Background: an optimization exercise with open tools, aiming at small area, a short achievable clock period and few clock cycles per item. Do not read the settings as production practice. Where RTL was checked, it was by simulation tests only, not by an equivalence proof against the original. The series may have gaps, and a smaller design here may also do less where the tests do not look. Function not checked in runs 4 to 9: the RTL went through the layout flow alone.

run_1/m1.png
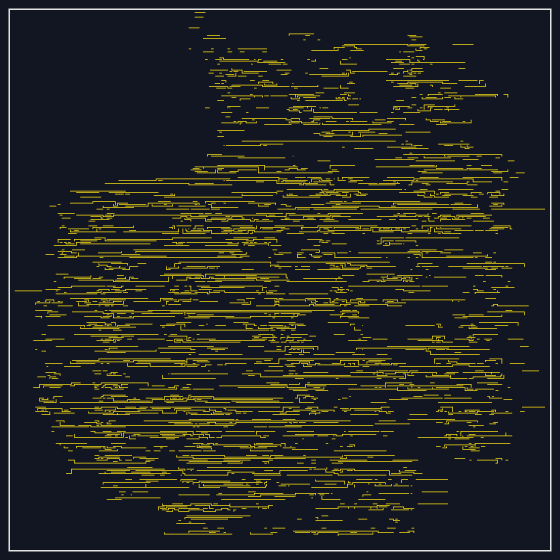
run_1/m2.png
Scale bar: 20 um.
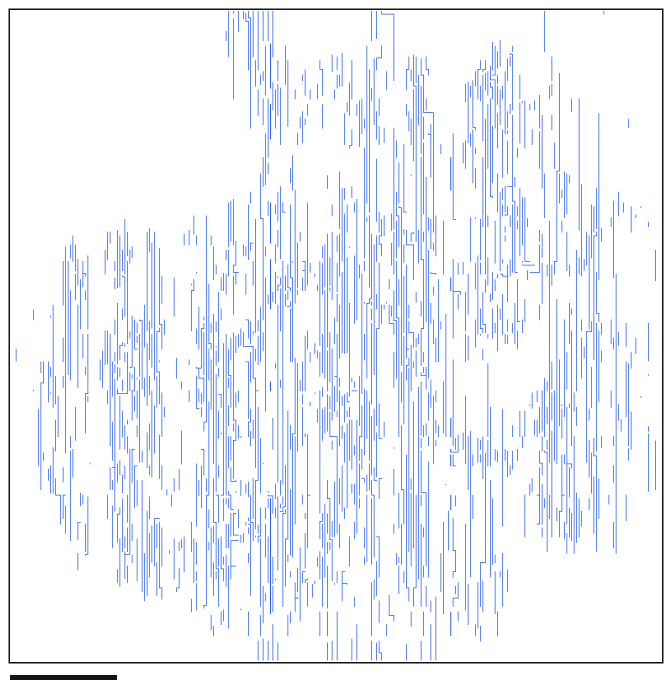
run_1/m3.png
Scale bar: 20 um.
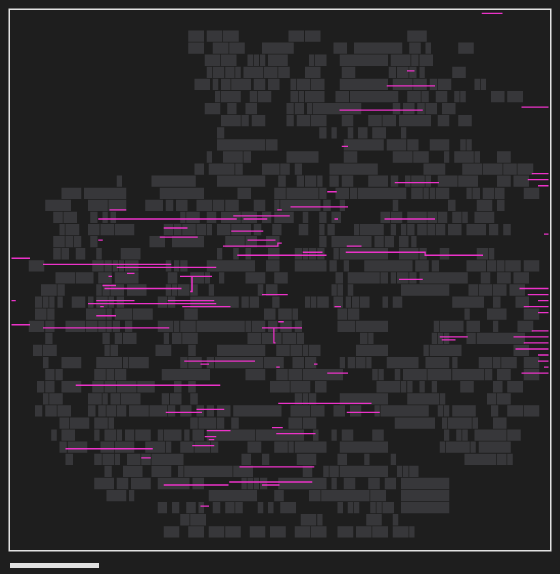
run_1/clock_nets.png
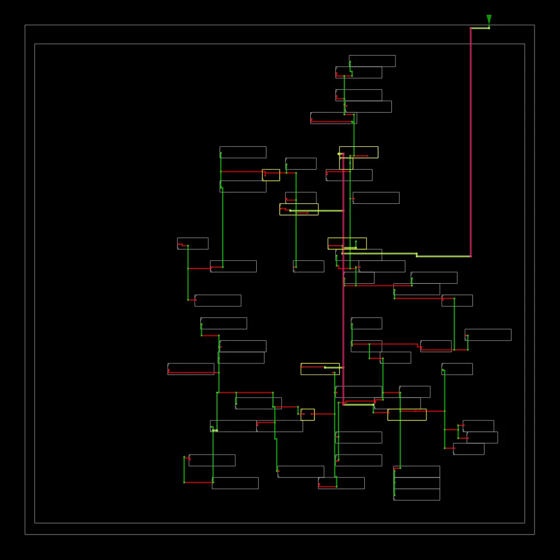
**flow/config.mk**
```make
export PLATFORM = sky130hd
export DESIGN_NAME = FP16_div
export DESIGN_NICKNAME = FP16_div
export VERILOG_FILES = /design/flow/design.v
export SDC_FILE = /design/flow/constraint.sdc
export NUM_CORES = 4
export LEC_CHECK = 0
export CAP_MARGIN = 20
export CORE_MARGIN = 2
export CORE_UTILIZATION = 40
export SLEW_MARGIN = 20
```
**flow/constraint.sdc**
```tcl
create_clock -name core_clock -period 5.0 [get_ports {clk}]
set_input_delay 1.0000 -clock core_clock [delete_from_list [all_inputs] [get_ports {clk}]]
set_output_delay 1.0000 -clock core_clock [all_outputs]
set_load 0.01 [all_outputs]
```
**flow/design.v**
```verilog
`timescale 1ns / 1ps
module FP16_div(
    input [15:0]data_dividend,
    input [15:0]data_divisor,
    input input_valid,
    input clk,
    input rst,
    output [15:0]data_q,
    output reg output_update,
    output idle
    );
    reg busy;
    reg first;
    reg s;
    reg rnd;
    reg [11:0] X;            
    reg [10:0] D;            
    reg [6:0] E;             
    reg [9:0] M;             
    reg [3:0] K;             
    assign idle = ~busy;
    wire load = input_valid & ~busy;
    wire [4:0] ea = data_dividend[14:10];
    wire [4:0] eb = data_divisor[14:10];
    wire ea_nz = |ea;
    wire eb_nz = |eb;
    wire [6:0] E_in = {2'b00, ea[4:1], ea[0] | ~ea_nz} - {2'b00, eb[4:1], eb[0] | ~eb_nz} + 7'd15;
    wire [12:0] A = {1'b0, X} - {2'b00, D};                    
    wire [13:0] B = {1'b0, X, 1'b0} - {3'b000, D};             
    wire [13:0] C = {1'b0, X, 1'b0} - {3'b000, D} - {2'b00, D, 1'b0};  
    wire h = ~A[12];
    wire l = h ? ~C[13] : ~B[13];
    reg [10:0] P;            
    always @(*) begin
        case ({h, l})
            2'b00: P = {X[9:0], 1'b0};
            2'b01: P = B[10:0];
            2'b10: P = {A[9:0], 1'b0};
            default: P = C[10:0];
        endcase
    end
    wire Xz = ~|X;
    wire Dz = ~|D;
    wire norm = X[10] & D[10];
    wire signed [6:0] Es = E;
    wire e_ge2 = Es >= 2;
    wire e_eq1 = E == 7'd1;
    wire ovf = (Es >= 32) | ((E == 7'd31) & h);
    wire [6:0] t = E + 7'd10;                         
    wire [3:0] K0 = e_ge2 ? (4'd12 - {3'b000, h}) : t[3:0];
    wire K0_last = Es <= -9;                          
    wire K0_neg = Es <= -11;                          
    wire [6:0] Em1 = E - 7'd1;
    wire [4:0] Ef = e_ge2 ? (h ? E[4:0] : Em1[4:0]) : {4'b0000, e_eq1 & h};
    wire [3:0] Kc = first ? K0 : K;
    wire last = first ? K0_last : (K[3:1] == 3'd0);
    always @(posedge clk) begin
        if (rst) begin
            busy <= 1'b0;
            output_update <= 1'b0;
        end else if (load) begin
            busy <= 1'b1;
            output_update <= 1'b0;
        end else if (busy) begin
            if (first ? (Dz | Xz | (norm & (ovf | last))) : last) begin
                busy <= 1'b0;
                output_update <= 1'b1;
            end
        end else begin
            output_update <= 1'b0;
        end
    end
    always @(posedge clk) begin
        if (load) begin
            first <= 1'b1;
            s <= data_dividend[15] ^ data_divisor[15];
            X <= {1'b0, ea_nz, data_dividend[9:0]};
            D <= {eb_nz, data_divisor[9:0]};
            E <= E_in;
            M <= 10'd0;
            rnd <= 1'b0;
        end else if (busy) begin
            if (first & Dz) begin
                E <= 7'd30;
                M <= 10'h3ff;
            end else if (first & Xz) begin
                E <= 7'd0;
            end else if (first & ~norm) begin
                if (~X[10]) X <= {X[10:0], 1'b0};
                if (~D[10]) D <= {D[9:0], 1'b0};
                E <= E + {{6{~X[10] & D[10]}}, X[10] ^ D[10]};
            end else begin
                first <= 1'b0;
                if (first) E <= {2'b00, Ef};
                if (first & ovf) begin
                    E <= 7'd30;
                    M <= 10'h3ff;
                end else if (~last) begin
                    X <= {P, 1'b0};
                    M <= {M[7:0], h, l};
                    K <= Kc - 4'd2;
                end else if (~K0_neg | ~first) begin
                    if (Kc[0]) begin
                        M <= {M[8:0], h};
                        rnd <= l;
                    end else begin
                        rnd <= h;
                    end
                end
            end
        end
    end
    wire [14:0] EM = {E[4:0], M};
    wire sat = &{~E[0], E[4:1], M};                   
    wire [14:0] V = EM + {14'd0, rnd & ~sat};
    wire zero = ~|{E[4:0], M, rnd};
    assign data_q = {s & ~zero, V};
endmodule
```
**flow/run.sh**
```bash
#!/bin/bash
# synth_recipe.tcl (not shown) runs the flow's synth.tcl, then flattens the netlist and writes it again
# the make line also repeats each setting of config.mk as NAME=value (left out here)
make -C /OpenROAD-flow-scripts/flow DESIGN_CONFIG=/design/flow/config.mk WORK_HOME=/design/flow/orfs CLKGATE_MAP_FILE= SYNTH_SCRIPT=/design/flow/synth_recipe.tcl finish
```
==> report_table.html, run 1 <==
<table>
<tr><th>Metric</th><th>Value</th></tr>
<tr><th colspan="2">Status</th></tr>
<tr><td>Outcome</td><td>timing/DRC/antenna clean</td></tr>
<tr><th colspan="2">Global routing</th></tr>
<tr><td>Largest net degree at the start of global routing</td><td>46</td></tr>
<tr><td>Met1 routing resource usage after global routing</td><td>29.9%</td></tr>
<tr><td>Number of global-route vias before repair</td><td>~5.0k</td></tr>
<tr><td>GRT Overall Usage</td><td>21.8%</td></tr>
<tr><td>Wire length of the first global-routing pass</td><td>25700 um</td></tr>
<tr><td>Global route hottest layer</td><td>met2</td></tr>
<tr><td>GR Layer Usage met2</td><td>36.4%</td></tr>
<tr><th colspan="2">Synthesis</th></tr>
<tr><td>Adder-cell area share of the yosys netlist</td><td>15.0%</td></tr>
<tr><td>Post-synthesis compound-gate area fraction</td><td>24.9%</td></tr>
<tr><td>Yosys top cell by area</td><td>sky130_fd_sc_hd__edfxtp_1</td></tr>
<tr><td>Main synth FF type</td><td>sky130_fd_sc_hd__edfxtp_1</td></tr>
<tr><td>Count of unique library cells instantiated by Yosys</td><td>a little over 80</td></tr>
<tr><td>Top-area cell type share of the netlist area</td><td>18.5%</td></tr>
<tr><td>Synthesized instance count</td><td>approximately 650</td></tr>
<tr><td>Warnings, synthesis</td><td>1</td></tr>
<tr><td>Area share of xor/xnor cells in the synthesized design</td><td>9.09%</td></tr>
<tr><td>Combinational family with the most area after synthesis</td><td>compound AO/OA/AOI/OAI gates</td></tr>
<tr><td>Async set or reset register ratio after synthesis</td><td>0%</td></tr>
<tr><td>Portion of netlist area occupied by mux cells</td><td>1.93%</td></tr>
<tr><td>Count of flip-flops with a built-in enable after synthesis</td><td>34</td></tr>
<tr><td>Post-synthesis share of cell area spent on and, or, nand and nor gates</td><td>19.9%</td></tr>
<tr><th colspan="2">STA</th></tr>
<tr><td>Clock tree skew after final layout</td><td>about 12 ps</td></tr>
<tr><td>Max-slew violations</td><td>0</td></tr>
<tr><td>Achievable frequency</td><td>0.227 GHz</td></tr>
<tr><td>Total negative slack</td><td>0 ps</td></tr>
<tr><td>Endpoints failing setup</td><td>0</td></tr>
<tr><td>Crit path time final</td><td>between 4000 and 5000 ps</td></tr>
<tr><td>Normalized max-slew margin</td><td>between 40% and 50%</td></tr>
<tr><td>Final cycle utilization of the critical path</td><td>88.2%</td></tr>
<tr><td>Setup repair after global routing missed its margin</td><td>no</td></tr>
<tr><th colspan="2">Place</th></tr>
<tr><td>RePlAce Congestion</td><td>0.871</td></tr>
<tr><td>PortBufs</td><td>52</td></tr>
<tr><td>Post-DP HPWL</td><td>12200 um</td></tr>
<tr><th colspan="2">Detailed routing</th></tr>
<tr><td>Sum of met3 wire segment lengths after detailed routing</td><td>~700 um</td></tr>
<tr><td>Top Metal Used</td><td>met4</td></tr>
<tr><td>Routed via count divided by cell count</td><td>~5.9</td></tr>
<tr><td>Met1 wire length</td><td>7180 um</td></tr>
<tr><td>DRC errors left</td><td>0</td></tr>
<tr><td>Antenna violation net count after detailed routing</td><td>0</td></tr>
<tr><td>Metal2 WL</td><td>7430 um</td></tr>
<tr><th colspan="2">Final layout</th></tr>
<tr><td>Fill cell total of the finished layout</td><td>about 1.3k</td></tr>
<tr><td>Clock network area share</td><td>2.43%</td></tr>
<tr><td>Final standard cell utilization of the core</td><td>47.4%</td></tr>
<tr><td>Largest contributor to cell area by class</td><td>multi-input gates</td></tr>
<tr><td>Largest reg by FF count</td><td>X</td></tr>
<tr><td>Inverters</td><td>41</td></tr>
<tr><td># nets final</td><td>between 700 and 800</td></tr>
<tr><td>Largest registers in the final layout</td><td>X x12, D x11, M x10</td></tr>
<tr><td>Inserted Diodes</td><td>0</td></tr>
<tr><td>Multi-input combinational gate total</td><td>533</td></tr>
<tr><td>Total area of sequential cells</td><td>1320 um2</td></tr>
<tr><td>Most common library cell in the layout ignoring fill and taps</td><td>sky130_fd_sc_hd__nand2_1</td></tr>
<tr><td>Layout cells sized above 1</td><td>around 7.3%</td></tr>
<tr><td>Buffers outside the clock class</td><td>58</td></tr>
<tr><th colspan="2">Floorplan</th></tr>
<tr><td>Floorplan die height</td><td>121 um</td></tr>
<tr><td>Core outline area</td><td>approximately 13000 um2</td></tr>
<tr><td>Standard-cell rows</td><td>42</td></tr>
<tr><td>Tapcell Cnt</td><td>176</td></tr>
<tr><th colspan="2">Clock tree</th></tr>
<tr><td>CTS tree</td><td>built</td></tr>
<tr><td>Clock tree root driver cell</td><td>sky130_fd_sc_hd__clkbuf_16</td></tr>
<tr><td>Hold buffers post-CTS</td><td>0</td></tr>
<tr><td>Deepest level of the CTS H-tree</td><td>2</td></tr>
<tr><td>Post-cts repair resize count</td><td>0</td></tr>
<tr><th colspan="2">Worst setup path</th></tr>
<tr><td>Signal arrival time at the worst endpoint</td><td>~4600 ps</td></tr>
<tr><td>Required @ worst endpoint</td><td>roughly 5200 ps</td></tr>
<tr><td>Max stage delay on crit path</td><td>550 ps</td></tr>
<tr><td>Launching element type of the critical path</td><td>flop</td></tr>
<tr><td>Crit-path max FO</td><td>10</td></tr>
<tr><td>Worst path bufs/invs</td><td>1</td></tr>
<tr><td>Cell-by-cell listing of the critical path</td><td>inv_1, fa_1, a211oi_2, o21ai_2, a211oi_1, o31ai_1, xnor2_1, ha_1, a21o_1, a21oi_1, nand2_1, nand4bb_1, nand2_4, xor2_4, or4b_1, a32oi_1</td></tr>
<tr><td>Cell family with the largest share of critical-path delay</td><td>compound AO/OA/AOI/OAI gates</td></tr>
<tr><td>Cell with the biggest individual delay on the critical path</td><td>sky130_fd_sc_hd__or4b_1</td></tr>
<tr><td>Setup CP Type</td><td>flop to flop</td></tr>
<tr><th colspan="2">Job</th></tr>
<tr><td>Count of maximum capacitance violations</td><td>0</td></tr>
</table>
Testbench counts for the RTL of run 1, summed over its fixed seeds: cycles 51,532, items 8,000.
About m1.png:
nets with wire on the layer: 722
main direction: horizontal
longest straight run: 46.5 um
wire length on this layer: 7180 um
share of all routed wire: 46%

About m2.png:
main direction: vertical
wire length on this layer: 7430 um
share of all routed wire: 48%

About m3.png:
longest straight run: 32.2 um
main direction: horizontal
share of all routed wire: 4.5%
wire length on this layer: 703 um
via count of the routed design: 5091
met3 usage in global routing: 2.21%
routed wire length: 15600 um

About clock_nets.png:
number of sinks handled by clock tree synthesis: 49
flip-flop and latch count: 49
number of buffers created by CTS: 5
CLK BUF: 5

[run 1: path summary, 6_finish.rpt]
kind / startpoint / to / slack [ps] / cells after the start
max: D[0] / X[11] / 590 / 16
min: X[11] / X[11] / 580 / 2
max reg2reg: D[0] / X[11] / 590 / 16
min reg2reg: X[11] / X[11] / 580 / 2
[run 1: metrics by stage]
step	setup slack, ps	instance area, um2	hold slack [ps]	instances
after floorplan	1080	5520	478	648
after global placement	746	6170	551	857
after detailed placement	626	6170	558	857
after CTS	600	6320	571	865
after global routing	197	6320	600	865
final	590	6320	577	865
[run 1: synth_stat cells (all sizes together), types with 5 or more instances]
cell / instances
a311oi: 8
mux2: 5
a31oi: 8
o21a: 9
o21ai: 37
o31ai: 14
ha: 58
nor2: 53
a21o: 15
nand3: 17
o221ai: 5
xnor2: 31
xor2: 22
clkbuf: 13
nor3: 17
dfxtp: 15
fa: 5
o211ai: 7
or3: 6
and3: 16
buf: 12
nor4: 9
nor2b: 9
a211oi: 8
mux2i: 5
and2: 5
inv: 41
edfxtp: 34
a21oi: 45
nand2b: 5
nand2: 63
## Run 2: what changed since run 1
--- a/flow/config.mk
+++ b/flow/config.mk
@@ -6,4 +6,5 @@
 export NUM_CORES = 4
 export LEC_CHECK = 0
+export ABC_CLOCK_PERIOD_IN_PS = 1500
 export CAP_MARGIN = 20
 export CORE_MARGIN = 2
run_2/top_view.png
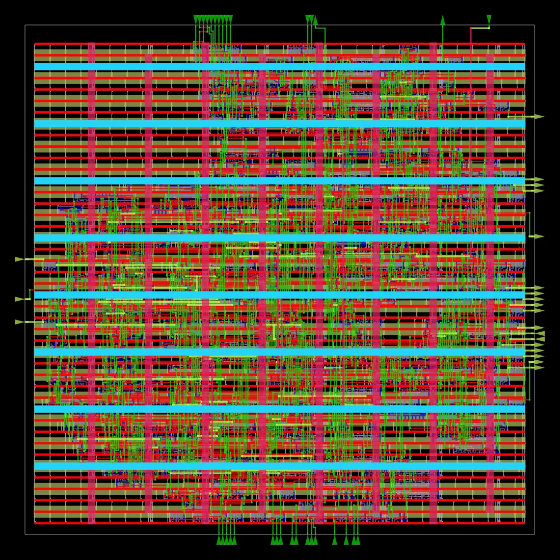
Die Span X: 121 um
Finished Cell Area: 6320 um2

==> report_table.html, run 2 <==
<table>
<tr><th>Metric</th><th>Value</th></tr>
<tr><th colspan="2">Place</th></tr>
<tr><td>Post-DP HPWL</td><td>12200 um (unchanged)</td></tr>
<tr><td>PortBufs</td><td>52 (unchanged)</td></tr>
<tr><td>Placed Area</td><td>6170 um2 (unchanged)</td></tr>
<tr><td>RePlAce Congestion</td><td>0.871 (unchanged)</td></tr>
<tr><td>Cell count after placement</td><td>857 (unchanged)</td></tr>
<tr><th colspan="2">Worst setup path</th></tr>
<tr><td>Max stage delay on crit path</td><td>550 ps (about the same)</td></tr>
<tr><td>Signal arrival time at the worst endpoint</td><td>4630 ps (about the same)</td></tr>
<tr><td>Worst path bufs/invs</td><td>1 (unchanged)</td></tr>
<tr><td>Crit-path max FO</td><td>10 (unchanged)</td></tr>
<tr><td>Required @ worst endpoint</td><td>5220 ps (about the same)</td></tr>
<tr><td>Setup CP Type</td><td>flop to flop (unchanged)</td></tr>
<tr><td>Cell with the biggest individual delay on the critical path</td><td>sky130_fd_sc_hd__or4b_1 (unchanged)</td></tr>
<tr><td>Cell family with the largest share of critical-path delay</td><td>compound AO/OA/AOI/OAI gates (unchanged)</td></tr>
<tr><th colspan="2">Global routing</th></tr>
<tr><td>GR Layer Usage met2</td><td>36.4% (unchanged)</td></tr>
<tr><td>Met1 routing resource usage after global routing</td><td>29.9% (unchanged)</td></tr>
<tr><td>Largest net degree at the start of global routing</td><td>46 (unchanged)</td></tr>
<tr><td>GRT Overall Usage</td><td>21.8% (unchanged)</td></tr>
<tr><td>Global route hottest layer</td><td>met2 (unchanged)</td></tr>
<tr><td>Number of global-route vias before repair</td><td>4966 (unchanged)</td></tr>
<tr><th colspan="2">Clock tree</th></tr>
<tr><td>Deepest level of the CTS H-tree</td><td>2 (unchanged)</td></tr>
<tr><td>Number of sinks handled by clock tree synthesis</td><td>49 (unchanged)</td></tr>
<tr><td>Hold buffers post-CTS</td><td>0 (unchanged)</td></tr>
<tr><td>CTS tree</td><td>built (unchanged)</td></tr>
<tr><td>Number of buffers created by CTS</td><td>5 (unchanged)</td></tr>
<tr><td>Clock tree root driver cell</td><td>sky130_fd_sc_hd__clkbuf_16 (unchanged)</td></tr>
<tr><td>Post-cts repair resize count</td><td>0 (unchanged)</td></tr>
<tr><th colspan="2">Synthesis</th></tr>
<tr><td>Synthesized instance count</td><td>648 (unchanged)</td></tr>
<tr><td>Warnings, synthesis</td><td>1 (unchanged)</td></tr>
<tr><td>Yosys top cell by area</td><td>sky130_fd_sc_hd__edfxtp_1 (unchanged)</td></tr>
<tr><td>Count of flip-flops with a built-in enable after synthesis</td><td>34 (unchanged)</td></tr>
<tr><td>Count of unique library cells instantiated by Yosys</td><td>83 (unchanged)</td></tr>
<tr><td>Async set or reset register ratio after synthesis</td><td>0% (unchanged)</td></tr>
<tr><td>Top post-synthesis cells by count</td><td>sky130_fd_sc_hd__nand2_1, sky130_fd_sc_hd__ha_1, sky130_fd_sc_hd__nor2_1 (unchanged)</td></tr>
<tr><td>Cell with the most instances after synthesis</td><td>sky130_fd_sc_hd__nand2_1 (unchanged)</td></tr>
<tr><th colspan="2">Detailed routing</th></tr>
<tr><td>Top Metal Used</td><td>met4 (unchanged)</td></tr>
<tr><td>Sum of met3 wire segment lengths after detailed routing</td><td>702 um (unchanged)</td></tr>
<tr><td>Via count of the routed design</td><td>5091 (unchanged)</td></tr>
<tr><td>Met1 wire length</td><td>7180 um (unchanged)</td></tr>
<tr><td>Routed wire length</td><td>15600 um (unchanged)</td></tr>
<tr><td>Routed via count divided by cell count</td><td>5.89 (unchanged)</td></tr>
<tr><td>Metal2 WL</td><td>7430 um (unchanged)</td></tr>
<tr><td>DRC errors left</td><td>0 (unchanged)</td></tr>
<tr><th colspan="2">Final layout</th></tr>
<tr><td>Largest reg by FF count</td><td>X (unchanged)</td></tr>
<tr><td># nets final</td><td>786 (unchanged)</td></tr>
<tr><td>Final standard cell utilization of the core</td><td>47.4% (unchanged)</td></tr>
<tr><td>Fill cell total of the finished layout</td><td>1298 (unchanged)</td></tr>
<tr><td>Inserted Diodes</td><td>0 (unchanged)</td></tr>
<tr><td>Layout cells sized above 1</td><td>7.26% (unchanged)</td></tr>
<tr><td>Largest registers in the final layout</td><td>X x12, D x11, M x10 (unchanged)</td></tr>
<tr><th colspan="2">STA</th></tr>
<tr><td>Max-slew violations</td><td>0 (unchanged)</td></tr>
<tr><td>Worst hold margin</td><td>577 ps (unchanged)</td></tr>
<tr><td>Normalized max-slew margin</td><td>46.1% (unchanged)</td></tr>
<tr><td>Clock tree skew after final layout</td><td>12.0 ps (unchanged)</td></tr>
<tr><td>Final cycle utilization of the critical path</td><td>88.2% (unchanged)</td></tr>
<tr><td>Total negative slack</td><td>0 ps (unchanged)</td></tr>
<tr><td>Min setup slack post-route</td><td>590 ps (unchanged)</td></tr>
<tr><td>Achievable frequency</td><td>0.227 GHz (unchanged)</td></tr>
<tr><th colspan="2">Status</th></tr>
<tr><td>Outcome</td><td>timing/DRC/antenna clean (unchanged)</td></tr>
</table>
## run 2: cell type report
cell class	count	area, um2	share of cell area [%]
multi-input combinational	533	3910	61.8
sequential	49	1320	20.9
timing repair buffer	58	566	8.94
tap	176	220	3.48
inverter	41	154	2.43
clock buffer	5	125	1.98
clock inverter	3	28.8	0.455
## run 2: final timing paths
path | start | to | slack (ps) | depth (start not counted)
worst max-delay path | D[0] | X[11] | 590 | 16
worst max register to register | D[0] | X[11] | 590 | 16
worst min-delay path | X[11] | X[11] | 580 | 2
worst min register to register | X[11] | X[11] | 580 | 2
## run 2: logic make-up (layout without fill, tap and decap cells)
group / Yosys count / after routing / share of synthesized area [%]
simple gates: 220 / 220 / 19.9
compound gates: 187 / 187 / 24.9
buf+inv: 66 / 107 / 5.24
fa+ha+maj: 63 / 63 / 15.0
xor+xnor: 53 / 53 / 9.09
flops: 49 / 49 / 23.9
mux: 10 / 10 / 1.93
## Run 3: what changed since run 2
--- a/flow/config.mk
+++ b/flow/config.mk
@@ -10,3 +10,4 @@
 export CORE_MARGIN = 2
 export CORE_UTILIZATION = 40
+export SETUP_SLACK_MARGIN = 2.8
 export SLEW_MARGIN = 20
run_3/m1.png
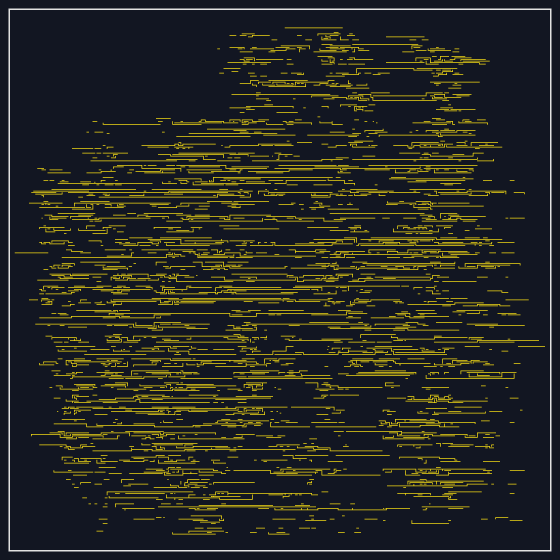
nets with wire on the layer: 797
main direction: horizontal
longest straight run: 35.4 um
met1 routing resource usage after global routing: 30.0%
routed wire length: 18200 um
via count of the routed design: 5538

run_3/m4.png
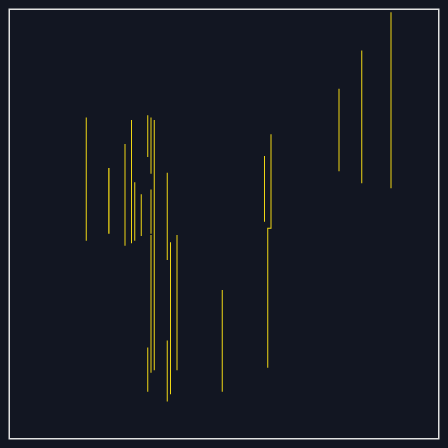
share of all routed wire: 3.6%
longest straight run: 70.7 um
wire length on this layer: 652 um

run_3/clock_nets.png
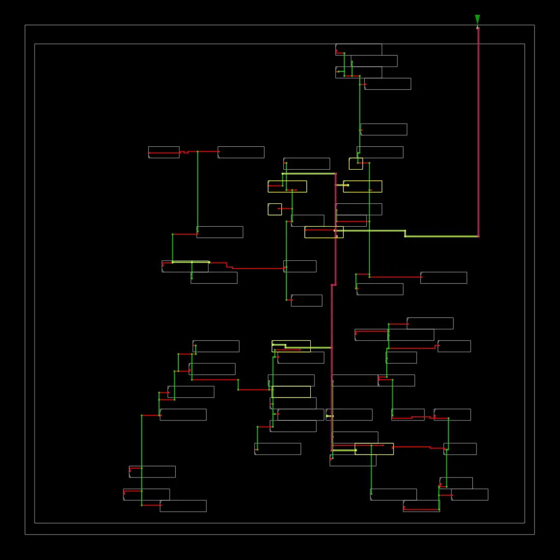
clock insertion delay at the later pin of the skew report: 300 ps
clock tree skew after final layout: 8.90 ps
CLK BUF: 6

run_3/top_view.png
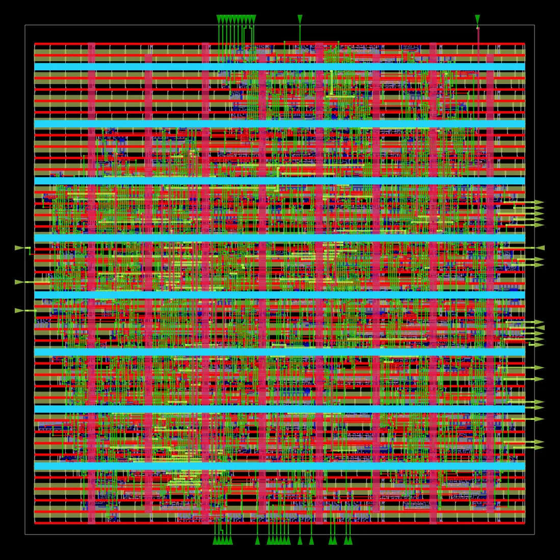
floorplan die height: 121 um
total die area: 14800 um2
number of standard cells in the layout, taps in and fillers out: 949

==> report_table.html, run 3 <==
<table>
<tr><th>Metric</th><th>Value</th></tr>
<tr><th colspan="2">Final layout</th></tr>
<tr><td>Final standard cell utilization of the core</td><td>59.4% (was 47.4%)</td></tr>
<tr><td>Largest registers in the final layout</td><td>X x12, D x11, M x10 (unchanged)</td></tr>
<tr><td>Fill cell total of the finished layout</td><td>1127 (was 1298)</td></tr>
<tr><td>Finished Cell Area</td><td>7920 um2 (was 6320 um2)</td></tr>
<tr><td>Inserted Diodes</td><td>0 (unchanged)</td></tr>
<tr><td>Most common library cell in the layout ignoring fill and taps</td><td>sky130_fd_sc_hd__buf_4 (was sky130_fd_sc_hd__nand2_1)</td></tr>
<tr><td>Largest reg by FF count</td><td>X (unchanged)</td></tr>
<tr><td>Number of flip-flops in the largest register</td><td>12 (unchanged)</td></tr>
<tr><td>Layout cells sized above 1</td><td>36.0% (was 7.26%)</td></tr>
<tr><td># nets final</td><td>870 (was 786)</td></tr>
<tr><th colspan="2">Synthesis</th></tr>
<tr><td>Top post-synthesis cells by count</td><td>sky130_fd_sc_hd__nand2_1, sky130_fd_sc_hd__ha_1, sky130_fd_sc_hd__nor2_1 (unchanged)</td></tr>
<tr><td>Warnings, synthesis</td><td>1 (unchanged)</td></tr>
<tr><td>Async set or reset register ratio after synthesis</td><td>0% (unchanged)</td></tr>
<tr><td>Area share of xor/xnor cells in the synthesized design</td><td>9.09% (unchanged)</td></tr>
<tr><td>Count of flip-flops with a built-in enable after synthesis</td><td>34 (unchanged)</td></tr>
<tr><td>Cell with the most instances after synthesis</td><td>sky130_fd_sc_hd__nand2_1 (unchanged)</td></tr>
<tr><td>Portion of netlist area occupied by mux cells</td><td>1.93% (unchanged)</td></tr>
<tr><td>Synthesized net count</td><td>746 (unchanged)</td></tr>
<tr><td>Synthesized instance count</td><td>648 (unchanged)</td></tr>
<tr><td>Combinational family with the most area after synthesis</td><td>compound AO/OA/AOI/OAI gates (unchanged)</td></tr>
<tr><td>Post-synthesis compound-gate area fraction</td><td>24.9% (unchanged)</td></tr>
<tr><td>Yosys top cell by area</td><td>sky130_fd_sc_hd__edfxtp_1 (unchanged)</td></tr>
<tr><td>Main synth FF type</td><td>sky130_fd_sc_hd__edfxtp_1 (unchanged)</td></tr>
<tr><td>Adder-cell area share of the yosys netlist</td><td>15.0% (unchanged)</td></tr>
<tr><td>Post-synthesis share of cell area spent on and, or, nand and nor gates</td><td>19.9% (unchanged)</td></tr>
<tr><td>Mean Syn Cell Area</td><td>8.52 um2 (unchanged)</td></tr>
<tr><td>Count of unique library cells instantiated by Yosys</td><td>83 (unchanged)</td></tr>
<tr><th colspan="2">Detailed routing</th></tr>
<tr><td>Routed via count divided by cell count</td><td>5.84 (was 5.89)</td></tr>
<tr><td>DRC errors left</td><td>0 (unchanged)</td></tr>
<tr><td>Number of DRC markers in iteration 0</td><td>408 (was 373)</td></tr>
<tr><th colspan="2">Place</th></tr>
<tr><td>Post-DP HPWL</td><td>12200 um (about the same)</td></tr>
<tr><td>PortBufs</td><td>52 (unchanged)</td></tr>
<tr><td>Cell count after placement</td><td>856 (was 857)</td></tr>
<tr><td>Placed Area</td><td>6550 um2 (was 6170 um2)</td></tr>
<tr><td>Post-place setup slack</td><td>917 ps (was 626 ps)</td></tr>
<tr><td>RePlAce Congestion</td><td>0.851 (was 0.871)</td></tr>
<tr><th colspan="2">Worst setup path</th></tr>
<tr><td>Crit-path max FO</td><td>8 (was 10)</td></tr>
<tr><td>Launching element type of the critical path</td><td>flop (unchanged)</td></tr>
<tr><td>Cell family with the largest share of critical-path delay</td><td>compound AO/OA/AOI/OAI gates (unchanged)</td></tr>
<tr><td>Required @ worst endpoint</td><td>5160 ps (was 5220 ps)</td></tr>
<tr><td>Worst path bufs/invs</td><td>2 (was 1)</td></tr>
<tr><td>Setup CP Type</td><td>flop to flop (unchanged)</td></tr>
<tr><td>Max stage delay on crit path</td><td>480 ps (was 550 ps)</td></tr>
<tr><td>Signal arrival time at the worst endpoint</td><td>4200 ps (was 4630 ps)</td></tr>
<tr><td>Cell-by-cell listing of the critical path</td><td>fa_2, a211oi_4, o21ai_2, a211oi_2, o31ai_2, xnor2_1, ha_1, buf_6, o2111ai_2, nor2_2, o21ai_4, o2111ai_4, nand2_8, xnor2_4, buf_4, mux2_4, o21ai_1 (was inv_1, fa_1, a211oi_2, o21ai_2, a211oi_1, o31ai_1, xnor2_1, ha_1, a21o_1, a21oi_1, nand2_1, nand4bb_1, nand2_4, xor2_4, or4b_1, a32oi_1)</td></tr>
<tr><td>Cell with the biggest individual delay on the critical path</td><td>sky130_fd_sc_hd__edfxtp_1 (was sky130_fd_sc_hd__or4b_1)</td></tr>
<tr><th colspan="2">STA</th></tr>
<tr><td>Final cycle utilization of the critical path</td><td>80.8% (was 88.2%)</td></tr>
<tr><td>Worst hold margin</td><td>555 ps (was 577 ps)</td></tr>
<tr><td>Endpoints failing setup</td><td>0 (unchanged)</td></tr>
<tr><td>Min setup slack post-route</td><td>958 ps (was 590 ps)</td></tr>
<tr><td>Max-slew violations</td><td>0 (unchanged)</td></tr>
<tr><td>Count of endpoints failing hold in the final timing report</td><td>0 (unchanged)</td></tr>
<tr><td>Achievable frequency</td><td>0.247 GHz (was 0.227 GHz)</td></tr>
<tr><td>Crit path time final</td><td>4040 ps (was 4410 ps)</td></tr>
<tr><td>Setup repair after global routing missed its margin</td><td>yes (was no)</td></tr>
<tr><td>Total negative slack</td><td>0 ps (unchanged)</td></tr>
<tr><th colspan="2">Clock tree</th></tr>
<tr><td>Number of sinks handled by clock tree synthesis</td><td>49 (unchanged)</td></tr>
<tr><td>Deepest level of the CTS H-tree</td><td>2 (unchanged)</td></tr>
<tr><td>Number of buffers created by CTS</td><td>5 (unchanged)</td></tr>
<tr><td>Hold buffers post-CTS</td><td>0 (unchanged)</td></tr>
<tr><td>Post-cts repair resize count</td><td>177 (was 0)</td></tr>
<tr><td>Clock tree root driver cell</td><td>sky130_fd_sc_hd__clkbuf_16 (unchanged)</td></tr>
<tr><td>CTS tree</td><td>built (unchanged)</td></tr>
<tr><th colspan="2">Job</th></tr>
<tr><td>Count of maximum capacitance violations</td><td>0 (unchanged)</td></tr>
<tr><th colspan="2">Floorplan</th></tr>
<tr><td>Standard-cell rows</td><td>42 (unchanged)</td></tr>
<tr><td>Die Span X</td><td>121 um (unchanged)</td></tr>
<tr><td>Initial Utilization</td><td>41.3% (unchanged)</td></tr>
<tr><td>Core outline area</td><td>13300 um2 (unchanged)</td></tr>
<tr><th colspan="2">Global routing</th></tr>
<tr><td>GRT Overall Usage</td><td>24.4% (was 21.8%)</td></tr>
<tr><td>Wire length of the first global-routing pass</td><td>28300 um (was 25700 um)</td></tr>
<tr><td>Largest net degree at the start of global routing</td><td>46 (unchanged)</td></tr>
<tr><td>Number of global-route vias before repair</td><td>5570 (was 4966)</td></tr>
<tr><th colspan="2">Status</th></tr>
<tr><td>Outcome</td><td>timing/DRC/antenna clean (unchanged)</td></tr>
</table>
## run 3: area by class of cell
| cell class | count | area [um2] | area share (%) |
|---|---|---|---|
| Timing Repair Buffer | 139 | 1270 | 16.0 |
| Sequential cell | 49 | 1350 | 17.0 |
| Tap cell | 176 | 220 | 2.78 |
| Inverter | 41 | 176 | 2.23 |
| Multi-Input combinational cell | 536 | 4740 | 59.9 |
| Clock inverter | 2 | 17.5 | 0.221 |
| Clock buffer | 6 | 150 | 1.89 |
## run 3: final timing paths
kind	from	to	slack (ps)	depth (start not counted)
worst min-delay path	M[9]	M[9]	550	2
worst max-delay path	X[0]	X[3]	960	17
worst min register to register	M[9]	M[9]	550	2
worst max register to register	X[0]	X[3]	960	17
## run 3: metal layers
metal  vias up  track usage [%]  wire length, um
li1       2647                -                -
met1      2642             30.0             7440
met2       199             44.6             9220
met3        50             2.40              886
met4         0             7.83              651
met5         -                0                0
## run 3: logic make-up after synthesis
family / after synthesis
compound gates: 187
xor+xnor: 53
fa+ha+maj: 63
buf+inv: 66
flops: 49
mux: 10
simple gates: 220
run_3/m3.png
Scale bar: 20 um.
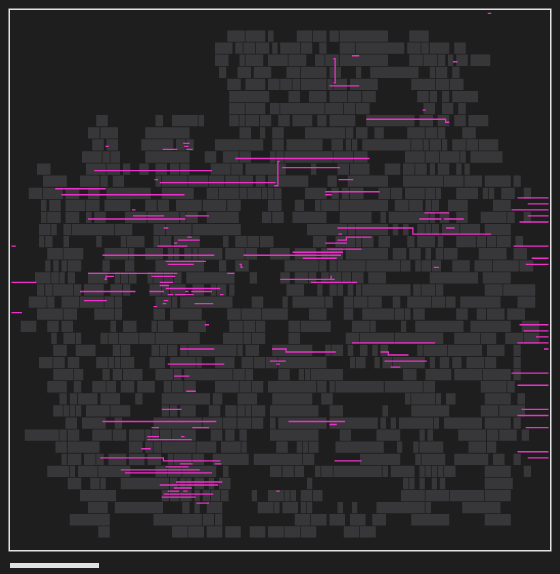

## Run 4: what changed since run 3
--- a/flow/design.v
+++ b/flow/design.v
@@ -27,17 +27,6 @@
     wire [6:0] E_in = {2'b00, ea[4:1], ea[0] | ~ea_nz} - {2'b00, eb[4:1], eb[0] | ~eb_nz} + 7'd15;
     wire [12:0] A = {1'b0, X} - {2'b00, D};                    
-    wire [13:0] B = {1'b0, X, 1'b0} - {3'b000, D};             
-    wire [13:0] C = {1'b0, X, 1'b0} - {3'b000, D} - {2'b00, D, 1'b0};  
-    wire h = ~A[12];
-    wire l = h ? ~C[13] : ~B[13];
-    reg [10:0] P;            
-    always @(*) begin
-        case ({h, l})
-            2'b00: P = {X[9:0], 1'b0};
-            2'b01: P = B[10:0];
-            2'b10: P = {A[9:0], 1'b0};
-            default: P = C[10:0];
-        endcase
-    end
+    wire h = ~A[12];                                           
+    wire [10:0] P = h ? A[10:0] : X[10:0];                     
     wire Xz = ~|X;
     wire Dz = ~|D;
@@ -49,10 +38,10 @@
     wire [6:0] t = E + 7'd10;                         
     wire [3:0] K0 = e_ge2 ? (4'd12 - {3'b000, h}) : t[3:0];
-    wire K0_last = Es <= -9;                          
+    wire K0_last = Es <= -10;                         
     wire K0_neg = Es <= -11;                          
     wire [6:0] Em1 = E - 7'd1;
     wire [4:0] Ef = e_ge2 ? (h ? E[4:0] : Em1[4:0]) : {4'b0000, e_eq1 & h};
     wire [3:0] Kc = first ? K0 : K;
-    wire last = first ? K0_last : (K[3:1] == 3'd0);
+    wire last = first ? K0_last : (K == 4'd0);
     always @(posedge clk) begin
         if (rst) begin
@@ -98,13 +87,8 @@
                 end else if (~last) begin
                     X <= {P, 1'b0};
-                    M <= {M[7:0], h, l};
-                    K <= Kc - 4'd2;
+                    M <= {M[8:0], h};
+                    K <= Kc - 4'd1;
                 end else if (~K0_neg | ~first) begin
-                    if (Kc[0]) begin
-                        M <= {M[8:0], h};
-                        rnd <= l;
-                    end else begin
-                        rnd <= h;
-                    end
+                    rnd <= h;
                 end
             end
--- a/flow/config.mk
+++ b/flow/config.mk
@@ -6,8 +6,6 @@
 export NUM_CORES = 4
 export LEC_CHECK = 0
-export ABC_CLOCK_PERIOD_IN_PS = 1500
 export CAP_MARGIN = 20
 export CORE_MARGIN = 2
 export CORE_UTILIZATION = 40
-export SETUP_SLACK_MARGIN = 2.8
 export SLEW_MARGIN = 20
run_4/m3.png
Scale bar: 20 um.
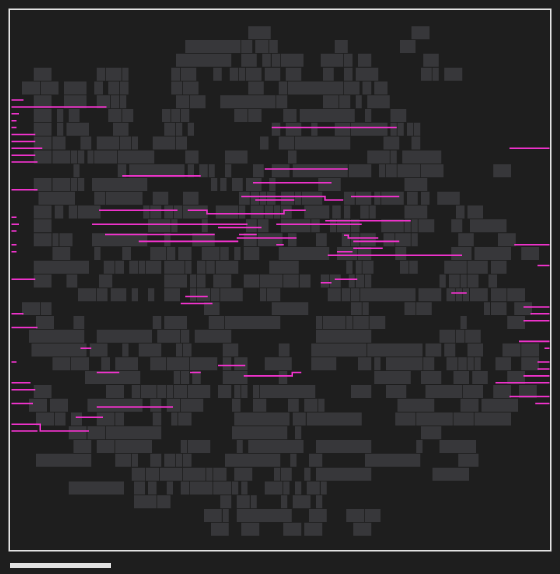
main direction: horizontal
nets with wire on the layer: 67
wire length on this layer: 555 um
share of all routed wire: 5.1%
longest straight run: 30.4 um

run_4/closeup.png
Window x 67 to 92, y 14 to 39 um. Cells in gray, sequential cells in the stronger gray; small squares are vias.
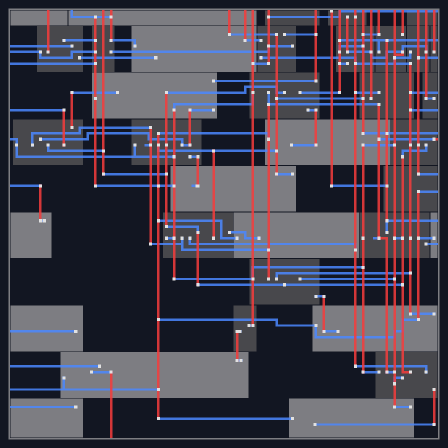
| layer | color |
|---|---|
| M2 | red |
| M1 | blue |
netlist names of flops here include: `M` (6)
sequential cells in the window: 8
most frequent: dfxtp_1 (7), o221a_2 (6), o221a_1 (2)
cells with their middle in the window: 25

run_4/clock_nets.png
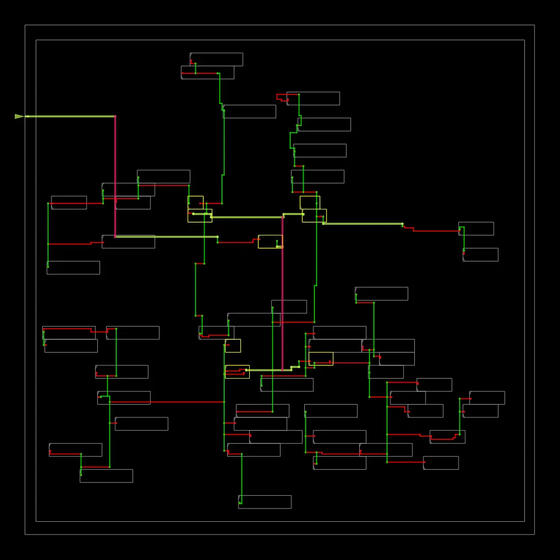
clock insertion delay at the later pin of the skew report: 320 ps

run_4/top_view.png
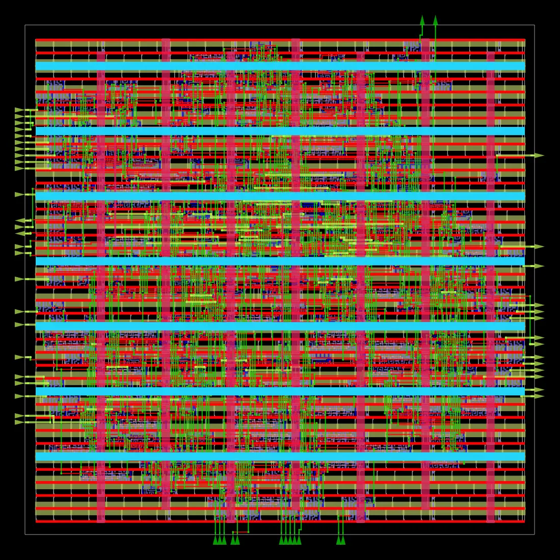
standard-cell rows: 37
floorplan die height: 106 um
routed wire length: 11000 um
number of ports placed on the die boundary: 53

==> report_table.html, run 4 <==
<table>
<tr><th>Metric</th><th>Value</th></tr>
<tr><th colspan="2">Status</th></tr>
<tr><td>Outcome</td><td>timing/DRC/antenna clean (unchanged)</td></tr>
<tr><th colspan="2">Global routing</th></tr>
<tr><td>Met3 usage in global routing</td><td>2.70% (was 2.40%)</td></tr>
<tr><td>Wire length of the first global-routing pass</td><td>17900 um (was 28300 um)</td></tr>
<tr><td>GRT Overall Usage</td><td>19.6% (was 24.4%)</td></tr>
<tr><td>Largest net degree at the start of global routing</td><td>31 (was 46)</td></tr>
<tr><th colspan="2">Worst setup path</th></tr>
<tr><td>Register-to-Register Path Depth</td><td>8 (was 17)</td></tr>
<tr><td>Max stage delay on crit path</td><td>600 ps (was 480 ps)</td></tr>
<tr><td>Cell with the biggest individual delay on the critical path</td><td>sky130_fd_sc_hd__edfxtp_1 (unchanged)</td></tr>
<tr><td>Required @ worst endpoint</td><td>4000 ps (was 5160 ps)</td></tr>
<tr><td>Levels on crit path</td><td>11 (was 17)</td></tr>
<tr><td>Launching element type of the critical path</td><td>flop (unchanged)</td></tr>
<tr><td>Worst path bufs/invs</td><td>2 (unchanged)</td></tr>
<tr><td>Reg-to-Reg Start</td><td>D[0] (was X[0])</td></tr>
<tr><td>Cell-by-cell listing of the critical path</td><td>inv_1, ha_1, nand3_1, o31a_1, ha_1, ha_1, nand2_1, nor2_1, nand4_1, xnor2_1, clkdlybuf4s50_1 (was fa_2, a211oi_4, o21ai_2, a211oi_2, o31ai_2, xnor2_1, ha_1, buf_6, o2111ai_2, nor2_2, o21ai_4, o2111ai_4, nand2_8, xnor2_4, buf_4, mux2_4, o21ai_1)</td></tr>
<tr><td>Cell family with the largest share of critical-path delay</td><td>buffers and inverters (was compound AO/OA/AOI/OAI gates)</td></tr>
<tr><td>Crit-path max FO</td><td>12 (was 8)</td></tr>
<tr><td>Critical Path Source</td><td>E[0] (was X[0])</td></tr>
<tr><td>Setup CP Type</td><td>flop to output pin (was flop to flop)</td></tr>
<tr><th colspan="2">Floorplan</th></tr>
<tr><td>Die Span X</td><td>106 um (was 121 um)</td></tr>
<tr><td>Total die area</td><td>11300 um2 (was 14800 um2)</td></tr>
<tr><th colspan="2">Detailed routing</th></tr>
<tr><td>Met1 wire length</td><td>5190 um (was 7440 um)</td></tr>
<tr><td>Metal2 WL</td><td>5160 um (was 9220 um)</td></tr>
<tr><td>Via count of the routed design</td><td>3717 (was 5538)</td></tr>
<tr><td>Sum of met3 wire segment lengths after detailed routing</td><td>554 um (was 886 um)</td></tr>
<tr><td>Routed via count divided by cell count</td><td>5.80 (was 5.84)</td></tr>
<tr><td>DRC errors left</td><td>0 (unchanged)</td></tr>
<tr><td>Top Metal Used</td><td>met4 (unchanged)</td></tr>
<tr><th colspan="2">Synthesis</th></tr>
<tr><td>Yosys top cell by area</td><td>sky130_fd_sc_hd__edfxtp_1 (unchanged)</td></tr>
<tr><td>Synthesized instance count</td><td>460 (was 648)</td></tr>
<tr><td>Synthesized net count</td><td>535 (was 746)</td></tr>
<tr><td>Count of flip-flops with a built-in enable after synthesis</td><td>34 (unchanged)</td></tr>
<tr><td>Main synth FF type</td><td>sky130_fd_sc_hd__edfxtp_1 (unchanged)</td></tr>
<tr><td>Mean Syn Cell Area</td><td>9.13 um2 (was 8.52 um2)</td></tr>
<tr><td>Top-area cell type share of the netlist area</td><td>24.3% (was 18.5%)</td></tr>
<tr><td>Count of unique library cells instantiated by Yosys</td><td>72 (was 83)</td></tr>
<tr><th colspan="2">Final layout</th></tr>
<tr><td>Largest reg by FF count</td><td>X (unchanged)</td></tr>
<tr><td># nets final</td><td>579 (was 870)</td></tr>
<tr><td>Layout cells sized above 1</td><td>9.11% (was 36.0%)</td></tr>
<tr><td>Fill cell total of the finished layout</td><td>990 (was 1127)</td></tr>
<tr><td>Number of standard cells in the layout, taps in and fillers out</td><td>641 (was 949)</td></tr>
<tr><td>Largest registers in the final layout</td><td>X x12, D x11, M x10 (unchanged)</td></tr>
<tr><td>Most common library cell in the layout ignoring fill and taps</td><td>sky130_fd_sc_hd__clkdlybuf4s50_1 (was sky130_fd_sc_hd__buf_4)</td></tr>
<tr><td>Finished Cell Area</td><td>4920 um2 (was 7920 um2)</td></tr>
<tr><td>Inserted Diodes</td><td>0 (unchanged)</td></tr>
<tr><th colspan="2">Clock tree</th></tr>
<tr><td>Clock tree root driver cell</td><td>sky130_fd_sc_hd__clkbuf_8 (was sky130_fd_sc_hd__clkbuf_16)</td></tr>
<tr><td>CTS tree</td><td>built (unchanged)</td></tr>
<tr><td>Post-cts repair resize count</td><td>0 (was 177)</td></tr>
<tr><td>Number of sinks handled by clock tree synthesis</td><td>49 (unchanged)</td></tr>
<tr><th colspan="2">Place</th></tr>
<tr><td>Post-place setup slack</td><td>1110 ps (was 917 ps)</td></tr>
<tr><td>Placed Area</td><td>4820 um2 (was 6550 um2)</td></tr>
<tr><td>PortBufs</td><td>52 (unchanged)</td></tr>
<tr><td>Post-DP HPWL</td><td>8360 um (was 12200 um)</td></tr>
<tr><td>Cell count after placement</td><td>632 (was 856)</td></tr>
<tr><th colspan="2">STA</th></tr>
<tr><td>Max-slew violations</td><td>0 (unchanged)</td></tr>
<tr><td>Min setup slack post-route</td><td>759 ps (was 958 ps)</td></tr>
<tr><td>Setup repair after global routing missed its margin</td><td>no (was yes)</td></tr>
<tr><td>Final cycle utilization of the critical path</td><td>84.8% (was 80.8%)</td></tr>
<tr><td>Total negative slack</td><td>0 ps (unchanged)</td></tr>
<tr><td>Endpoints failing setup</td><td>0 (unchanged)</td></tr>
<tr><td>Worst hold margin</td><td>535 ps (was 555 ps)</td></tr>
<tr><td>Count of endpoints failing hold in the final timing report</td><td>0 (unchanged)</td></tr>
<tr><td>Crit path time final</td><td>4240 ps (was 4040 ps)</td></tr>
<tr><th colspan="2">Hold path</th></tr>
<tr><td>Worst Hold Path Cells</td><td>2 (unchanged)</td></tr>
<tr><td>Hold Crit Endpoint</td><td>rnd (was M[9])</td></tr>
<tr><th colspan="2">Job</th></tr>
<tr><td>Count of maximum capacitance violations</td><td>0 (unchanged)</td></tr>
</table>
-- run 4: worst reg2reg max path, cell delays in order (launching register included) --
cell and delay (ps):
sky130_fd_sc_hd__edfxtp_1 470, sky130_fd_sc_hd__ha_1 270, sky130_fd_sc_hd__fa_1 400, sky130_fd_sc_hd__nand2b_1 210, sky130_fd_sc_hd__a211oi_2 420, sky130_fd_sc_hd__o211ai_2 240
sky130_fd_sc_hd__nand2_1 200, sky130_fd_sc_hd__nor3_1 80, sky130_fd_sc_hd__a32oi_1 570
-- run 4: cell type report --
cell class	count	share of cell area, %
Inverter	33	2.52
Clock inverter	3	0.584
Tap cell	136	3.46
Timing Repair Buffer	57	11.3
Multi-Input combinational cell	358	53.9
Sequential cell	49	26.8
Clock buffer	5	1.40
-- run 4: cell families after synthesis --
family	count (synthesis)	share of synthesized area [%]
and+or+nand+nor	162	21.7
AOI/OAI and AO/OA	122	21.9
buffers and inverters	53	5.42
DFF	49	31.4
adders and majority gates	40	12.4
xor gates and xnor gates	33	6.88
muxes	1	0.238
run_4/m2.png
Scale bar: 20 um.
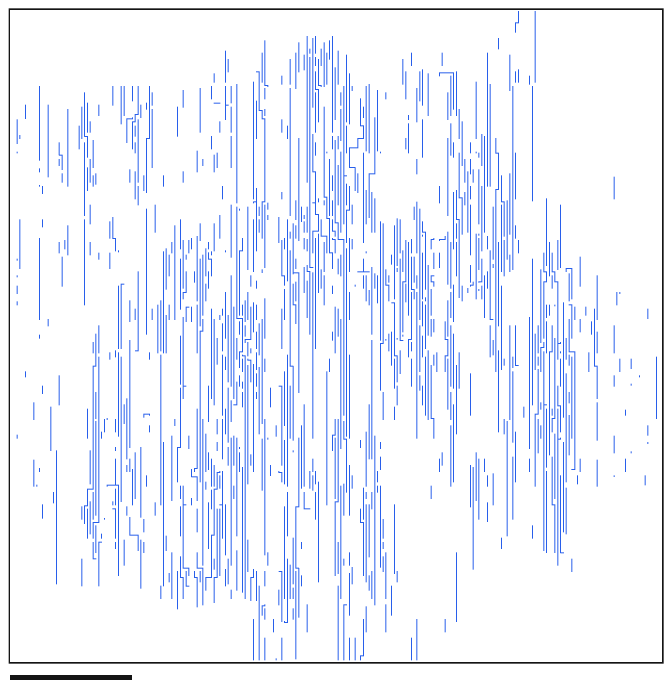

## Run 5: what changed since run 4
==> flow/design.v (replaced) <==
`timescale 1ns / 1ps
module FP16_div(
    input [15:0]data_dividend,
    input [15:0]data_divisor,
    input input_valid,
    input clk,
    input rst,
    output [15:0]data_q,
    output reg output_update,
    output reg idle
    );
    reg found;               
    reg s;                   
    reg [12:0] X;            
    reg [10:0] D;            
    reg [6:0] E;             
    reg [10:0] M;            
    assign data_q = {s, E[4:0], M[9:0]};
    wire busy = ~idle;
    wire load = input_valid & idle;
    wire [4:0] ea = data_dividend[14:10];
    wire [4:0] eb = data_divisor[14:10];
    wire ea_nz = |ea;
    wire eb_nz = |eb;
    wire [12:0] X_in = ea_nz ? {2'b00, 1'b1, data_dividend[9:0]} : {2'b00, data_dividend[9:0], 1'b0};
    wire [10:0] D_in = eb_nz ? {1'b1, data_divisor[9:0]} : {data_divisor[9:0], 1'b0};
    wire [6:0] E_in = {2'b00, ea} + {2'b11, ~eb} + 7'd16;    
    wire sub = ~X[12];
    wire [12:0] T = X + ({2'b00, D} ^ {13{sub}}) + {12'd0, sub};
    wire q = ~T[12];
    wire Dz = ~|D;
    wire dn = ~D[10];
    wire last = found & M[10];
    wire e_ovf = ~E[6] & E[5];                            
    wire e_m10 = E == 7'b1110110;                         
    wire e_zero = E[6] & ~(E[5] & E[4] & (E[3] | (E[2] & E[1])));   
    wire e_den = (E[6] | (E == 7'd0)) & ~e_zero;          
    wire e_one = E == 7'd1;
    wire e_31 = E == 7'd31;
    wire [3:0] mk = 4'd1 - E[3:0];                        
    wire [10:0] marker = (~found & e_den & ~e_m10) ? (11'd1 << mk) : 11'd0;
    wire ovf = Dz | (~dn & ~found & (e_ovf | (e_31 & q)));
    wire done = ovf | (~dn & (found ? M[10] : (e_zero | e_m10)));
    wire dec = ~dn & ~found;
    wire [6:0] Epm = E + (dec ? 7'h7f : 7'h01);
    wire m_ones = &M[9:0];
    wire sat = m_ones & (E[4:0] == 5'd30);
    wire rnd = q & ~sat;
    wire [9:0] M_inc = M[9:0] + 10'd1;
    wire em_zero = ~|{E[4:0], M[9:0]};
    always @(posedge clk) begin
        if (rst) begin
            idle <= 1'b1;
            output_update <= 1'b0;
        end else if (load) begin
            idle <= 1'b0;
            output_update <= 1'b0;
        end else begin
            idle <= idle | done;
            output_update <= busy & done;
        end
    end
    always @(posedge clk) begin
        if (load) begin
            s <= data_dividend[15] ^ data_divisor[15];
            X <= X_in;
            D <= D_in;
            E <= E_in;
            M <= 11'd0;
            found <= 1'b0;
        end else if (ovf) begin
            E <= 7'd30;
            M <= 11'h3ff;
        end else if (dn) begin
            D <= {D[9:0], 1'b0};
            E <= Epm;
        end else begin
            X <= {T[11:0], 1'b0};
            if (last) begin
                if (rnd) begin
                    M[9:0] <= M_inc;
                    if (m_ones) E <= Epm;
                end
                if (em_zero & ~q) s <= 1'b0;
            end else begin
                M <= {M[9:0], found ? q : ((q | e_one) & ~e_zero)} | marker;
            end
            if (~found) begin
                found <= 1'b1;
                if (e_zero) begin
                    s <= 1'b0;
                    E <= 7'd0;
                end else if (e_den) begin
                    E <= 7'd0;
                    if (e_m10) s <= s & q;
                end else if (e_one) begin
                    E <= {6'd0, q};
                end else if (~q) begin
                    found <= 1'b0;
                    E <= Epm;
                end
            end
        end
    end
endmodule
run_5/m2.png
Scale bar: 20 um.
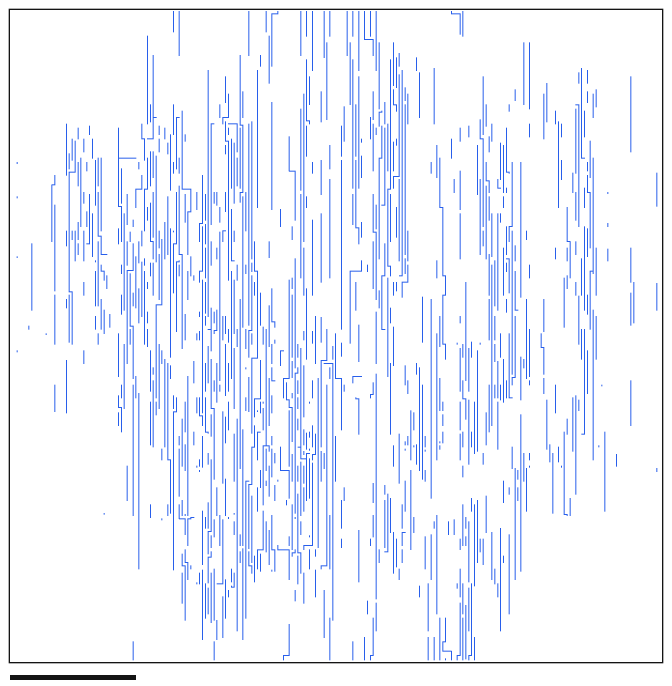
longest straight run: 40.8 um
main direction: vertical
share of all routed wire: 47%
wire length on this layer: 4890 um
via count of the routed design: 3599
GR Layer Usage met2: 32.6%

run_5/m3.png
Scale bar: 20 um.
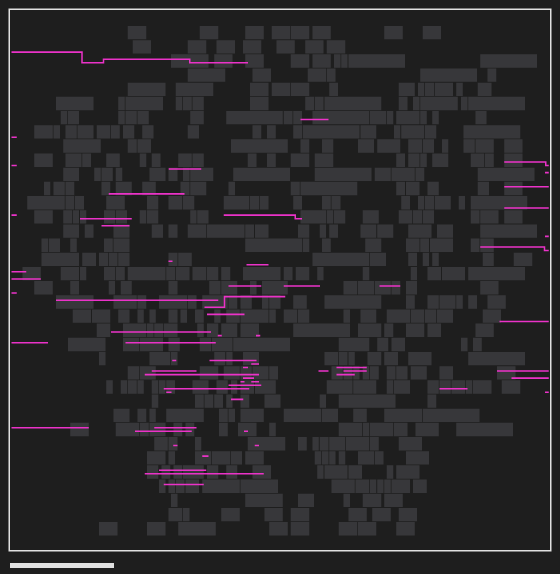
share of all routed wire: 4.5%
main direction: horizontal
wire length on this layer: 460 um
nets with wire on the layer: 46
longest straight run: 30.8 um

run_5/clock_nets.png
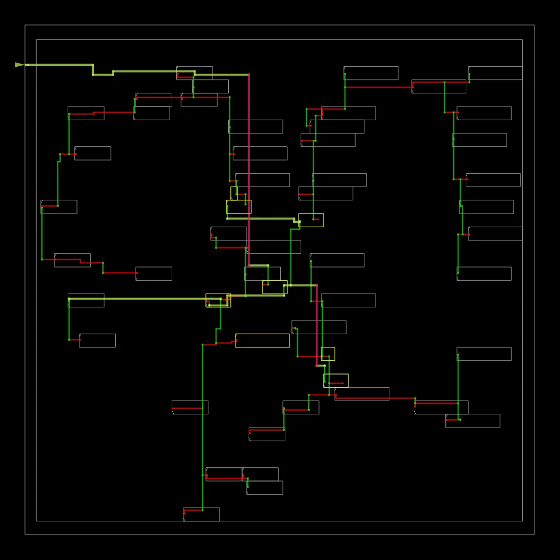
number of sinks handled by clock tree synthesis: 46
clock insertion delay at the later pin of the skew report: 300 ps
flip-flop and latch count: 46
clock tree skew after final layout: 6.94 ps

run_5/m1.png
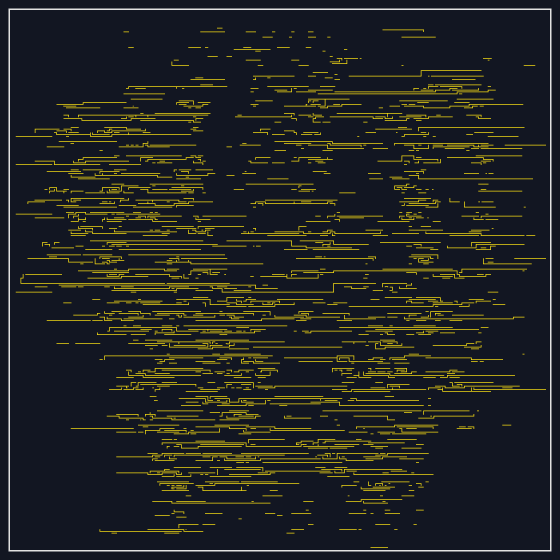
main direction: horizontal
longest straight run: 37.7 um
wire length on this layer: 4820 um
met1 routing resource usage after global routing: 26.2%
routed wire length: 10300 um

==> report_table.html, run 5 <==
<table>
<tr><th>Metric</th><th>Value</th></tr>
<tr><th colspan="2">Status</th></tr>
<tr><td>Outcome</td><td>timing/DRC/antenna clean (unchanged)</td></tr>
<tr><th colspan="2">Synthesis</th></tr>
<tr><td>Count of unique library cells instantiated by Yosys</td><td>64 (was 72)</td></tr>
<tr><td>Post-synthesis share of cell area spent on and, or, nand and nor gates</td><td>19.9% (was 21.6%)</td></tr>
<tr><td>Main synth FF type</td><td>sky130_fd_sc_hd__edfxtp_1 (unchanged)</td></tr>
<tr><td>Mean Syn Cell Area</td><td>8.32 um2 (was 9.13 um2)</td></tr>
<tr><td>Combinational family with the most area after synthesis</td><td>compound AO/OA/AOI/OAI gates (unchanged)</td></tr>
<tr><td>Synthesized net count</td><td>538 (was 535)</td></tr>
<tr><td>Async set or reset register ratio after synthesis</td><td>0% (unchanged)</td></tr>
<tr><td>Area share of xor/xnor cells in the synthesized design</td><td>6.40% (was 6.88%)</td></tr>
<tr><td>Portion of netlist area occupied by mux cells</td><td>3.81% (was 0.238%)</td></tr>
<tr><td>Synthesized instance count</td><td>477 (was 460)</td></tr>
<tr><th colspan="2">Worst setup path</th></tr>
<tr><td>Critical Path Source</td><td>X[12] (was E[0])</td></tr>
<tr><td>Launching element type of the critical path</td><td>flop (unchanged)</td></tr>
<tr><td>Setup CP Type</td><td>flop to flop (was flop to output pin)</td></tr>
<tr><td>Signal arrival time at the worst endpoint</td><td>3540 ps (was 3240 ps)</td></tr>
<tr><td>Crit-path max FO</td><td>13 (was 12)</td></tr>
<tr><td>Register-to-Register Path Depth</td><td>10 (was 8)</td></tr>
<tr><td>Required @ worst endpoint</td><td>5220 ps (was 4000 ps)</td></tr>
<tr><td>Worst setup path end</td><td>M[4] (was data_q[14])</td></tr>
<tr><th colspan="2">Detailed routing</th></tr>
<tr><td>Antenna violation net count after detailed routing</td><td>0 (unchanged)</td></tr>
<tr><td>Routed via count divided by cell count</td><td>5.69 (was 5.80)</td></tr>
<tr><td>Metal2 WL</td><td>4890 um (was 5160 um)</td></tr>
<tr><td>Met1 wire length</td><td>4820 um (was 5190 um)</td></tr>
<tr><td>Top Metal Used</td><td>met4 (unchanged)</td></tr>
<tr><td>Number of DRC markers in iteration 0</td><td>243 (was 250)</td></tr>
<tr><td>Sum of met3 wire segment lengths after detailed routing</td><td>460 um (was 554 um)</td></tr>
<tr><td>DRC errors left</td><td>0 (unchanged)</td></tr>
<tr><th colspan="2">Final layout</th></tr>
<tr><td># nets final</td><td>559 (was 579)</td></tr>
<tr><td>Finished Cell Area</td><td>4580 um2 (was 4920 um2)</td></tr>
<tr><td>Non-clock buffer contribution to total cell area</td><td>12.3% (was 11.3%)</td></tr>
<tr><td>Multi-input gate area in the final layout</td><td>2510 um2 (was 2650 um2)</td></tr>
<tr><td>Largest registers in the final layout</td><td>X x13, D x11, M x11 (was X x12, D x11, M x10)</td></tr>
<tr><td>Multi-input gate share of the layout cell area</td><td>54.7% (was 53.9%)</td></tr>
<tr><td>Sequential cell area share</td><td>25.6% (was 26.8%)</td></tr>
<tr><td>Multi-input combinational gate total</td><td>371 (was 358)</td></tr>
<tr><td>Fill cell total of the finished layout</td><td>970 (was 990)</td></tr>
<tr><td>Most common library cell in the layout ignoring fill and taps</td><td>sky130_fd_sc_hd__clkdlybuf4s50_1 (unchanged)</td></tr>
<tr><td>Number of standard cells in the layout, taps in and fillers out</td><td>632 (was 641)</td></tr>
<tr><td>Total area of sequential cells</td><td>1170 um2 (was 1320 um2)</td></tr>
<tr><td>Layout cells sized above 1</td><td>4.81% (was 9.11%)</td></tr>
<tr><td>CLK BUF</td><td>6 (was 5)</td></tr>
<tr><th colspan="2">STA</th></tr>
<tr><td>Normalized max-slew margin</td><td>27.6% (was 50.1%)</td></tr>
<tr><td>Count of endpoints failing hold in the final timing report</td><td>0 (unchanged)</td></tr>
<tr><td>Crit path time final</td><td>3320 ps (was 4240 ps)</td></tr>
<tr><td>Final cycle utilization of the critical path</td><td>66.4% (was 84.8%)</td></tr>
<tr><td>Worst hold margin</td><td>582 ps (was 535 ps)</td></tr>
<tr><td>Endpoints failing setup</td><td>0 (unchanged)</td></tr>
<tr><th colspan="2">Hold path</th></tr>
<tr><td>Hold Crit Endpoint</td><td>M[8] (was rnd)</td></tr>
<tr><td>Worst Hold Path Cells</td><td>2 (unchanged)</td></tr>
<tr><th colspan="2">Global routing</th></tr>
<tr><td>Number of global-route vias before repair</td><td>3447 (was 3605)</td></tr>
<tr><th colspan="2">Place</th></tr>
<tr><td>Post-place setup slack</td><td>1510 ps (was 1110 ps)</td></tr>
<tr><td>PortBufs</td><td>52 (unchanged)</td></tr>
<tr><th colspan="2">Clock tree</th></tr>
<tr><td>Clock tree root driver cell</td><td>sky130_fd_sc_hd__clkbuf_8 (unchanged)</td></tr>
<tr><td>Post-cts repair resize count</td><td>0 (unchanged)</td></tr>
<tr><td>Deepest level of the CTS H-tree</td><td>2 (unchanged)</td></tr>
<tr><td>CTS tree</td><td>built (unchanged)</td></tr>
<tr><th colspan="2">Job</th></tr>
<tr><td>Count of maximum capacitance violations</td><td>0 (unchanged)</td></tr>
</table>
==> run 5: cell types whose count changed after synthesis, moves of 9 or more <==
| cell | delta |
|---|---|
| sky130_fd_sc_hd__inv_1 | -16 |
| sky130_fd_sc_hd__buf_4 | +15 |
| sky130_fd_sc_hd__ha_1 | -13 |
| sky130_fd_sc_hd__mux2i_1 | +13 |
| sky130_fd_sc_hd__o21ai_0 | +13 |
| sky130_fd_sc_hd__clkbuf_1 | +11 |
| sky130_fd_sc_hd__a21oi_1 | +10 |
| sky130_fd_sc_hd__edfxtp_1 | -9 |
==> run 5: critical path: stages, from the launching register on <==
cell and delay (ps):
sky130_fd_sc_hd__edfxtp_1 620, sky130_fd_sc_hd__xnor2_1 300, sky130_fd_sc_hd__inv_1 80, sky130_fd_sc_hd__fa_1 400, sky130_fd_sc_hd__nand2b_1 190, sky130_fd_sc_hd__a21o_1 200, sky130_fd_sc_hd__a211o_1 340, sky130_fd_sc_hd__nand2_2 180
sky130_fd_sc_hd__o21bai_1 320, sky130_fd_sc_hd__or3_1 460, sky130_fd_sc_hd__a31oi_1 150
run_5/top_view.png
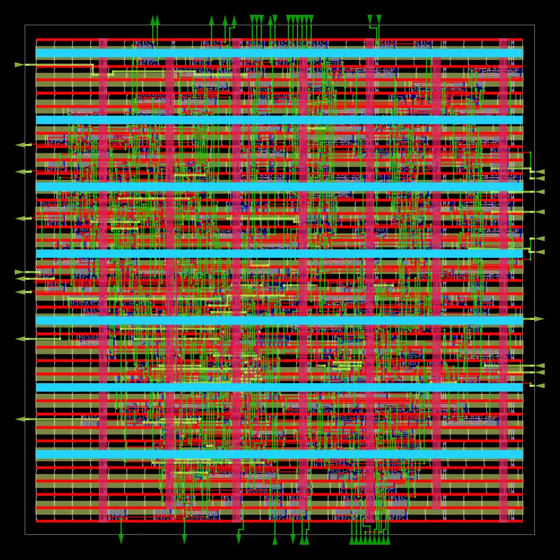

## Run 6: what changed since run 5
--- a/flow/config.mk
+++ b/flow/config.mk
@@ -9,3 +9,4 @@
 export CORE_MARGIN = 2
 export CORE_UTILIZATION = 40
+export SETUP_SLACK_MARGIN = 2.5
 export SLEW_MARGIN = 20
run_6/top_view.png
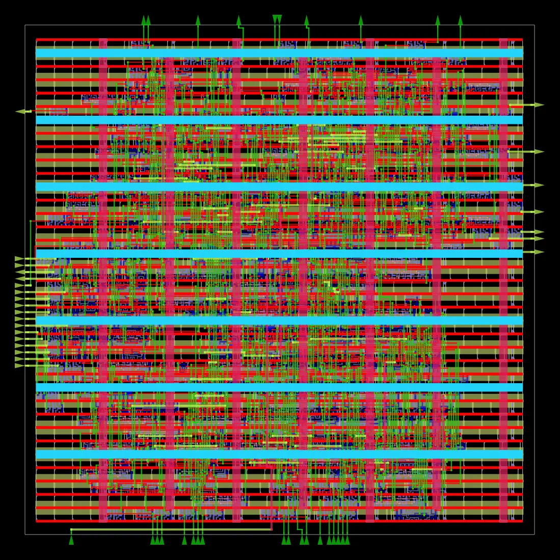
total die area: 10700 um2
number of standard cells in the layout, taps in and fillers out: 673
Die Span X: 104 um
standard-cell rows: 36
final standard cell utilization of the core: 55.6%

run_6/m4.png
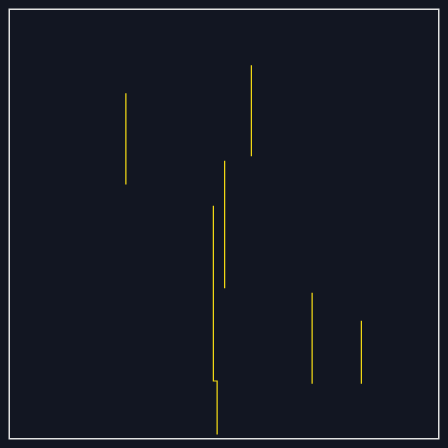
nets with wire on the layer: 6
main direction: vertical
share of all routed wire: 1.4%
wire length on this layer: 167 um
routed wire length: 11600 um
via count of the routed design: 3937

run_6/m2.png
Scale bar: 20 um.
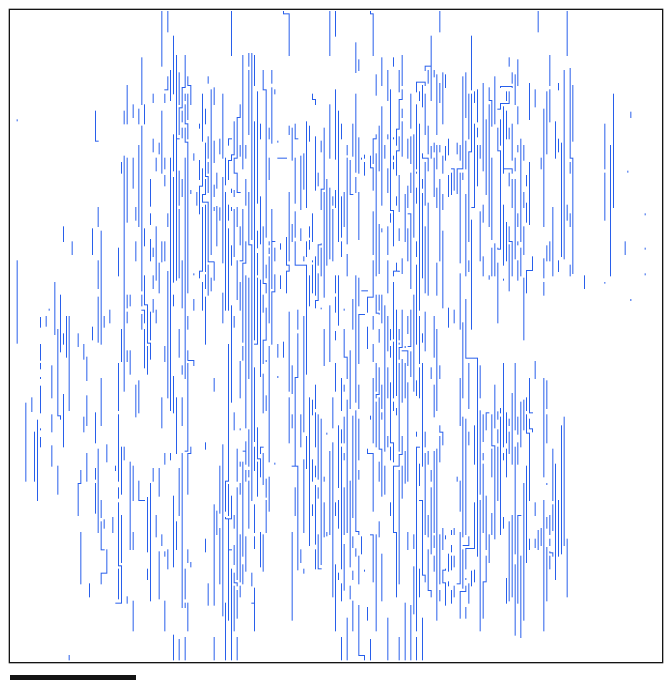
main direction: vertical
longest straight run: 40.6 um

run_6/clock_nets.png
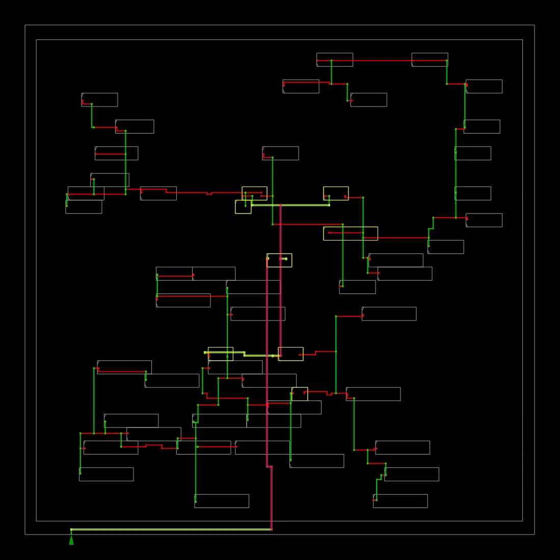
clock tree skew after final layout: 6.92 ps
clock insertion delay at the later pin of the skew report: 310 ps

==> report_table.html, run 6 <==
<table>
<tr><th>Metric</th><th>Value</th></tr>
<tr><th colspan="2">Status</th></tr>
<tr><td>Outcome</td><td>timing/DRC/antenna clean (unchanged)</td></tr>
<tr><th colspan="2">Hold path</th></tr>
<tr><td>Hold Crit Endpoint</td><td>M[1] (was M[8])</td></tr>
<tr><td>HP Start</td><td>M[1] (was M[8])</td></tr>
<tr><th colspan="2">Place</th></tr>
<tr><td>PortBufs</td><td>52 (unchanged)</td></tr>
<tr><td>Post-DP HPWL</td><td>7800 um (was 7660 um)</td></tr>
<tr><td>RePlAce Congestion</td><td>0.867 (was 0.837)</td></tr>
<tr><td>Placed Area</td><td>4520 um2 (was 4470 um2)</td></tr>
<tr><th colspan="2">Global routing</th></tr>
<tr><td>Met3 usage in global routing</td><td>2.45% (was 3.08%)</td></tr>
<tr><td>Met1 routing resource usage after global routing</td><td>29.2% (was 26.2%)</td></tr>
<tr><td>GRT Overall Usage</td><td>21.5% (was 19.5%)</td></tr>
<tr><td>Number of global-route vias before repair</td><td>3758 (was 3447)</td></tr>
<tr><th colspan="2">Synthesis</th></tr>
<tr><td>Area share of xor/xnor cells in the synthesized design</td><td>6.40% (unchanged)</td></tr>
<tr><td>Yosys top cell by area</td><td>sky130_fd_sc_hd__edfxtp_1 (unchanged)</td></tr>
<tr><td>Combinational family with the most area after synthesis</td><td>compound AO/OA/AOI/OAI gates (unchanged)</td></tr>
<tr><td>Mean Syn Cell Area</td><td>8.32 um2 (unchanged)</td></tr>
<tr><td>Main synth FF type</td><td>sky130_fd_sc_hd__edfxtp_1 (unchanged)</td></tr>
<tr><td>Count of unique library cells instantiated by Yosys</td><td>64 (unchanged)</td></tr>
<tr><td>Top post-synthesis cells by count</td><td>sky130_fd_sc_hd__nand2_1, sky130_fd_sc_hd__a21oi_1, sky130_fd_sc_hd__nor2_1 (unchanged)</td></tr>
<tr><td>Synthesized instance count</td><td>477 (unchanged)</td></tr>
<tr><td>Async set or reset register ratio after synthesis</td><td>0% (unchanged)</td></tr>
<tr><td>Cell with the most instances after synthesis</td><td>sky130_fd_sc_hd__nand2_1 (unchanged)</td></tr>
<tr><td>Post-synthesis share of cell area spent on and, or, nand and nor gates</td><td>19.9% (unchanged)</td></tr>
<tr><td>Post-synthesis compound-gate area fraction</td><td>24.4% (unchanged)</td></tr>
<tr><th colspan="2">Detailed routing</th></tr>
<tr><td>Top Metal Used</td><td>met4 (unchanged)</td></tr>
<tr><td>Met1 wire length</td><td>5300 um (was 4820 um)</td></tr>
<tr><td>DRC errors left</td><td>0 (unchanged)</td></tr>
<tr><td>Number of DRC markers in iteration 0</td><td>260 (was 243)</td></tr>
<tr><td>Sum of met3 wire segment lengths after detailed routing</td><td>499 um (was 460 um)</td></tr>
<tr><th colspan="2">STA</th></tr>
<tr><td>Min setup slack post-route</td><td>2030 ps (was 1680 ps)</td></tr>
<tr><td>Worst hold margin</td><td>555 ps (was 582 ps)</td></tr>
<tr><td>Achievable frequency</td><td>0.337 GHz (was 0.301 GHz)</td></tr>
<tr><td>Final cycle utilization of the critical path</td><td>59.4% (was 66.4%)</td></tr>
<tr><td>Normalized max-slew margin</td><td>46.1% (was 27.6%)</td></tr>
<tr><td>Setup repair after global routing missed its margin</td><td>yes (was no)</td></tr>
<tr><th colspan="2">Worst setup path</th></tr>
<tr><td>Worst setup path end</td><td>E[6] (was M[4])</td></tr>
<tr><td>Worst path bufs/invs</td><td>1 (unchanged)</td></tr>
<tr><td>Cell with the biggest individual delay on the critical path</td><td>sky130_fd_sc_hd__or4_1 (was sky130_fd_sc_hd__edfxtp_1)</td></tr>
<tr><td>Reg-to-Reg Start</td><td>X[12] (unchanged)</td></tr>
<tr><td>Cell-by-cell listing of the critical path</td><td>buf_4, nor2_2, a21oi_2, fa_2, nand2b_4, a21o_1, a211o_4, a21oi_4, a211oi_4, or4_1, nand3_1 (was xnor2_1, inv_1, fa_1, nand2b_1, a21o_1, a211o_1, nand2_2, o21bai_1, or3_1, a31oi_1)</td></tr>
<tr><td>Endpoint of the worst-slack reg-to-reg timing path</td><td>E[6] (was M[4])</td></tr>
<tr><td>Register-to-Register Path Depth</td><td>11 (was 10)</td></tr>
<tr><td>Levels on crit path</td><td>11 (was 10)</td></tr>
<tr><td>Crit-path max FO</td><td>5 (was 13)</td></tr>
<tr><td>Signal arrival time at the worst endpoint</td><td>3230 ps (was 3540 ps)</td></tr>
<tr><th colspan="2">Clock tree</th></tr>
<tr><td>Number of buffers created by CTS</td><td>5 (unchanged)</td></tr>
<tr><td>Hold buffers post-CTS</td><td>0 (unchanged)</td></tr>
<tr><td>CTS tree</td><td>built (unchanged)</td></tr>
<tr><td>Number of sinks handled by clock tree synthesis</td><td>46 (unchanged)</td></tr>
<tr><th colspan="2">Final layout</th></tr>
<tr><td>Layout cells sized above 1</td><td>22.4% (was 4.81%)</td></tr>
<tr><td>Finished Cell Area</td><td>5380 um2 (was 4580 um2)</td></tr>
<tr><td>Inserted Diodes</td><td>0 (unchanged)</td></tr>
<tr><th colspan="2">Job</th></tr>
<tr><td>Count of maximum capacitance violations</td><td>0 (unchanged)</td></tr>
<tr><th colspan="2">Floorplan</th></tr>
<tr><td>Number of ports placed on the die boundary</td><td>53 (unchanged)</td></tr>
<tr><td>Core outline area</td><td>9680 um2 (unchanged)</td></tr>
<tr><td>Initial Utilization</td><td>41.0% (unchanged)</td></tr>
</table>
[run 6: changes by cell type in the layout (fill, tap and decap cells not counted), moves of 3 or more]
cell	delta
sky130_fd_sc_hd__a21oi_2	+8
sky130_fd_sc_hd__ha_4	+5
sky130_fd_sc_hd__ha_1	-6
sky130_fd_sc_hd__a21oi_1	-10
sky130_fd_sc_hd__xnor2_2	+3
sky130_fd_sc_hd__buf_6	+12
sky130_fd_sc_hd__buf_4	+25
sky130_fd_sc_hd__xnor2_1	-5
sky130_fd_sc_hd__dfxtp_1	-4
sky130_fd_sc_hd__nor2_1	-3
sky130_fd_sc_hd__clkdlybuf4s50_1	-8
sky130_fd_sc_hd__o21ai_0	-5
sky130_fd_sc_hd__dlygate4sd2_1	+7
[run 6: timing repair]
action / 4_1_cts / 5_1_grt
setup endpoints to repair: 74 / 54
pin swaps: 32 / 20
resized for setup: 69 / 20
setup buffers: 37 / 4
cloned: 2 / 0
[run 6: final cells by class]
type	instances	area (um2)	share of cell area, %
timing repair buffer	99	977	18.2
sequential	46	1180	22.0
clock inverter	3	47.5	0.884
clock buffer	5	68.8	1.28
inverter	16	60.1	1.12
multi-input combinational	371	2880	53.5
tap	133	166	3.09
run_6/m3.png
Scale bar: 20 um.
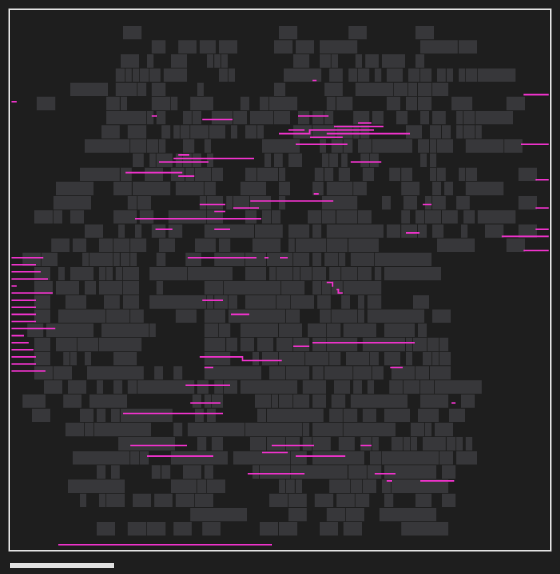

## Run 7: what changed since run 6
--- a/flow/config.mk
+++ b/flow/config.mk
@@ -9,4 +9,4 @@
 export CORE_MARGIN = 2
 export CORE_UTILIZATION = 40
-export SETUP_SLACK_MARGIN = 2.5
+export SETUP_SLACK_MARGIN = 1.5
 export SLEW_MARGIN = 20
run_7/m3.png
Scale bar: 20 um.
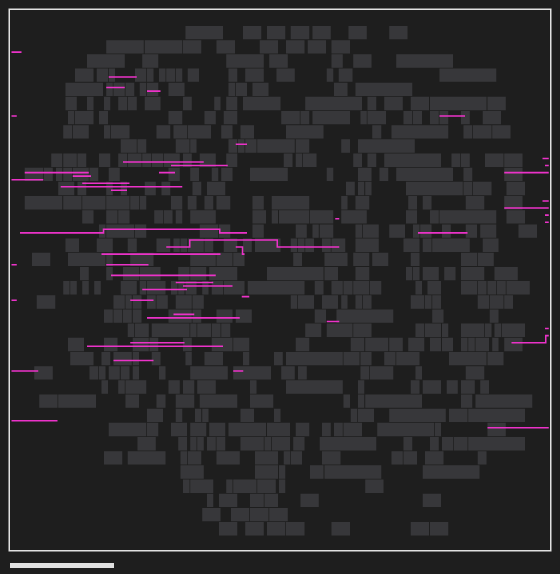
main direction: horizontal
wire length on this layer: 398 um
nets with wire on the layer: 42
longest straight run: 25.8 um

run_7/top_view.png
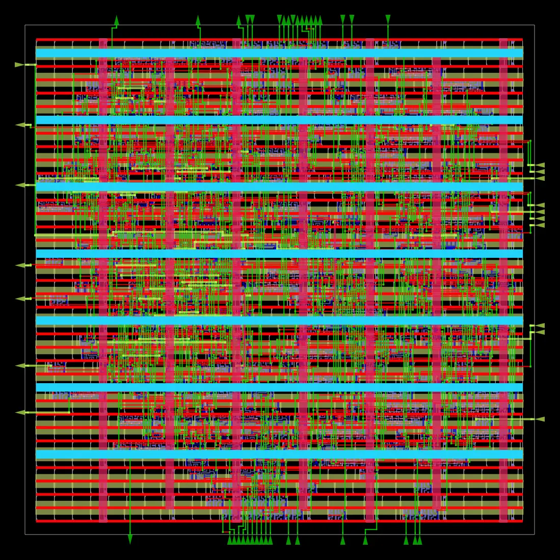
Finished Cell Area: 4580 um2
floorplan die height: 104 um
number of standard cells in the layout, taps in and fillers out: 634
final standard cell utilization of the core: 47.3%
routed wire length: 10700 um

==> report_table.html, run 7 <==
<table>
<tr><th>Metric</th><th>Value</th></tr>
<tr><th colspan="2">Place</th></tr>
<tr><td>PortBufs</td><td>52 (unchanged)</td></tr>
<tr><td>Post-DP HPWL</td><td>7800 um (about the same)</td></tr>
<tr><td>Placed Area</td><td>4480 um2 (was 4520 um2)</td></tr>
<tr><td>RePlAce Congestion</td><td>0.828 (was 0.867)</td></tr>
<tr><th colspan="2">Clock tree</th></tr>
<tr><td>CTS clk-pin slew, worst paths</td><td>90 ps (was 100 ps)</td></tr>
<tr><td>Clock tree root driver cell</td><td>sky130_fd_sc_hd__clkbuf_8 (unchanged)</td></tr>
<tr><td>Number of sinks handled by clock tree synthesis</td><td>46 (unchanged)</td></tr>
<tr><td>Hold buffers post-CTS</td><td>0 (unchanged)</td></tr>
<tr><td>CTS tree</td><td>built (unchanged)</td></tr>
<tr><td>Number of buffers created by CTS</td><td>5 (unchanged)</td></tr>
<tr><td>Clock insertion delay at the later pin of the skew report</td><td>310 ps (about the same)</td></tr>
<tr><td>Deepest level of the CTS H-tree</td><td>2 (unchanged)</td></tr>
<tr><th colspan="2">Final layout</th></tr>
<tr><td>Layout cells sized above 1</td><td>5.19% (was 22.4%)</td></tr>
<tr><td>Clock network area share</td><td>1.88% (was 2.16%)</td></tr>
<tr><td>Flip-flop and latch count</td><td>46 (unchanged)</td></tr>
<tr><td>Multi-input combinational gate total</td><td>371 (unchanged)</td></tr>
<tr><td>Multi-input gate share of the layout cell area</td><td>54.7% (was 53.5%)</td></tr>
<tr><td>Fill cell total of the finished layout</td><td>970 (was 877)</td></tr>
<tr><td>CLK BUF</td><td>6 (was 5)</td></tr>
<tr><td>Inverters</td><td>16 (unchanged)</td></tr>
<tr><td>Non-clock buffer contribution to total cell area</td><td>12.9% (was 18.2%)</td></tr>
<tr><td>Largest reg by FF count</td><td>X (unchanged)</td></tr>
<tr><td>Total area of sequential cells</td><td>1170 um2 (was 1180 um2)</td></tr>
<tr><td>Most common library cell in the layout ignoring fill and taps</td><td>sky130_fd_sc_hd__clkdlybuf4s50_1 (unchanged)</td></tr>
<tr><td>Inserted Diodes</td><td>0 (unchanged)</td></tr>
<tr><td># nets final</td><td>561 (was 600)</td></tr>
<tr><td>Sequential cell area share</td><td>25.6% (was 22.0%)</td></tr>
<tr><td>Multi-input gate area in the final layout</td><td>2510 um2 (was 2880 um2)</td></tr>
<tr><td>Largest registers in the final layout</td><td>X x13, D x11, M x11 (unchanged)</td></tr>
<tr><td>Number of flip-flops in the largest register</td><td>13 (unchanged)</td></tr>
<tr><td>Largest contributor to cell area by class</td><td>multi-input gates (unchanged)</td></tr>
<tr><td>Buffers outside the clock class</td><td>60 (was 99)</td></tr>
<tr><th colspan="2">Detailed routing</th></tr>
<tr><td>Antenna violation net count after detailed routing</td><td>0 (unchanged)</td></tr>
<tr><td>Number of DRC markers in iteration 0</td><td>167 (was 260)</td></tr>
<tr><td>First-pass iteration count of the detailed router</td><td>5 (was 4)</td></tr>
<tr><td>Met1 wire length</td><td>4810 um (was 5300 um)</td></tr>
<tr><td>Routed via count divided by cell count</td><td>5.82 (was 5.85)</td></tr>
<tr><td>DRC errors left</td><td>0 (unchanged)</td></tr>
<tr><td>Top Metal Used</td><td>met4 (unchanged)</td></tr>
<tr><td>Sum of met3 wire segment lengths after detailed routing</td><td>397 um (was 499 um)</td></tr>
<tr><td>Via count of the routed design</td><td>3692 (was 3937)</td></tr>
<tr><td>Metal2 WL</td><td>5430 um (was 5610 um)</td></tr>
<tr><th colspan="2">Status</th></tr>
<tr><td>Outcome</td><td>timing/DRC/antenna clean (unchanged)</td></tr>
<tr><th colspan="2">Hold path</th></tr>
<tr><td>Worst Hold Path Cells</td><td>1 (was 2)</td></tr>
<tr><th colspan="2">Floorplan</th></tr>
<tr><td>Number of ports placed on the die boundary</td><td>53 (unchanged)</td></tr>
<tr><td>Initial Utilization</td><td>41.0% (unchanged)</td></tr>
<tr><td>Die Span X</td><td>104 um (unchanged)</td></tr>
<tr><td>Core outline area</td><td>9680 um2 (unchanged)</td></tr>
<tr><td>Total die area</td><td>10700 um2 (unchanged)</td></tr>
<tr><td>Standard-cell rows</td><td>36 (unchanged)</td></tr>
<tr><td>Tapcell Cnt</td><td>133 (unchanged)</td></tr>
<tr><th colspan="2">Worst setup path</th></tr>
<tr><td>Cell-by-cell listing of the critical path</td><td>buf_12, xnor2_1, ha_1, a21o_1, o21ai_1, a211o_1, nand2_2, a221oi_2, buf_4, nand2_1, o32a_1 (was buf_4, nor2_2, a21oi_2, fa_2, nand2b_4, a21o_1, a211o_4, a21oi_4, a211oi_4, or4_1, nand3_1)</td></tr>
<tr><td>Register-to-Register Path Depth</td><td>11 (unchanged)</td></tr>
<tr><td>Required @ worst endpoint</td><td>5200 ps (was 5260 ps)</td></tr>
<tr><td>Crit-path max FO</td><td>16 (was 5)</td></tr>
<tr><td>Worst path bufs/invs</td><td>2 (was 1)</td></tr>
<tr><td>Setup CP Type</td><td>flop to flop (unchanged)</td></tr>
<tr><td>Cell with the biggest individual delay on the critical path</td><td>sky130_fd_sc_hd__edfxtp_1 (was sky130_fd_sc_hd__or4_1)</td></tr>
<tr><td>Max stage delay on crit path</td><td>480 ps (was 550 ps)</td></tr>
<tr><td>Launching element type of the critical path</td><td>flop (unchanged)</td></tr>
<tr><td>Cell family with the largest share of critical-path delay</td><td>compound AO/OA/AOI/OAI gates (unchanged)</td></tr>
<tr><td>Levels on crit path</td><td>11 (unchanged)</td></tr>
<tr><td>Signal arrival time at the worst endpoint</td><td>3400 ps (was 3230 ps)</td></tr>
<tr><th colspan="2">Synthesis</th></tr>
<tr><td>Synthesized net count</td><td>538 (unchanged)</td></tr>
<tr><td>Count of flip-flops with a built-in enable after synthesis</td><td>25 (unchanged)</td></tr>
<tr><td>Combinational family with the most area after synthesis</td><td>compound AO/OA/AOI/OAI gates (unchanged)</td></tr>
<tr><td>Post-synthesis share of cell area spent on and, or, nand and nor gates</td><td>19.9% (unchanged)</td></tr>
<tr><td>Yosys top cell by area</td><td>sky130_fd_sc_hd__edfxtp_1 (unchanged)</td></tr>
<tr><td>Top-area cell type share of the netlist area</td><td>18.9% (unchanged)</td></tr>
<tr><td>Synthesized instance count</td><td>477 (unchanged)</td></tr>
<tr><td>Post-synthesis compound-gate area fraction</td><td>24.4% (unchanged)</td></tr>
<tr><td>Count of unique library cells instantiated by Yosys</td><td>64 (unchanged)</td></tr>
<tr><td>Portion of netlist area occupied by mux cells</td><td>3.81% (unchanged)</td></tr>
<tr><td>Async set or reset register ratio after synthesis</td><td>0% (unchanged)</td></tr>
<tr><td>Main synth FF type</td><td>sky130_fd_sc_hd__edfxtp_1 (unchanged)</td></tr>
<tr><td>Cell with the most instances after synthesis</td><td>sky130_fd_sc_hd__nand2_1 (unchanged)</td></tr>
<tr><td>Adder-cell area share of the yosys netlist</td><td>8.57% (unchanged)</td></tr>
<tr><td>Area share of xor/xnor cells in the synthesized design</td><td>6.40% (unchanged)</td></tr>
<tr><td>Mean Syn Cell Area</td><td>8.32 um2 (unchanged)</td></tr>
<tr><td>Post-synthesis register bit count</td><td>46 (unchanged)</td></tr>
<tr><td>Top post-synthesis cells by count</td><td>sky130_fd_sc_hd__nand2_1, sky130_fd_sc_hd__a21oi_1, sky130_fd_sc_hd__nor2_1 (unchanged)</td></tr>
<tr><td>Warnings, synthesis</td><td>1 (unchanged)</td></tr>
<tr><th colspan="2">Global routing</th></tr>
<tr><td>Met3 usage in global routing</td><td>2.27% (was 2.45%)</td></tr>
<tr><td>GR Layer Usage met2</td><td>34.9% (was 36.5%)</td></tr>
<tr><td>Met1 routing resource usage after global routing</td><td>27.2% (was 29.2%)</td></tr>
<tr><td>Number of global-route vias before repair</td><td>3602 (was 3758)</td></tr>
<tr><td>Global route hottest layer</td><td>met2 (unchanged)</td></tr>
<tr><td>Wire length of the first global-routing pass</td><td>18000 um (was 19100 um)</td></tr>
<tr><td>Global route total overflow</td><td>0 (unchanged)</td></tr>
<tr><td>Largest net degree at the start of global routing</td><td>50 (was 37)</td></tr>
<tr><td>GRT Overall Usage</td><td>20.0% (was 21.5%)</td></tr>
<tr><th colspan="2">STA</th></tr>
<tr><td>Total negative slack</td><td>0 ps (unchanged)</td></tr>
<tr><td>Final cycle utilization of the critical path</td><td>64.0% (was 59.4%)</td></tr>
<tr><td>Max-slew violations</td><td>0 (unchanged)</td></tr>
<tr><td>Normalized max-slew margin</td><td>35.3% (was 46.1%)</td></tr>
<tr><td>Crit path time final</td><td>3200 ps (was 2970 ps)</td></tr>
<tr><td>Worst hold margin</td><td>522 ps (was 555 ps)</td></tr>
<tr><td>Endpoints failing setup</td><td>0 (unchanged)</td></tr>
<tr><td>Count of endpoints failing hold in the final timing report</td><td>0 (unchanged)</td></tr>
<tr><td>Achievable frequency</td><td>0.313 GHz (was 0.337 GHz)</td></tr>
<tr><td>Setup repair after global routing missed its margin</td><td>no (was yes)</td></tr>
<tr><td>Clock tree skew after final layout</td><td>8.01 ps (was 6.92 ps)</td></tr>
<tr><th colspan="2">Job</th></tr>
<tr><td>Count of maximum capacitance violations</td><td>0 (unchanged)</td></tr>
</table>
run_7/closeup.png
Window x 65 to 90, y 13 to 38 um. Cells in gray, sequential cells in the stronger gray; small squares are vias.
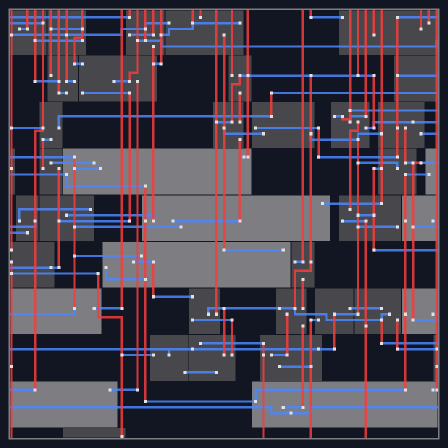
| layer | color |
|---|---|
| M1 | blue |
| M2 | red |
sequential cells in the window: 5
cells with their middle in the window: 33
most frequent: edfxtp_1 (5), nand2_1 (4), mux2i_1 (4)
netlist names of flops here include: `X` (5)

run_7/m1.png
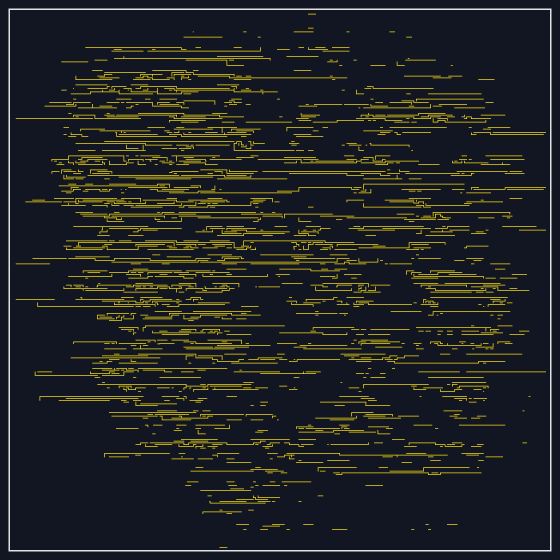
longest straight run: 29.9 um
wire length on this layer: 4810 um
nets with wire on the layer: 527
share of all routed wire: 45%
main direction: horizontal

[run 7: final timing paths]
path | slack, ps | to | from
worst max register to register | 1800 | E[1] | X[12]
worst max-delay path | 1800 | E[1] | X[12]
worst min-delay path | 520 | output_update | idle
worst min register to register | 520 | output_update | idle
[run 7: logic make-up after synthesis]
family	count (synthesis)
AOI/OAI and AO/OA	144
xor gates and xnor gates	29
adders and majority gates	26
buffers and inverters	60
DFF	46
muxes	15
and+or+nand+nor	157
[run 7: timing repair]
item / 4_1_cts / 5_1_grt
gates resized for setup: 0 / 0
setup buffers: 0 / 1
endpoints found under the setup margin: 0 / 25
[run 7: per-stage QoR]
| step | instances | setup slack (ps) | util [%] |
|---|---|---|---|
| 2_1_floorplan | 477 | 1600 | - |
| 3_3_place_gp | 625 | 1600 | 46.2 |
| 3_5_place_dp | 625 | 1550 | 46.2 |
| 4_1_cts | 633 | 1680 | 47.1 |
| 5_1_grt | 634 | 1590 | 47.3 |
| 6_report | 634 | 1800 | 47.3 |
run_7/clock_nets.png
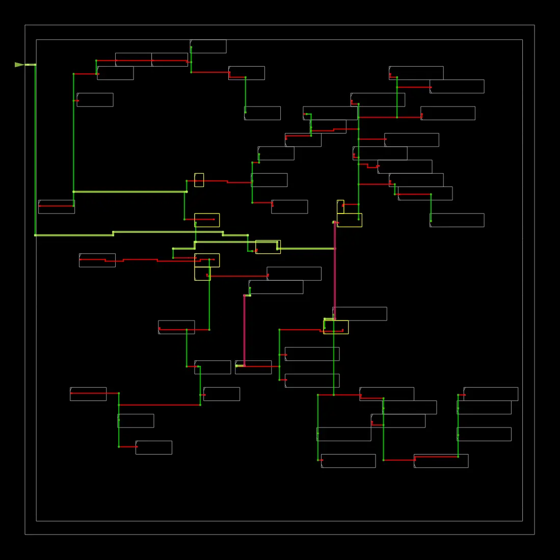

## Run 8: what changed since run 7
==> flow/design.v (replaced) <==
`timescale 1ns / 1ps
module FP16_div(
    input [15:0]data_dividend,
    input [15:0]data_divisor,
    input input_valid,
    input clk,
    input rst,
    output [15:0]data_q,
    output reg output_update,
    output reg idle
    );
    reg found;               
    reg s;                   
    reg [12:0] X;            
    reg [10:0] D;            
    reg [6:0] F;             
    reg [10:0] M;            
    assign data_q = {s, F[4:0], M[9:0]};
    wire busy = ~idle;
    wire load = input_valid & idle;
    wire [4:0] ea = data_dividend[14:10];
    wire [4:0] eb = data_divisor[14:10];
    wire ea_nz = |ea;
    wire eb_nz = |eb;
    wire [12:0] X_in = ea_nz ? {2'b00, 1'b1, data_dividend[9:0]} : {2'b00, data_dividend[9:0], 1'b0};
    wire [10:0] D_in = eb_nz ? {1'b1, data_divisor[9:0]} : {data_divisor[9:0], 1'b0};
    wire [6:0] F_in = {2'b00, ea} + {2'b00, ~eb} + 7'b1110001;    
    wire sub = ~X[12];
    wire [11:0] T = X[11:0] + ({1'b0, D} ^ {12{sub}}) + {11'd0, sub};
    wire q = ~T[11];
    wire Dz = ~|D;
    wire dn = ~D[10];
    wire last = found & M[10];
    wire f_ovf = ~F[6] & F[5] & (|F[4:0]);                
    wire f_32 = F == 7'd32;                               
    wire f_zero = $signed(F) <= -10;
    wire f_m9 = F == 7'b1110111;                          
    wire f_den = ($signed(F) >= -8) & ($signed(F) <= 1);
    wire f_two = F == 7'd2;
    wire [3:0] mk = 4'd2 - F[3:0];                        
    wire [10:0] marker = (~found & f_den) ? (11'd1 << mk) : 11'd0;
    wire ovf = Dz | (~dn & ~found & (f_ovf | (f_32 & q)));
    wire done = ovf | (~dn & (found ? M[10] : (f_zero | f_m9)));
    wire [6:0] Fpm = F + ((found | dn) ? 7'h01 : 7'h7f);
    wire m_ones = &M[9:0];
    wire sat = m_ones & (F[4:0] == 5'd30);
    wire [9:0] M_inc = M[9:0] + 10'd1;
    wire em_zero = ~|{F[4:0], M[9:0]};
    always @(posedge clk) begin
        if (rst) begin
            idle <= 1'b1;
            output_update <= 1'b0;
        end else if (load) begin
            idle <= 1'b0;
            output_update <= 1'b0;
        end else begin
            idle <= idle | done;
            output_update <= busy & done;
        end
    end
    always @(posedge clk) begin
        if (load) begin
            s <= data_dividend[15] ^ data_divisor[15];
            X <= X_in;
            D <= D_in;
            F <= F_in;
            M <= 11'd0;
            found <= 1'b0;
        end else if (ovf) begin
            F <= 7'd30;
            M <= 11'h3ff;
        end else if (dn) begin
            D <= {D[9:0], 1'b0};
            F <= Fpm;
        end else begin
            X <= {T, 1'b0};
            if (found) begin
                if (M[10]) begin
                    if (q & ~sat) begin
                        M[9:0] <= M_inc;
                        if (m_ones) F <= Fpm;
                    end
                    if (em_zero & ~q) s <= 1'b0;
                end else begin
                    M <= {M[9:0], q};
                end
            end else begin
                M <= {10'd0, (q | f_two) & ~f_zero} | marker;
                found <= q | f_two | f_den | f_zero | f_m9;      
                if (f_zero) s <= 1'b0;
                if (f_m9) s <= s & q;
                if (f_zero | f_m9 | f_den) F <= 7'd0;
                else if (f_two) F <= {6'd0, q};
                else F <= Fpm;
            end
        end
    end
endmodule
run_8/clock_nets.png
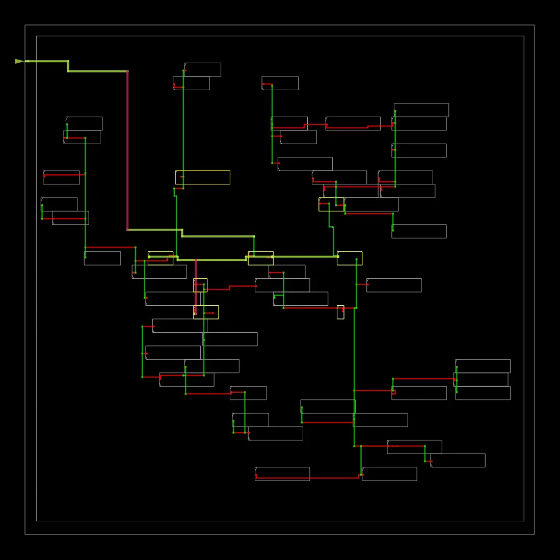
clock insertion delay at the later pin of the skew report: 300 ps

run_8/top_view.png
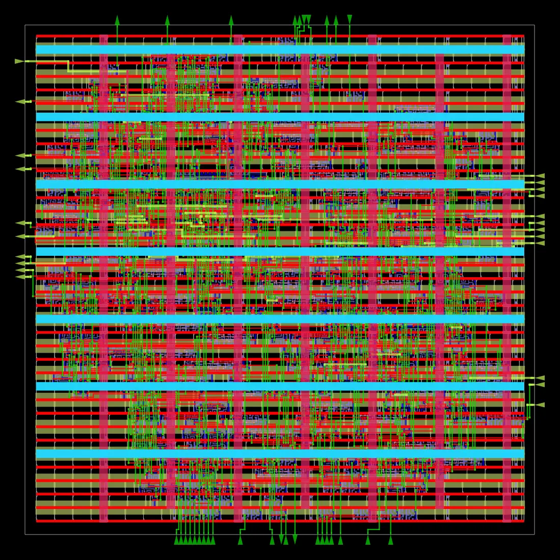
number of standard cells in the layout, taps in and fillers out: 611
routed wire length: 9830 um
Die Span X: 103 um
final standard cell utilization of the core: 47.5%

==> report_table.html, run 8 <==
<table>
<tr><th>Metric</th><th>Value</th></tr>
<tr><th colspan="2">Status</th></tr>
<tr><td>Outcome</td><td>timing/DRC/antenna clean (unchanged)</td></tr>
<tr><th colspan="2">Global routing</th></tr>
<tr><td>GR Layer Usage met2</td><td>34.4% (was 34.9%)</td></tr>
<tr><td>Global route total overflow</td><td>0 (unchanged)</td></tr>
<tr><td>Met3 usage in global routing</td><td>2.92% (was 2.27%)</td></tr>
<tr><td>Number of global-route vias before repair</td><td>3366 (was 3602)</td></tr>
<tr><td>GRT Overall Usage</td><td>19.2% (was 20.0%)</td></tr>
<tr><td>Met1 routing resource usage after global routing</td><td>24.7% (was 27.2%)</td></tr>
<tr><th colspan="2">Worst setup path</th></tr>
<tr><td>Setup CP Type</td><td>flop to flop (unchanged)</td></tr>
<tr><td>Launching element type of the critical path</td><td>flop (unchanged)</td></tr>
<tr><td>Levels on crit path</td><td>12 (was 11)</td></tr>
<tr><td>Endpoint of the worst-slack reg-to-reg timing path</td><td>D[10] (was E[1])</td></tr>
<tr><td>Cell with the biggest individual delay on the critical path</td><td>sky130_fd_sc_hd__xnor2_2 (was sky130_fd_sc_hd__edfxtp_1)</td></tr>
<tr><td>Most common cell type on the critical path</td><td>sky130_fd_sc_hd__buf_4</td></tr>
<tr><td>Signal arrival time at the worst endpoint</td><td>3270 ps (was 3400 ps)</td></tr>
<tr><td>Worst setup path end</td><td>D[10] (was E[1])</td></tr>
<tr><td>Register-to-Register Path Depth</td><td>12 (was 11)</td></tr>
<tr><td>Crit-path max FO</td><td>13 (was 16)</td></tr>
<tr><td>Required @ worst endpoint</td><td>5060 ps (was 5200 ps)</td></tr>
<tr><td>Max stage delay on crit path</td><td>440 ps (was 480 ps)</td></tr>
<tr><th colspan="2">Synthesis</th></tr>
<tr><td>Async set or reset register ratio after synthesis</td><td>0% (unchanged)</td></tr>
<tr><td>Post-synthesis share of cell area spent on and, or, nand and nor gates</td><td>18.2% (was 19.9%)</td></tr>
<tr><td>Top post-synthesis cells by count</td><td>sky130_fd_sc_hd__nand2_1, sky130_fd_sc_hd__o21ai_0, sky130_fd_sc_hd__a21oi_1 (was sky130_fd_sc_hd__nand2_1, sky130_fd_sc_hd__a21oi_1, sky130_fd_sc_hd__nor2_1)</td></tr>
<tr><td>Post-synthesis compound-gate area fraction</td><td>20.7% (was 24.4%)</td></tr>
<tr><td>Synthesized instance count</td><td>449 (was 477)</td></tr>
<tr><td>Adder-cell area share of the yosys netlist</td><td>9.54% (was 8.57%)</td></tr>
<tr><td>Mean Syn Cell Area</td><td>8.71 um2 (was 8.32 um2)</td></tr>
<tr><td>Count of flip-flops with a built-in enable after synthesis</td><td>32 (was 25)</td></tr>
<tr><td>Yosys top cell by area</td><td>sky130_fd_sc_hd__edfxtp_1 (unchanged)</td></tr>
<tr><td>Warnings, synthesis</td><td>1 (unchanged)</td></tr>
<tr><td>Post-synthesis register bit count</td><td>46 (unchanged)</td></tr>
<tr><td>Synthesized net count</td><td>512 (was 538)</td></tr>
<tr><td>Count of unique library cells instantiated by Yosys</td><td>56 (was 64)</td></tr>
<tr><td>Combinational family with the most area after synthesis</td><td>compound AO/OA/AOI/OAI gates (unchanged)</td></tr>
<tr><th colspan="2">Final layout</th></tr>
<tr><td>Fill cell total of the finished layout</td><td>997 (was 970)</td></tr>
<tr><td>Largest reg by FF count</td><td>X (unchanged)</td></tr>
<tr><td>Most common library cell in the layout ignoring fill and taps</td><td>sky130_fd_sc_hd__clkdlybuf4s50_1 (unchanged)</td></tr>
<tr><td>Total area of sequential cells</td><td>1240 um2 (was 1170 um2)</td></tr>
<tr><td>Layout cells sized above 1</td><td>6.28% (was 5.19%)</td></tr>
<tr><td># nets final</td><td>540 (was 561)</td></tr>
<tr><td>Largest registers in the final layout</td><td>X x13, D x11, M x11 (unchanged)</td></tr>
<tr><th colspan="2">STA</th></tr>
<tr><td>Count of endpoints failing hold in the final timing report</td><td>0 (unchanged)</td></tr>
<tr><td>Worst hold margin</td><td>618 ps (was 522 ps)</td></tr>
<tr><td>Final cycle utilization of the critical path</td><td>64.0% (about the same)</td></tr>
<tr><td>Total negative slack</td><td>0 ps (unchanged)</td></tr>
<tr><td>Max-slew violations</td><td>0 (unchanged)</td></tr>
<tr><td>Setup repair after global routing missed its margin</td><td>no (unchanged)</td></tr>
<tr><td>Crit path time final</td><td>3200 ps (about the same)</td></tr>
<tr><td>Endpoints failing setup</td><td>0 (unchanged)</td></tr>
<tr><th colspan="2">Detailed routing</th></tr>
<tr><td>Number of DRC markers in iteration 0</td><td>86 (was 167)</td></tr>
<tr><td>Metal2 WL</td><td>4840 um (was 5430 um)</td></tr>
<tr><td>Top Metal Used</td><td>met4 (unchanged)</td></tr>
<tr><td>Met1 wire length</td><td>4540 um (was 4810 um)</td></tr>
<tr><td>First-pass iteration count of the detailed router</td><td>4 (was 5)</td></tr>
<tr><td>Antenna violation net count after detailed routing</td><td>0 (unchanged)</td></tr>
<tr><td>Via count of the routed design</td><td>3329 (was 3692)</td></tr>
<tr><th colspan="2">Job</th></tr>
<tr><td>Count of maximum capacitance violations</td><td>0 (unchanged)</td></tr>
<tr><th colspan="2">Clock tree</th></tr>
<tr><td>Hold buffers post-CTS</td><td>0 (unchanged)</td></tr>
<tr><td>Post-cts repair resize count</td><td>1 (was 0)</td></tr>
<tr><td>Number of buffers created by CTS</td><td>5 (unchanged)</td></tr>
<tr><td>CTS tree</td><td>built (unchanged)</td></tr>
<tr><td>Deepest level of the CTS H-tree</td><td>2 (unchanged)</td></tr>
<tr><td>Number of sinks handled by clock tree synthesis</td><td>46 (unchanged)</td></tr>
<tr><td>Post-CTS setup buffer count</td><td>0 (unchanged)</td></tr>
<tr><td>CTS clk-pin slew, worst paths</td><td>100 ps (was 90 ps)</td></tr>
<tr><th colspan="2">Place</th></tr>
<tr><td>Placed Area</td><td>4420 um2 (was 4480 um2)</td></tr>
<tr><td>Post-place setup slack</td><td>1410 ps (was 1550 ps)</td></tr>
<tr><td>RePlAce Congestion</td><td>0.812 (was 0.828)</td></tr>
<tr><td>Cell count after placement</td><td>598 (was 625)</td></tr>
<tr><td>Post-DP HPWL</td><td>7320 um (was 7800 um)</td></tr>
<tr><th colspan="2">Floorplan</th></tr>
<tr><td>Number of ports placed on the die boundary</td><td>53 (unchanged)</td></tr>
<tr><td>Initial Utilization</td><td>40.6% (was 41.0%)</td></tr>
<tr><td>Total die area</td><td>10600 um2 (was 10700 um2)</td></tr>
<tr><th colspan="2">Hold path</th></tr>
<tr><td>Worst Hold Path Cells</td><td>2 (was 1)</td></tr>
</table>
run_8/m2.png
Scale bar: 20 um.
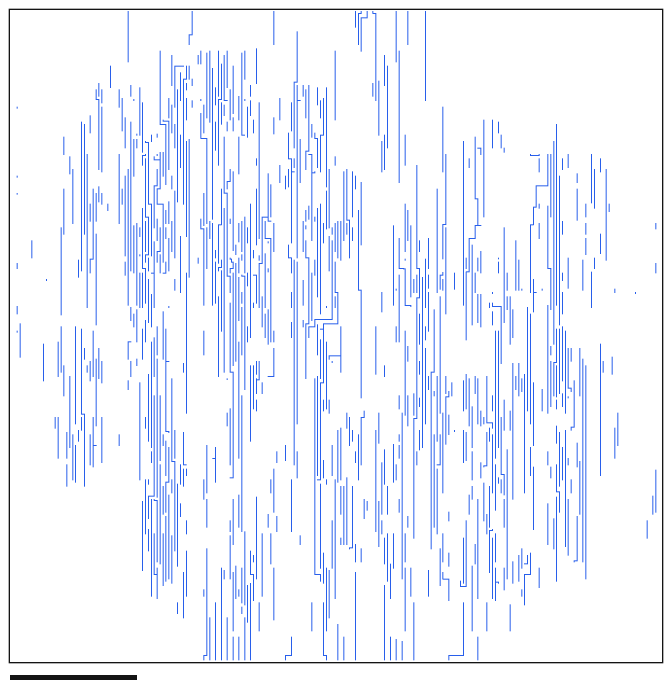
nets with wire on the layer: 446
wire length on this layer: 4840 um
longest straight run: 33.7 um

run_8/closeup.png
Window x 65 to 90, y 13 to 38 um. Cells in gray, sequential cells in the stronger gray; small squares are vias.
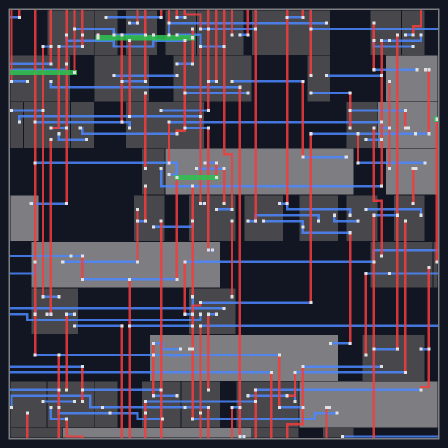
| layer | color |
|---|---|
| M3 | green |
| M1 | blue |
| M2 | red |
netlist names of flops here include: `X` (4)
sequential cells in the window: 4
most frequent: edfxtp_1 (4), a21oi_1 (4), ha_1 (4)
cells with their middle in the window: 37

run 8: cell count changes after synthesis, moves of 4 or more:
cell | previous run | this run
sky130_fd_sc_hd__a211oi_1 | 8 | 2
sky130_fd_sc_hd__a31oi_1 | 16 | 7
sky130_fd_sc_hd__dfxtp_1 | 21 | 14
sky130_fd_sc_hd__edfxtp_1 | 25 | 32
sky130_fd_sc_hd__mux2i_1 | 14 | 25
sky130_fd_sc_hd__nand3_1 | 22 | 12
sky130_fd_sc_hd__nand3b_1 | 0 | 11
sky130_fd_sc_hd__nor2_1 | 33 | 24
sky130_fd_sc_hd__nor4_1 | 7 | 3
sky130_fd_sc_hd__o21ai_0 | 27 | 36
sky130_fd_sc_hd__o31ai_1 | 1 | 7
sky130_fd_sc_hd__xnor2_1 | 22 | 16
run 8: layout make-up:
class | instances | area share, %
Inverter | 19 | 1.56
Tap cell | 133 | 3.64
Clock inverter | 2 | 0.820
Clock buffer | 6 | 1.59
Multi-Input combinational cell | 342 | 52.1
Sequential cell | 46 | 27.1
Timing Repair Buffer | 63 | 13.2
run_8/m3.png
Scale bar: 20 um.
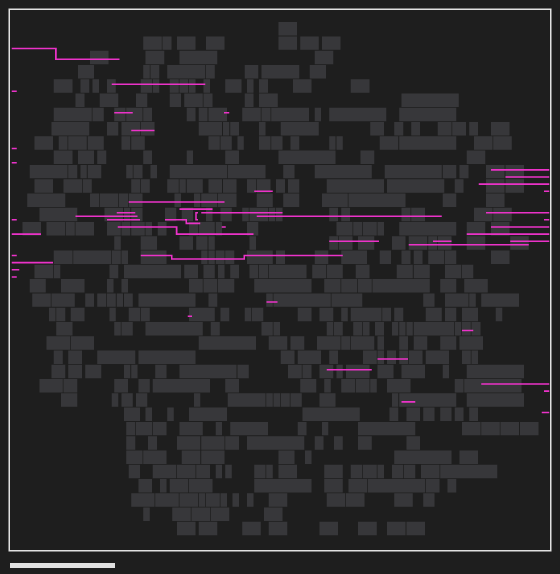

## Run 9: what changed since run 8
--- a/flow/config.mk
+++ b/flow/config.mk
@@ -9,4 +9,4 @@
 export CORE_MARGIN = 2
 export CORE_UTILIZATION = 40
-export SETUP_SLACK_MARGIN = 1.5
+export SETUP_SLACK_MARGIN = 2.5
 export SLEW_MARGIN = 20
run_9/m3.png
Scale bar: 20 um.
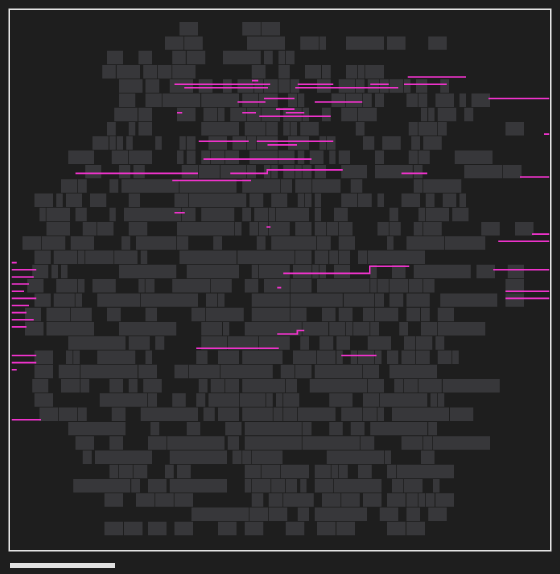
longest straight run: 23.0 um
wire length on this layer: 393 um
nets with wire on the layer: 45

run_9/m2.png
Scale bar: 20 um.
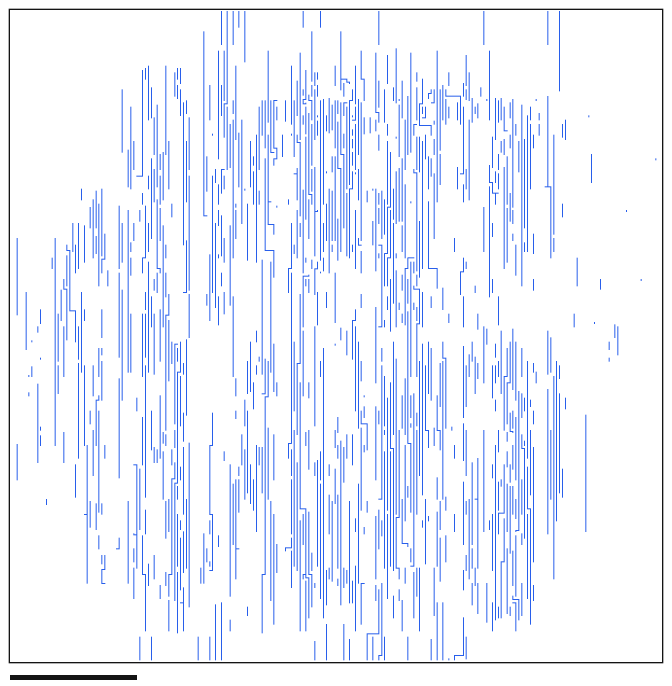
longest straight run: 42.5 um
main direction: vertical
share of all routed wire: 50%

run_9/m1.png
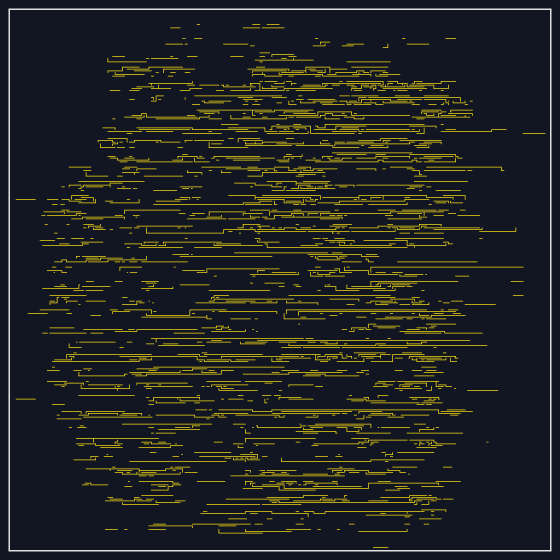
share of all routed wire: 46%
main direction: horizontal
wire length on this layer: 4950 um
longest straight run: 40.5 um
nets with wire on the layer: 537

run_9/clock_nets.png
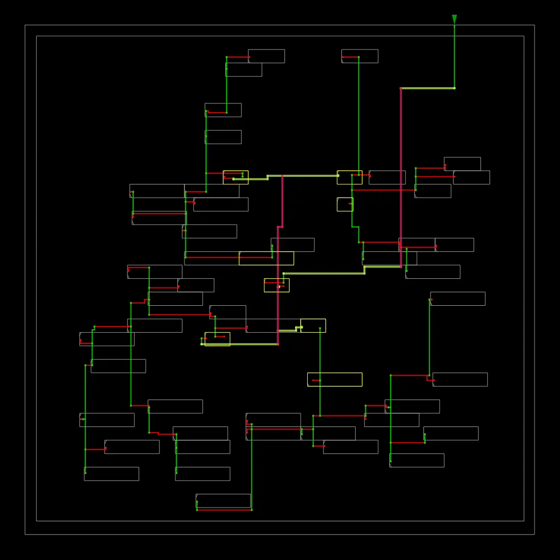
clock tree skew after final layout: 13.6 ps
CLK BUF: 5
clock insertion delay at the later pin of the skew report: 310 ps

==> report_table.html, run 9 <==
<table>
<tr><th>Metric</th><th>Value</th></tr>
<tr><th colspan="2">Detailed routing</th></tr>
<tr><td>Top Metal Used</td><td>met4 (unchanged)</td></tr>
<tr><td>Number of DRC markers in iteration 0</td><td>227 (was 86)</td></tr>
<tr><td>Antenna violation net count after detailed routing</td><td>0 (unchanged)</td></tr>
<tr><td>Metal2 WL</td><td>5420 um (was 4840 um)</td></tr>
<tr><td>Sum of met3 wire segment lengths after detailed routing</td><td>392 um (was 387 um)</td></tr>
<tr><td>Via count of the routed design</td><td>3562 (was 3329)</td></tr>
<tr><th colspan="2">Hold path</th></tr>
<tr><td>Worst Hold Path Cells</td><td>2 (unchanged)</td></tr>
<tr><th colspan="2">STA</th></tr>
<tr><td>Worst hold margin</td><td>626 ps (was 618 ps)</td></tr>
<tr><td>Crit path time final</td><td>2930 ps (was 3200 ps)</td></tr>
<tr><td>Min setup slack post-route</td><td>2070 ps (was 1800 ps)</td></tr>
<tr><td>Endpoints failing setup</td><td>0 (unchanged)</td></tr>
<tr><td>Count of endpoints failing hold in the final timing report</td><td>0 (unchanged)</td></tr>
<tr><td>Total negative slack</td><td>0 ps (unchanged)</td></tr>
<tr><th colspan="2">Floorplan</th></tr>
<tr><td>Core outline area</td><td>9640 um2 (unchanged)</td></tr>
<tr><td>Standard-cell rows</td><td>36 (unchanged)</td></tr>
<tr><th colspan="2">Global routing</th></tr>
<tr><td>Met1 routing resource usage after global routing</td><td>29.4% (was 24.7%)</td></tr>
<tr><td>GRT Overall Usage</td><td>20.7% (was 19.2%)</td></tr>
<tr><td>GR Layer Usage met2</td><td>33.9% (was 34.4%)</td></tr>
<tr><th colspan="2">Worst setup path</th></tr>
<tr><td>Launching element type of the critical path</td><td>flop (unchanged)</td></tr>
<tr><td>Required @ worst endpoint</td><td>5020 ps (was 5060 ps)</td></tr>
<tr><td>Setup CP Type</td><td>flop to flop (unchanged)</td></tr>
<tr><td>Critical Path Source</td><td>X[12] (unchanged)</td></tr>
<tr><td>Register-to-Register Path Depth</td><td>12 (unchanged)</td></tr>
<tr><td>Signal arrival time at the worst endpoint</td><td>2960 ps (was 3270 ps)</td></tr>
<tr><td>Cell with the biggest individual delay on the critical path</td><td>sky130_fd_sc_hd__edfxtp_1 (was sky130_fd_sc_hd__xnor2_2)</td></tr>
<tr><td>Reg-to-Reg Start</td><td>X[12] (unchanged)</td></tr>
<tr><th colspan="2">Clock tree</th></tr>
<tr><td>Clock tree root driver cell</td><td>sky130_fd_sc_hd__clkbuf_8 (unchanged)</td></tr>
<tr><td>CTS tree</td><td>built (unchanged)</td></tr>
<tr><th colspan="2">Synthesis</th></tr>
<tr><td>Combinational family with the most area after synthesis</td><td>compound AO/OA/AOI/OAI gates (unchanged)</td></tr>
<tr><td>Post-synthesis register bit count</td><td>46 (unchanged)</td></tr>
<tr><td>Yosys top cell by area</td><td>sky130_fd_sc_hd__edfxtp_1 (unchanged)</td></tr>
<tr><td>Synthesized net count</td><td>512 (unchanged)</td></tr>
<tr><th colspan="2">Place</th></tr>
<tr><td>Post-place setup slack</td><td>1450 ps (was 1410 ps)</td></tr>
<tr><td>RePlAce Congestion</td><td>0.859 (was 0.812)</td></tr>
<tr><td>Cell count after placement</td><td>598 (unchanged)</td></tr>
<tr><th colspan="2">Status</th></tr>
<tr><td>Outcome</td><td>timing/DRC/antenna clean (unchanged)</td></tr>
<tr><th colspan="2">Final layout</th></tr>
<tr><td>Largest registers in the final layout</td><td>X x13, D x11, M x11 (unchanged)</td></tr>
<tr><td>Inserted Diodes</td><td>0 (unchanged)</td></tr>
</table>
run 9: cell counts after synthesis:
No cell type changed its count.
run 9: stage by stage:
step | utilization (%)
finish | 56.0
global route | 56.0
CTS | 52.6
detailed placement | 46.3
global placement | 46.3
floorplan | -
run 9: timing repair:
| action | CTS | global route |
|---|---|---|
| pin swaps | 30 | 19 |
| gates cloned | 2 | 1 |
| buffers inserted | 23 | 11 |
| gates resized for setup | 67 | 41 |
| setup endpoints to repair | 70 | 70 |
| hold buffers | 0 | 0 |
run 9: cell type report:
cell class | count | area, um2 | share of cell area (%)
Clock inverter | 3 | 68.8 | 1.27
Sequential cell | 46 | 1250 | 23.1
Timing Repair Buffer | 94 | 926 | 17.1
Inverter | 19 | 75.1 | 1.39
Multi-Input combinational cell | 343 | 2850 | 52.8
Clock buffer | 5 | 68.8 | 1.27
Tap cell | 133 | 166 | 3.08
run 9: how the worst max path moves through the flow:
stage                     depth (start not counted)     to  slack (ps)
after floorplan                                  11   F[0]        2140
after global placement                           10   M[6]        1570
after detailed placement                         11   X[6]        1450
after CTS                                        12  X[11]        2170
after global routing                             12  X[11]        1940
final                                            12  X[11]        2070

## Gallery

The metal 1 layer.
(a)
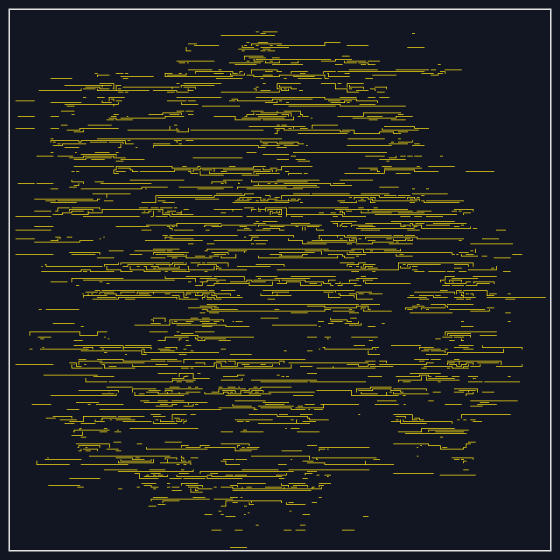
(b)
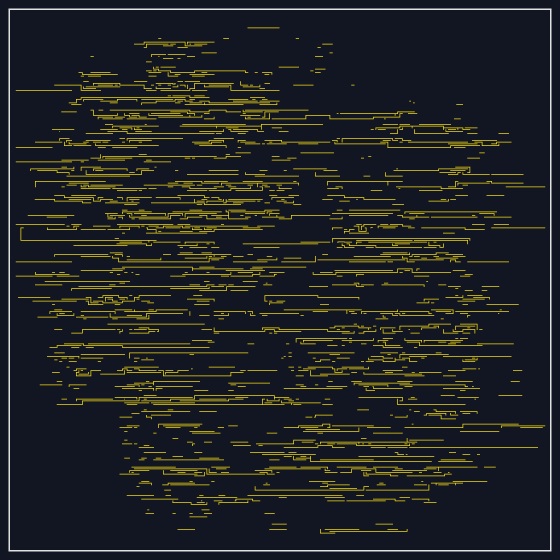
(c)
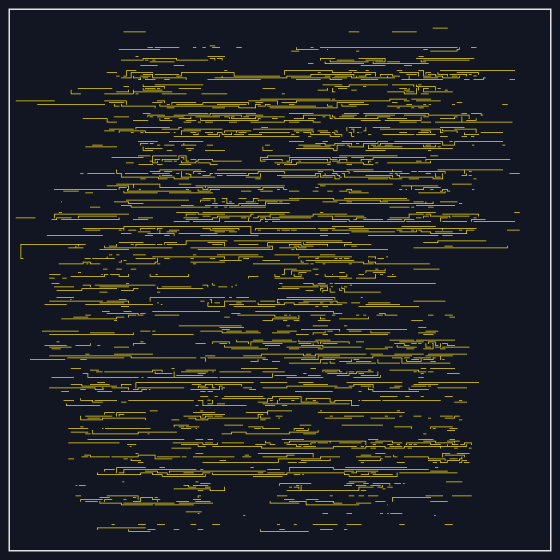
- run 6 = (c)
- run 4 = (a)
- run 8 = (b)

[what the ideal ports hide]
Ports are ideal in the flow. The routed layouts listed here were re-timed in OpenROAD. Step 1, drivers: a clkbuf_16 drives clk and a buf_2 each remaining input, both assumed. Step 2 also shifts input and output timing later by t, the mid clock arrival at the registers, as if the neighbouring blocks saw the same clock. a / b / c = no drivers / after step 1 / after step 2; a / b = the first two.
| run | t, ns | slack for setup (ns) | latest minus earliest clock arrival (ns) | worst register clock-pin slew, ns |
|---|---|---|---|---|
| run 1 | 0.337 | 0.590 / 0.590 / 0.590 | 0.012 / 0.012 | 0.08 / 0.08 |
| run 2 | 0.337 | 0.590 / 0.590 / 0.590 | 0.012 / 0.012 | 0.08 / 0.08 |
| run 3 | 0.336 | 0.958 / 0.958 / 0.958 | 0.009 / 0.009 | 0.08 / 0.08 |
| run 4 | 0.347 | 0.759 / 0.729 / 1.075 | 0.007 / 0.007 | 0.11 / 0.11 |
| run 5 | 0.331 | 1.681 / 1.681 / 1.514 | 0.007 / 0.006 | 0.09 / 0.09 |
| run 6 | 0.339 | 2.030 / 2.030 / 1.894 | 0.007 / 0.007 | 0.10 / 0.10 |
| run 7 | 0.334 | 1.800 / 1.800 / 1.572 | 0.008 / 0.008 | 0.10 / 0.10 |
| run 8 | 0.331 | 1.798 / 1.798 / 1.574 | 0.014 / 0.013 | 0.10 / 0.10 |
| run 9 | 0.337 | 2.066 / 2.066 / 1.949 | 0.014 / 0.014 | 0.10 / 0.10 |
After both steps every run listed still meets setup and hold. The setup slack of run 7, which loses most, moves by 0.000 ns with the drivers and by -0.228 ns with both steps.
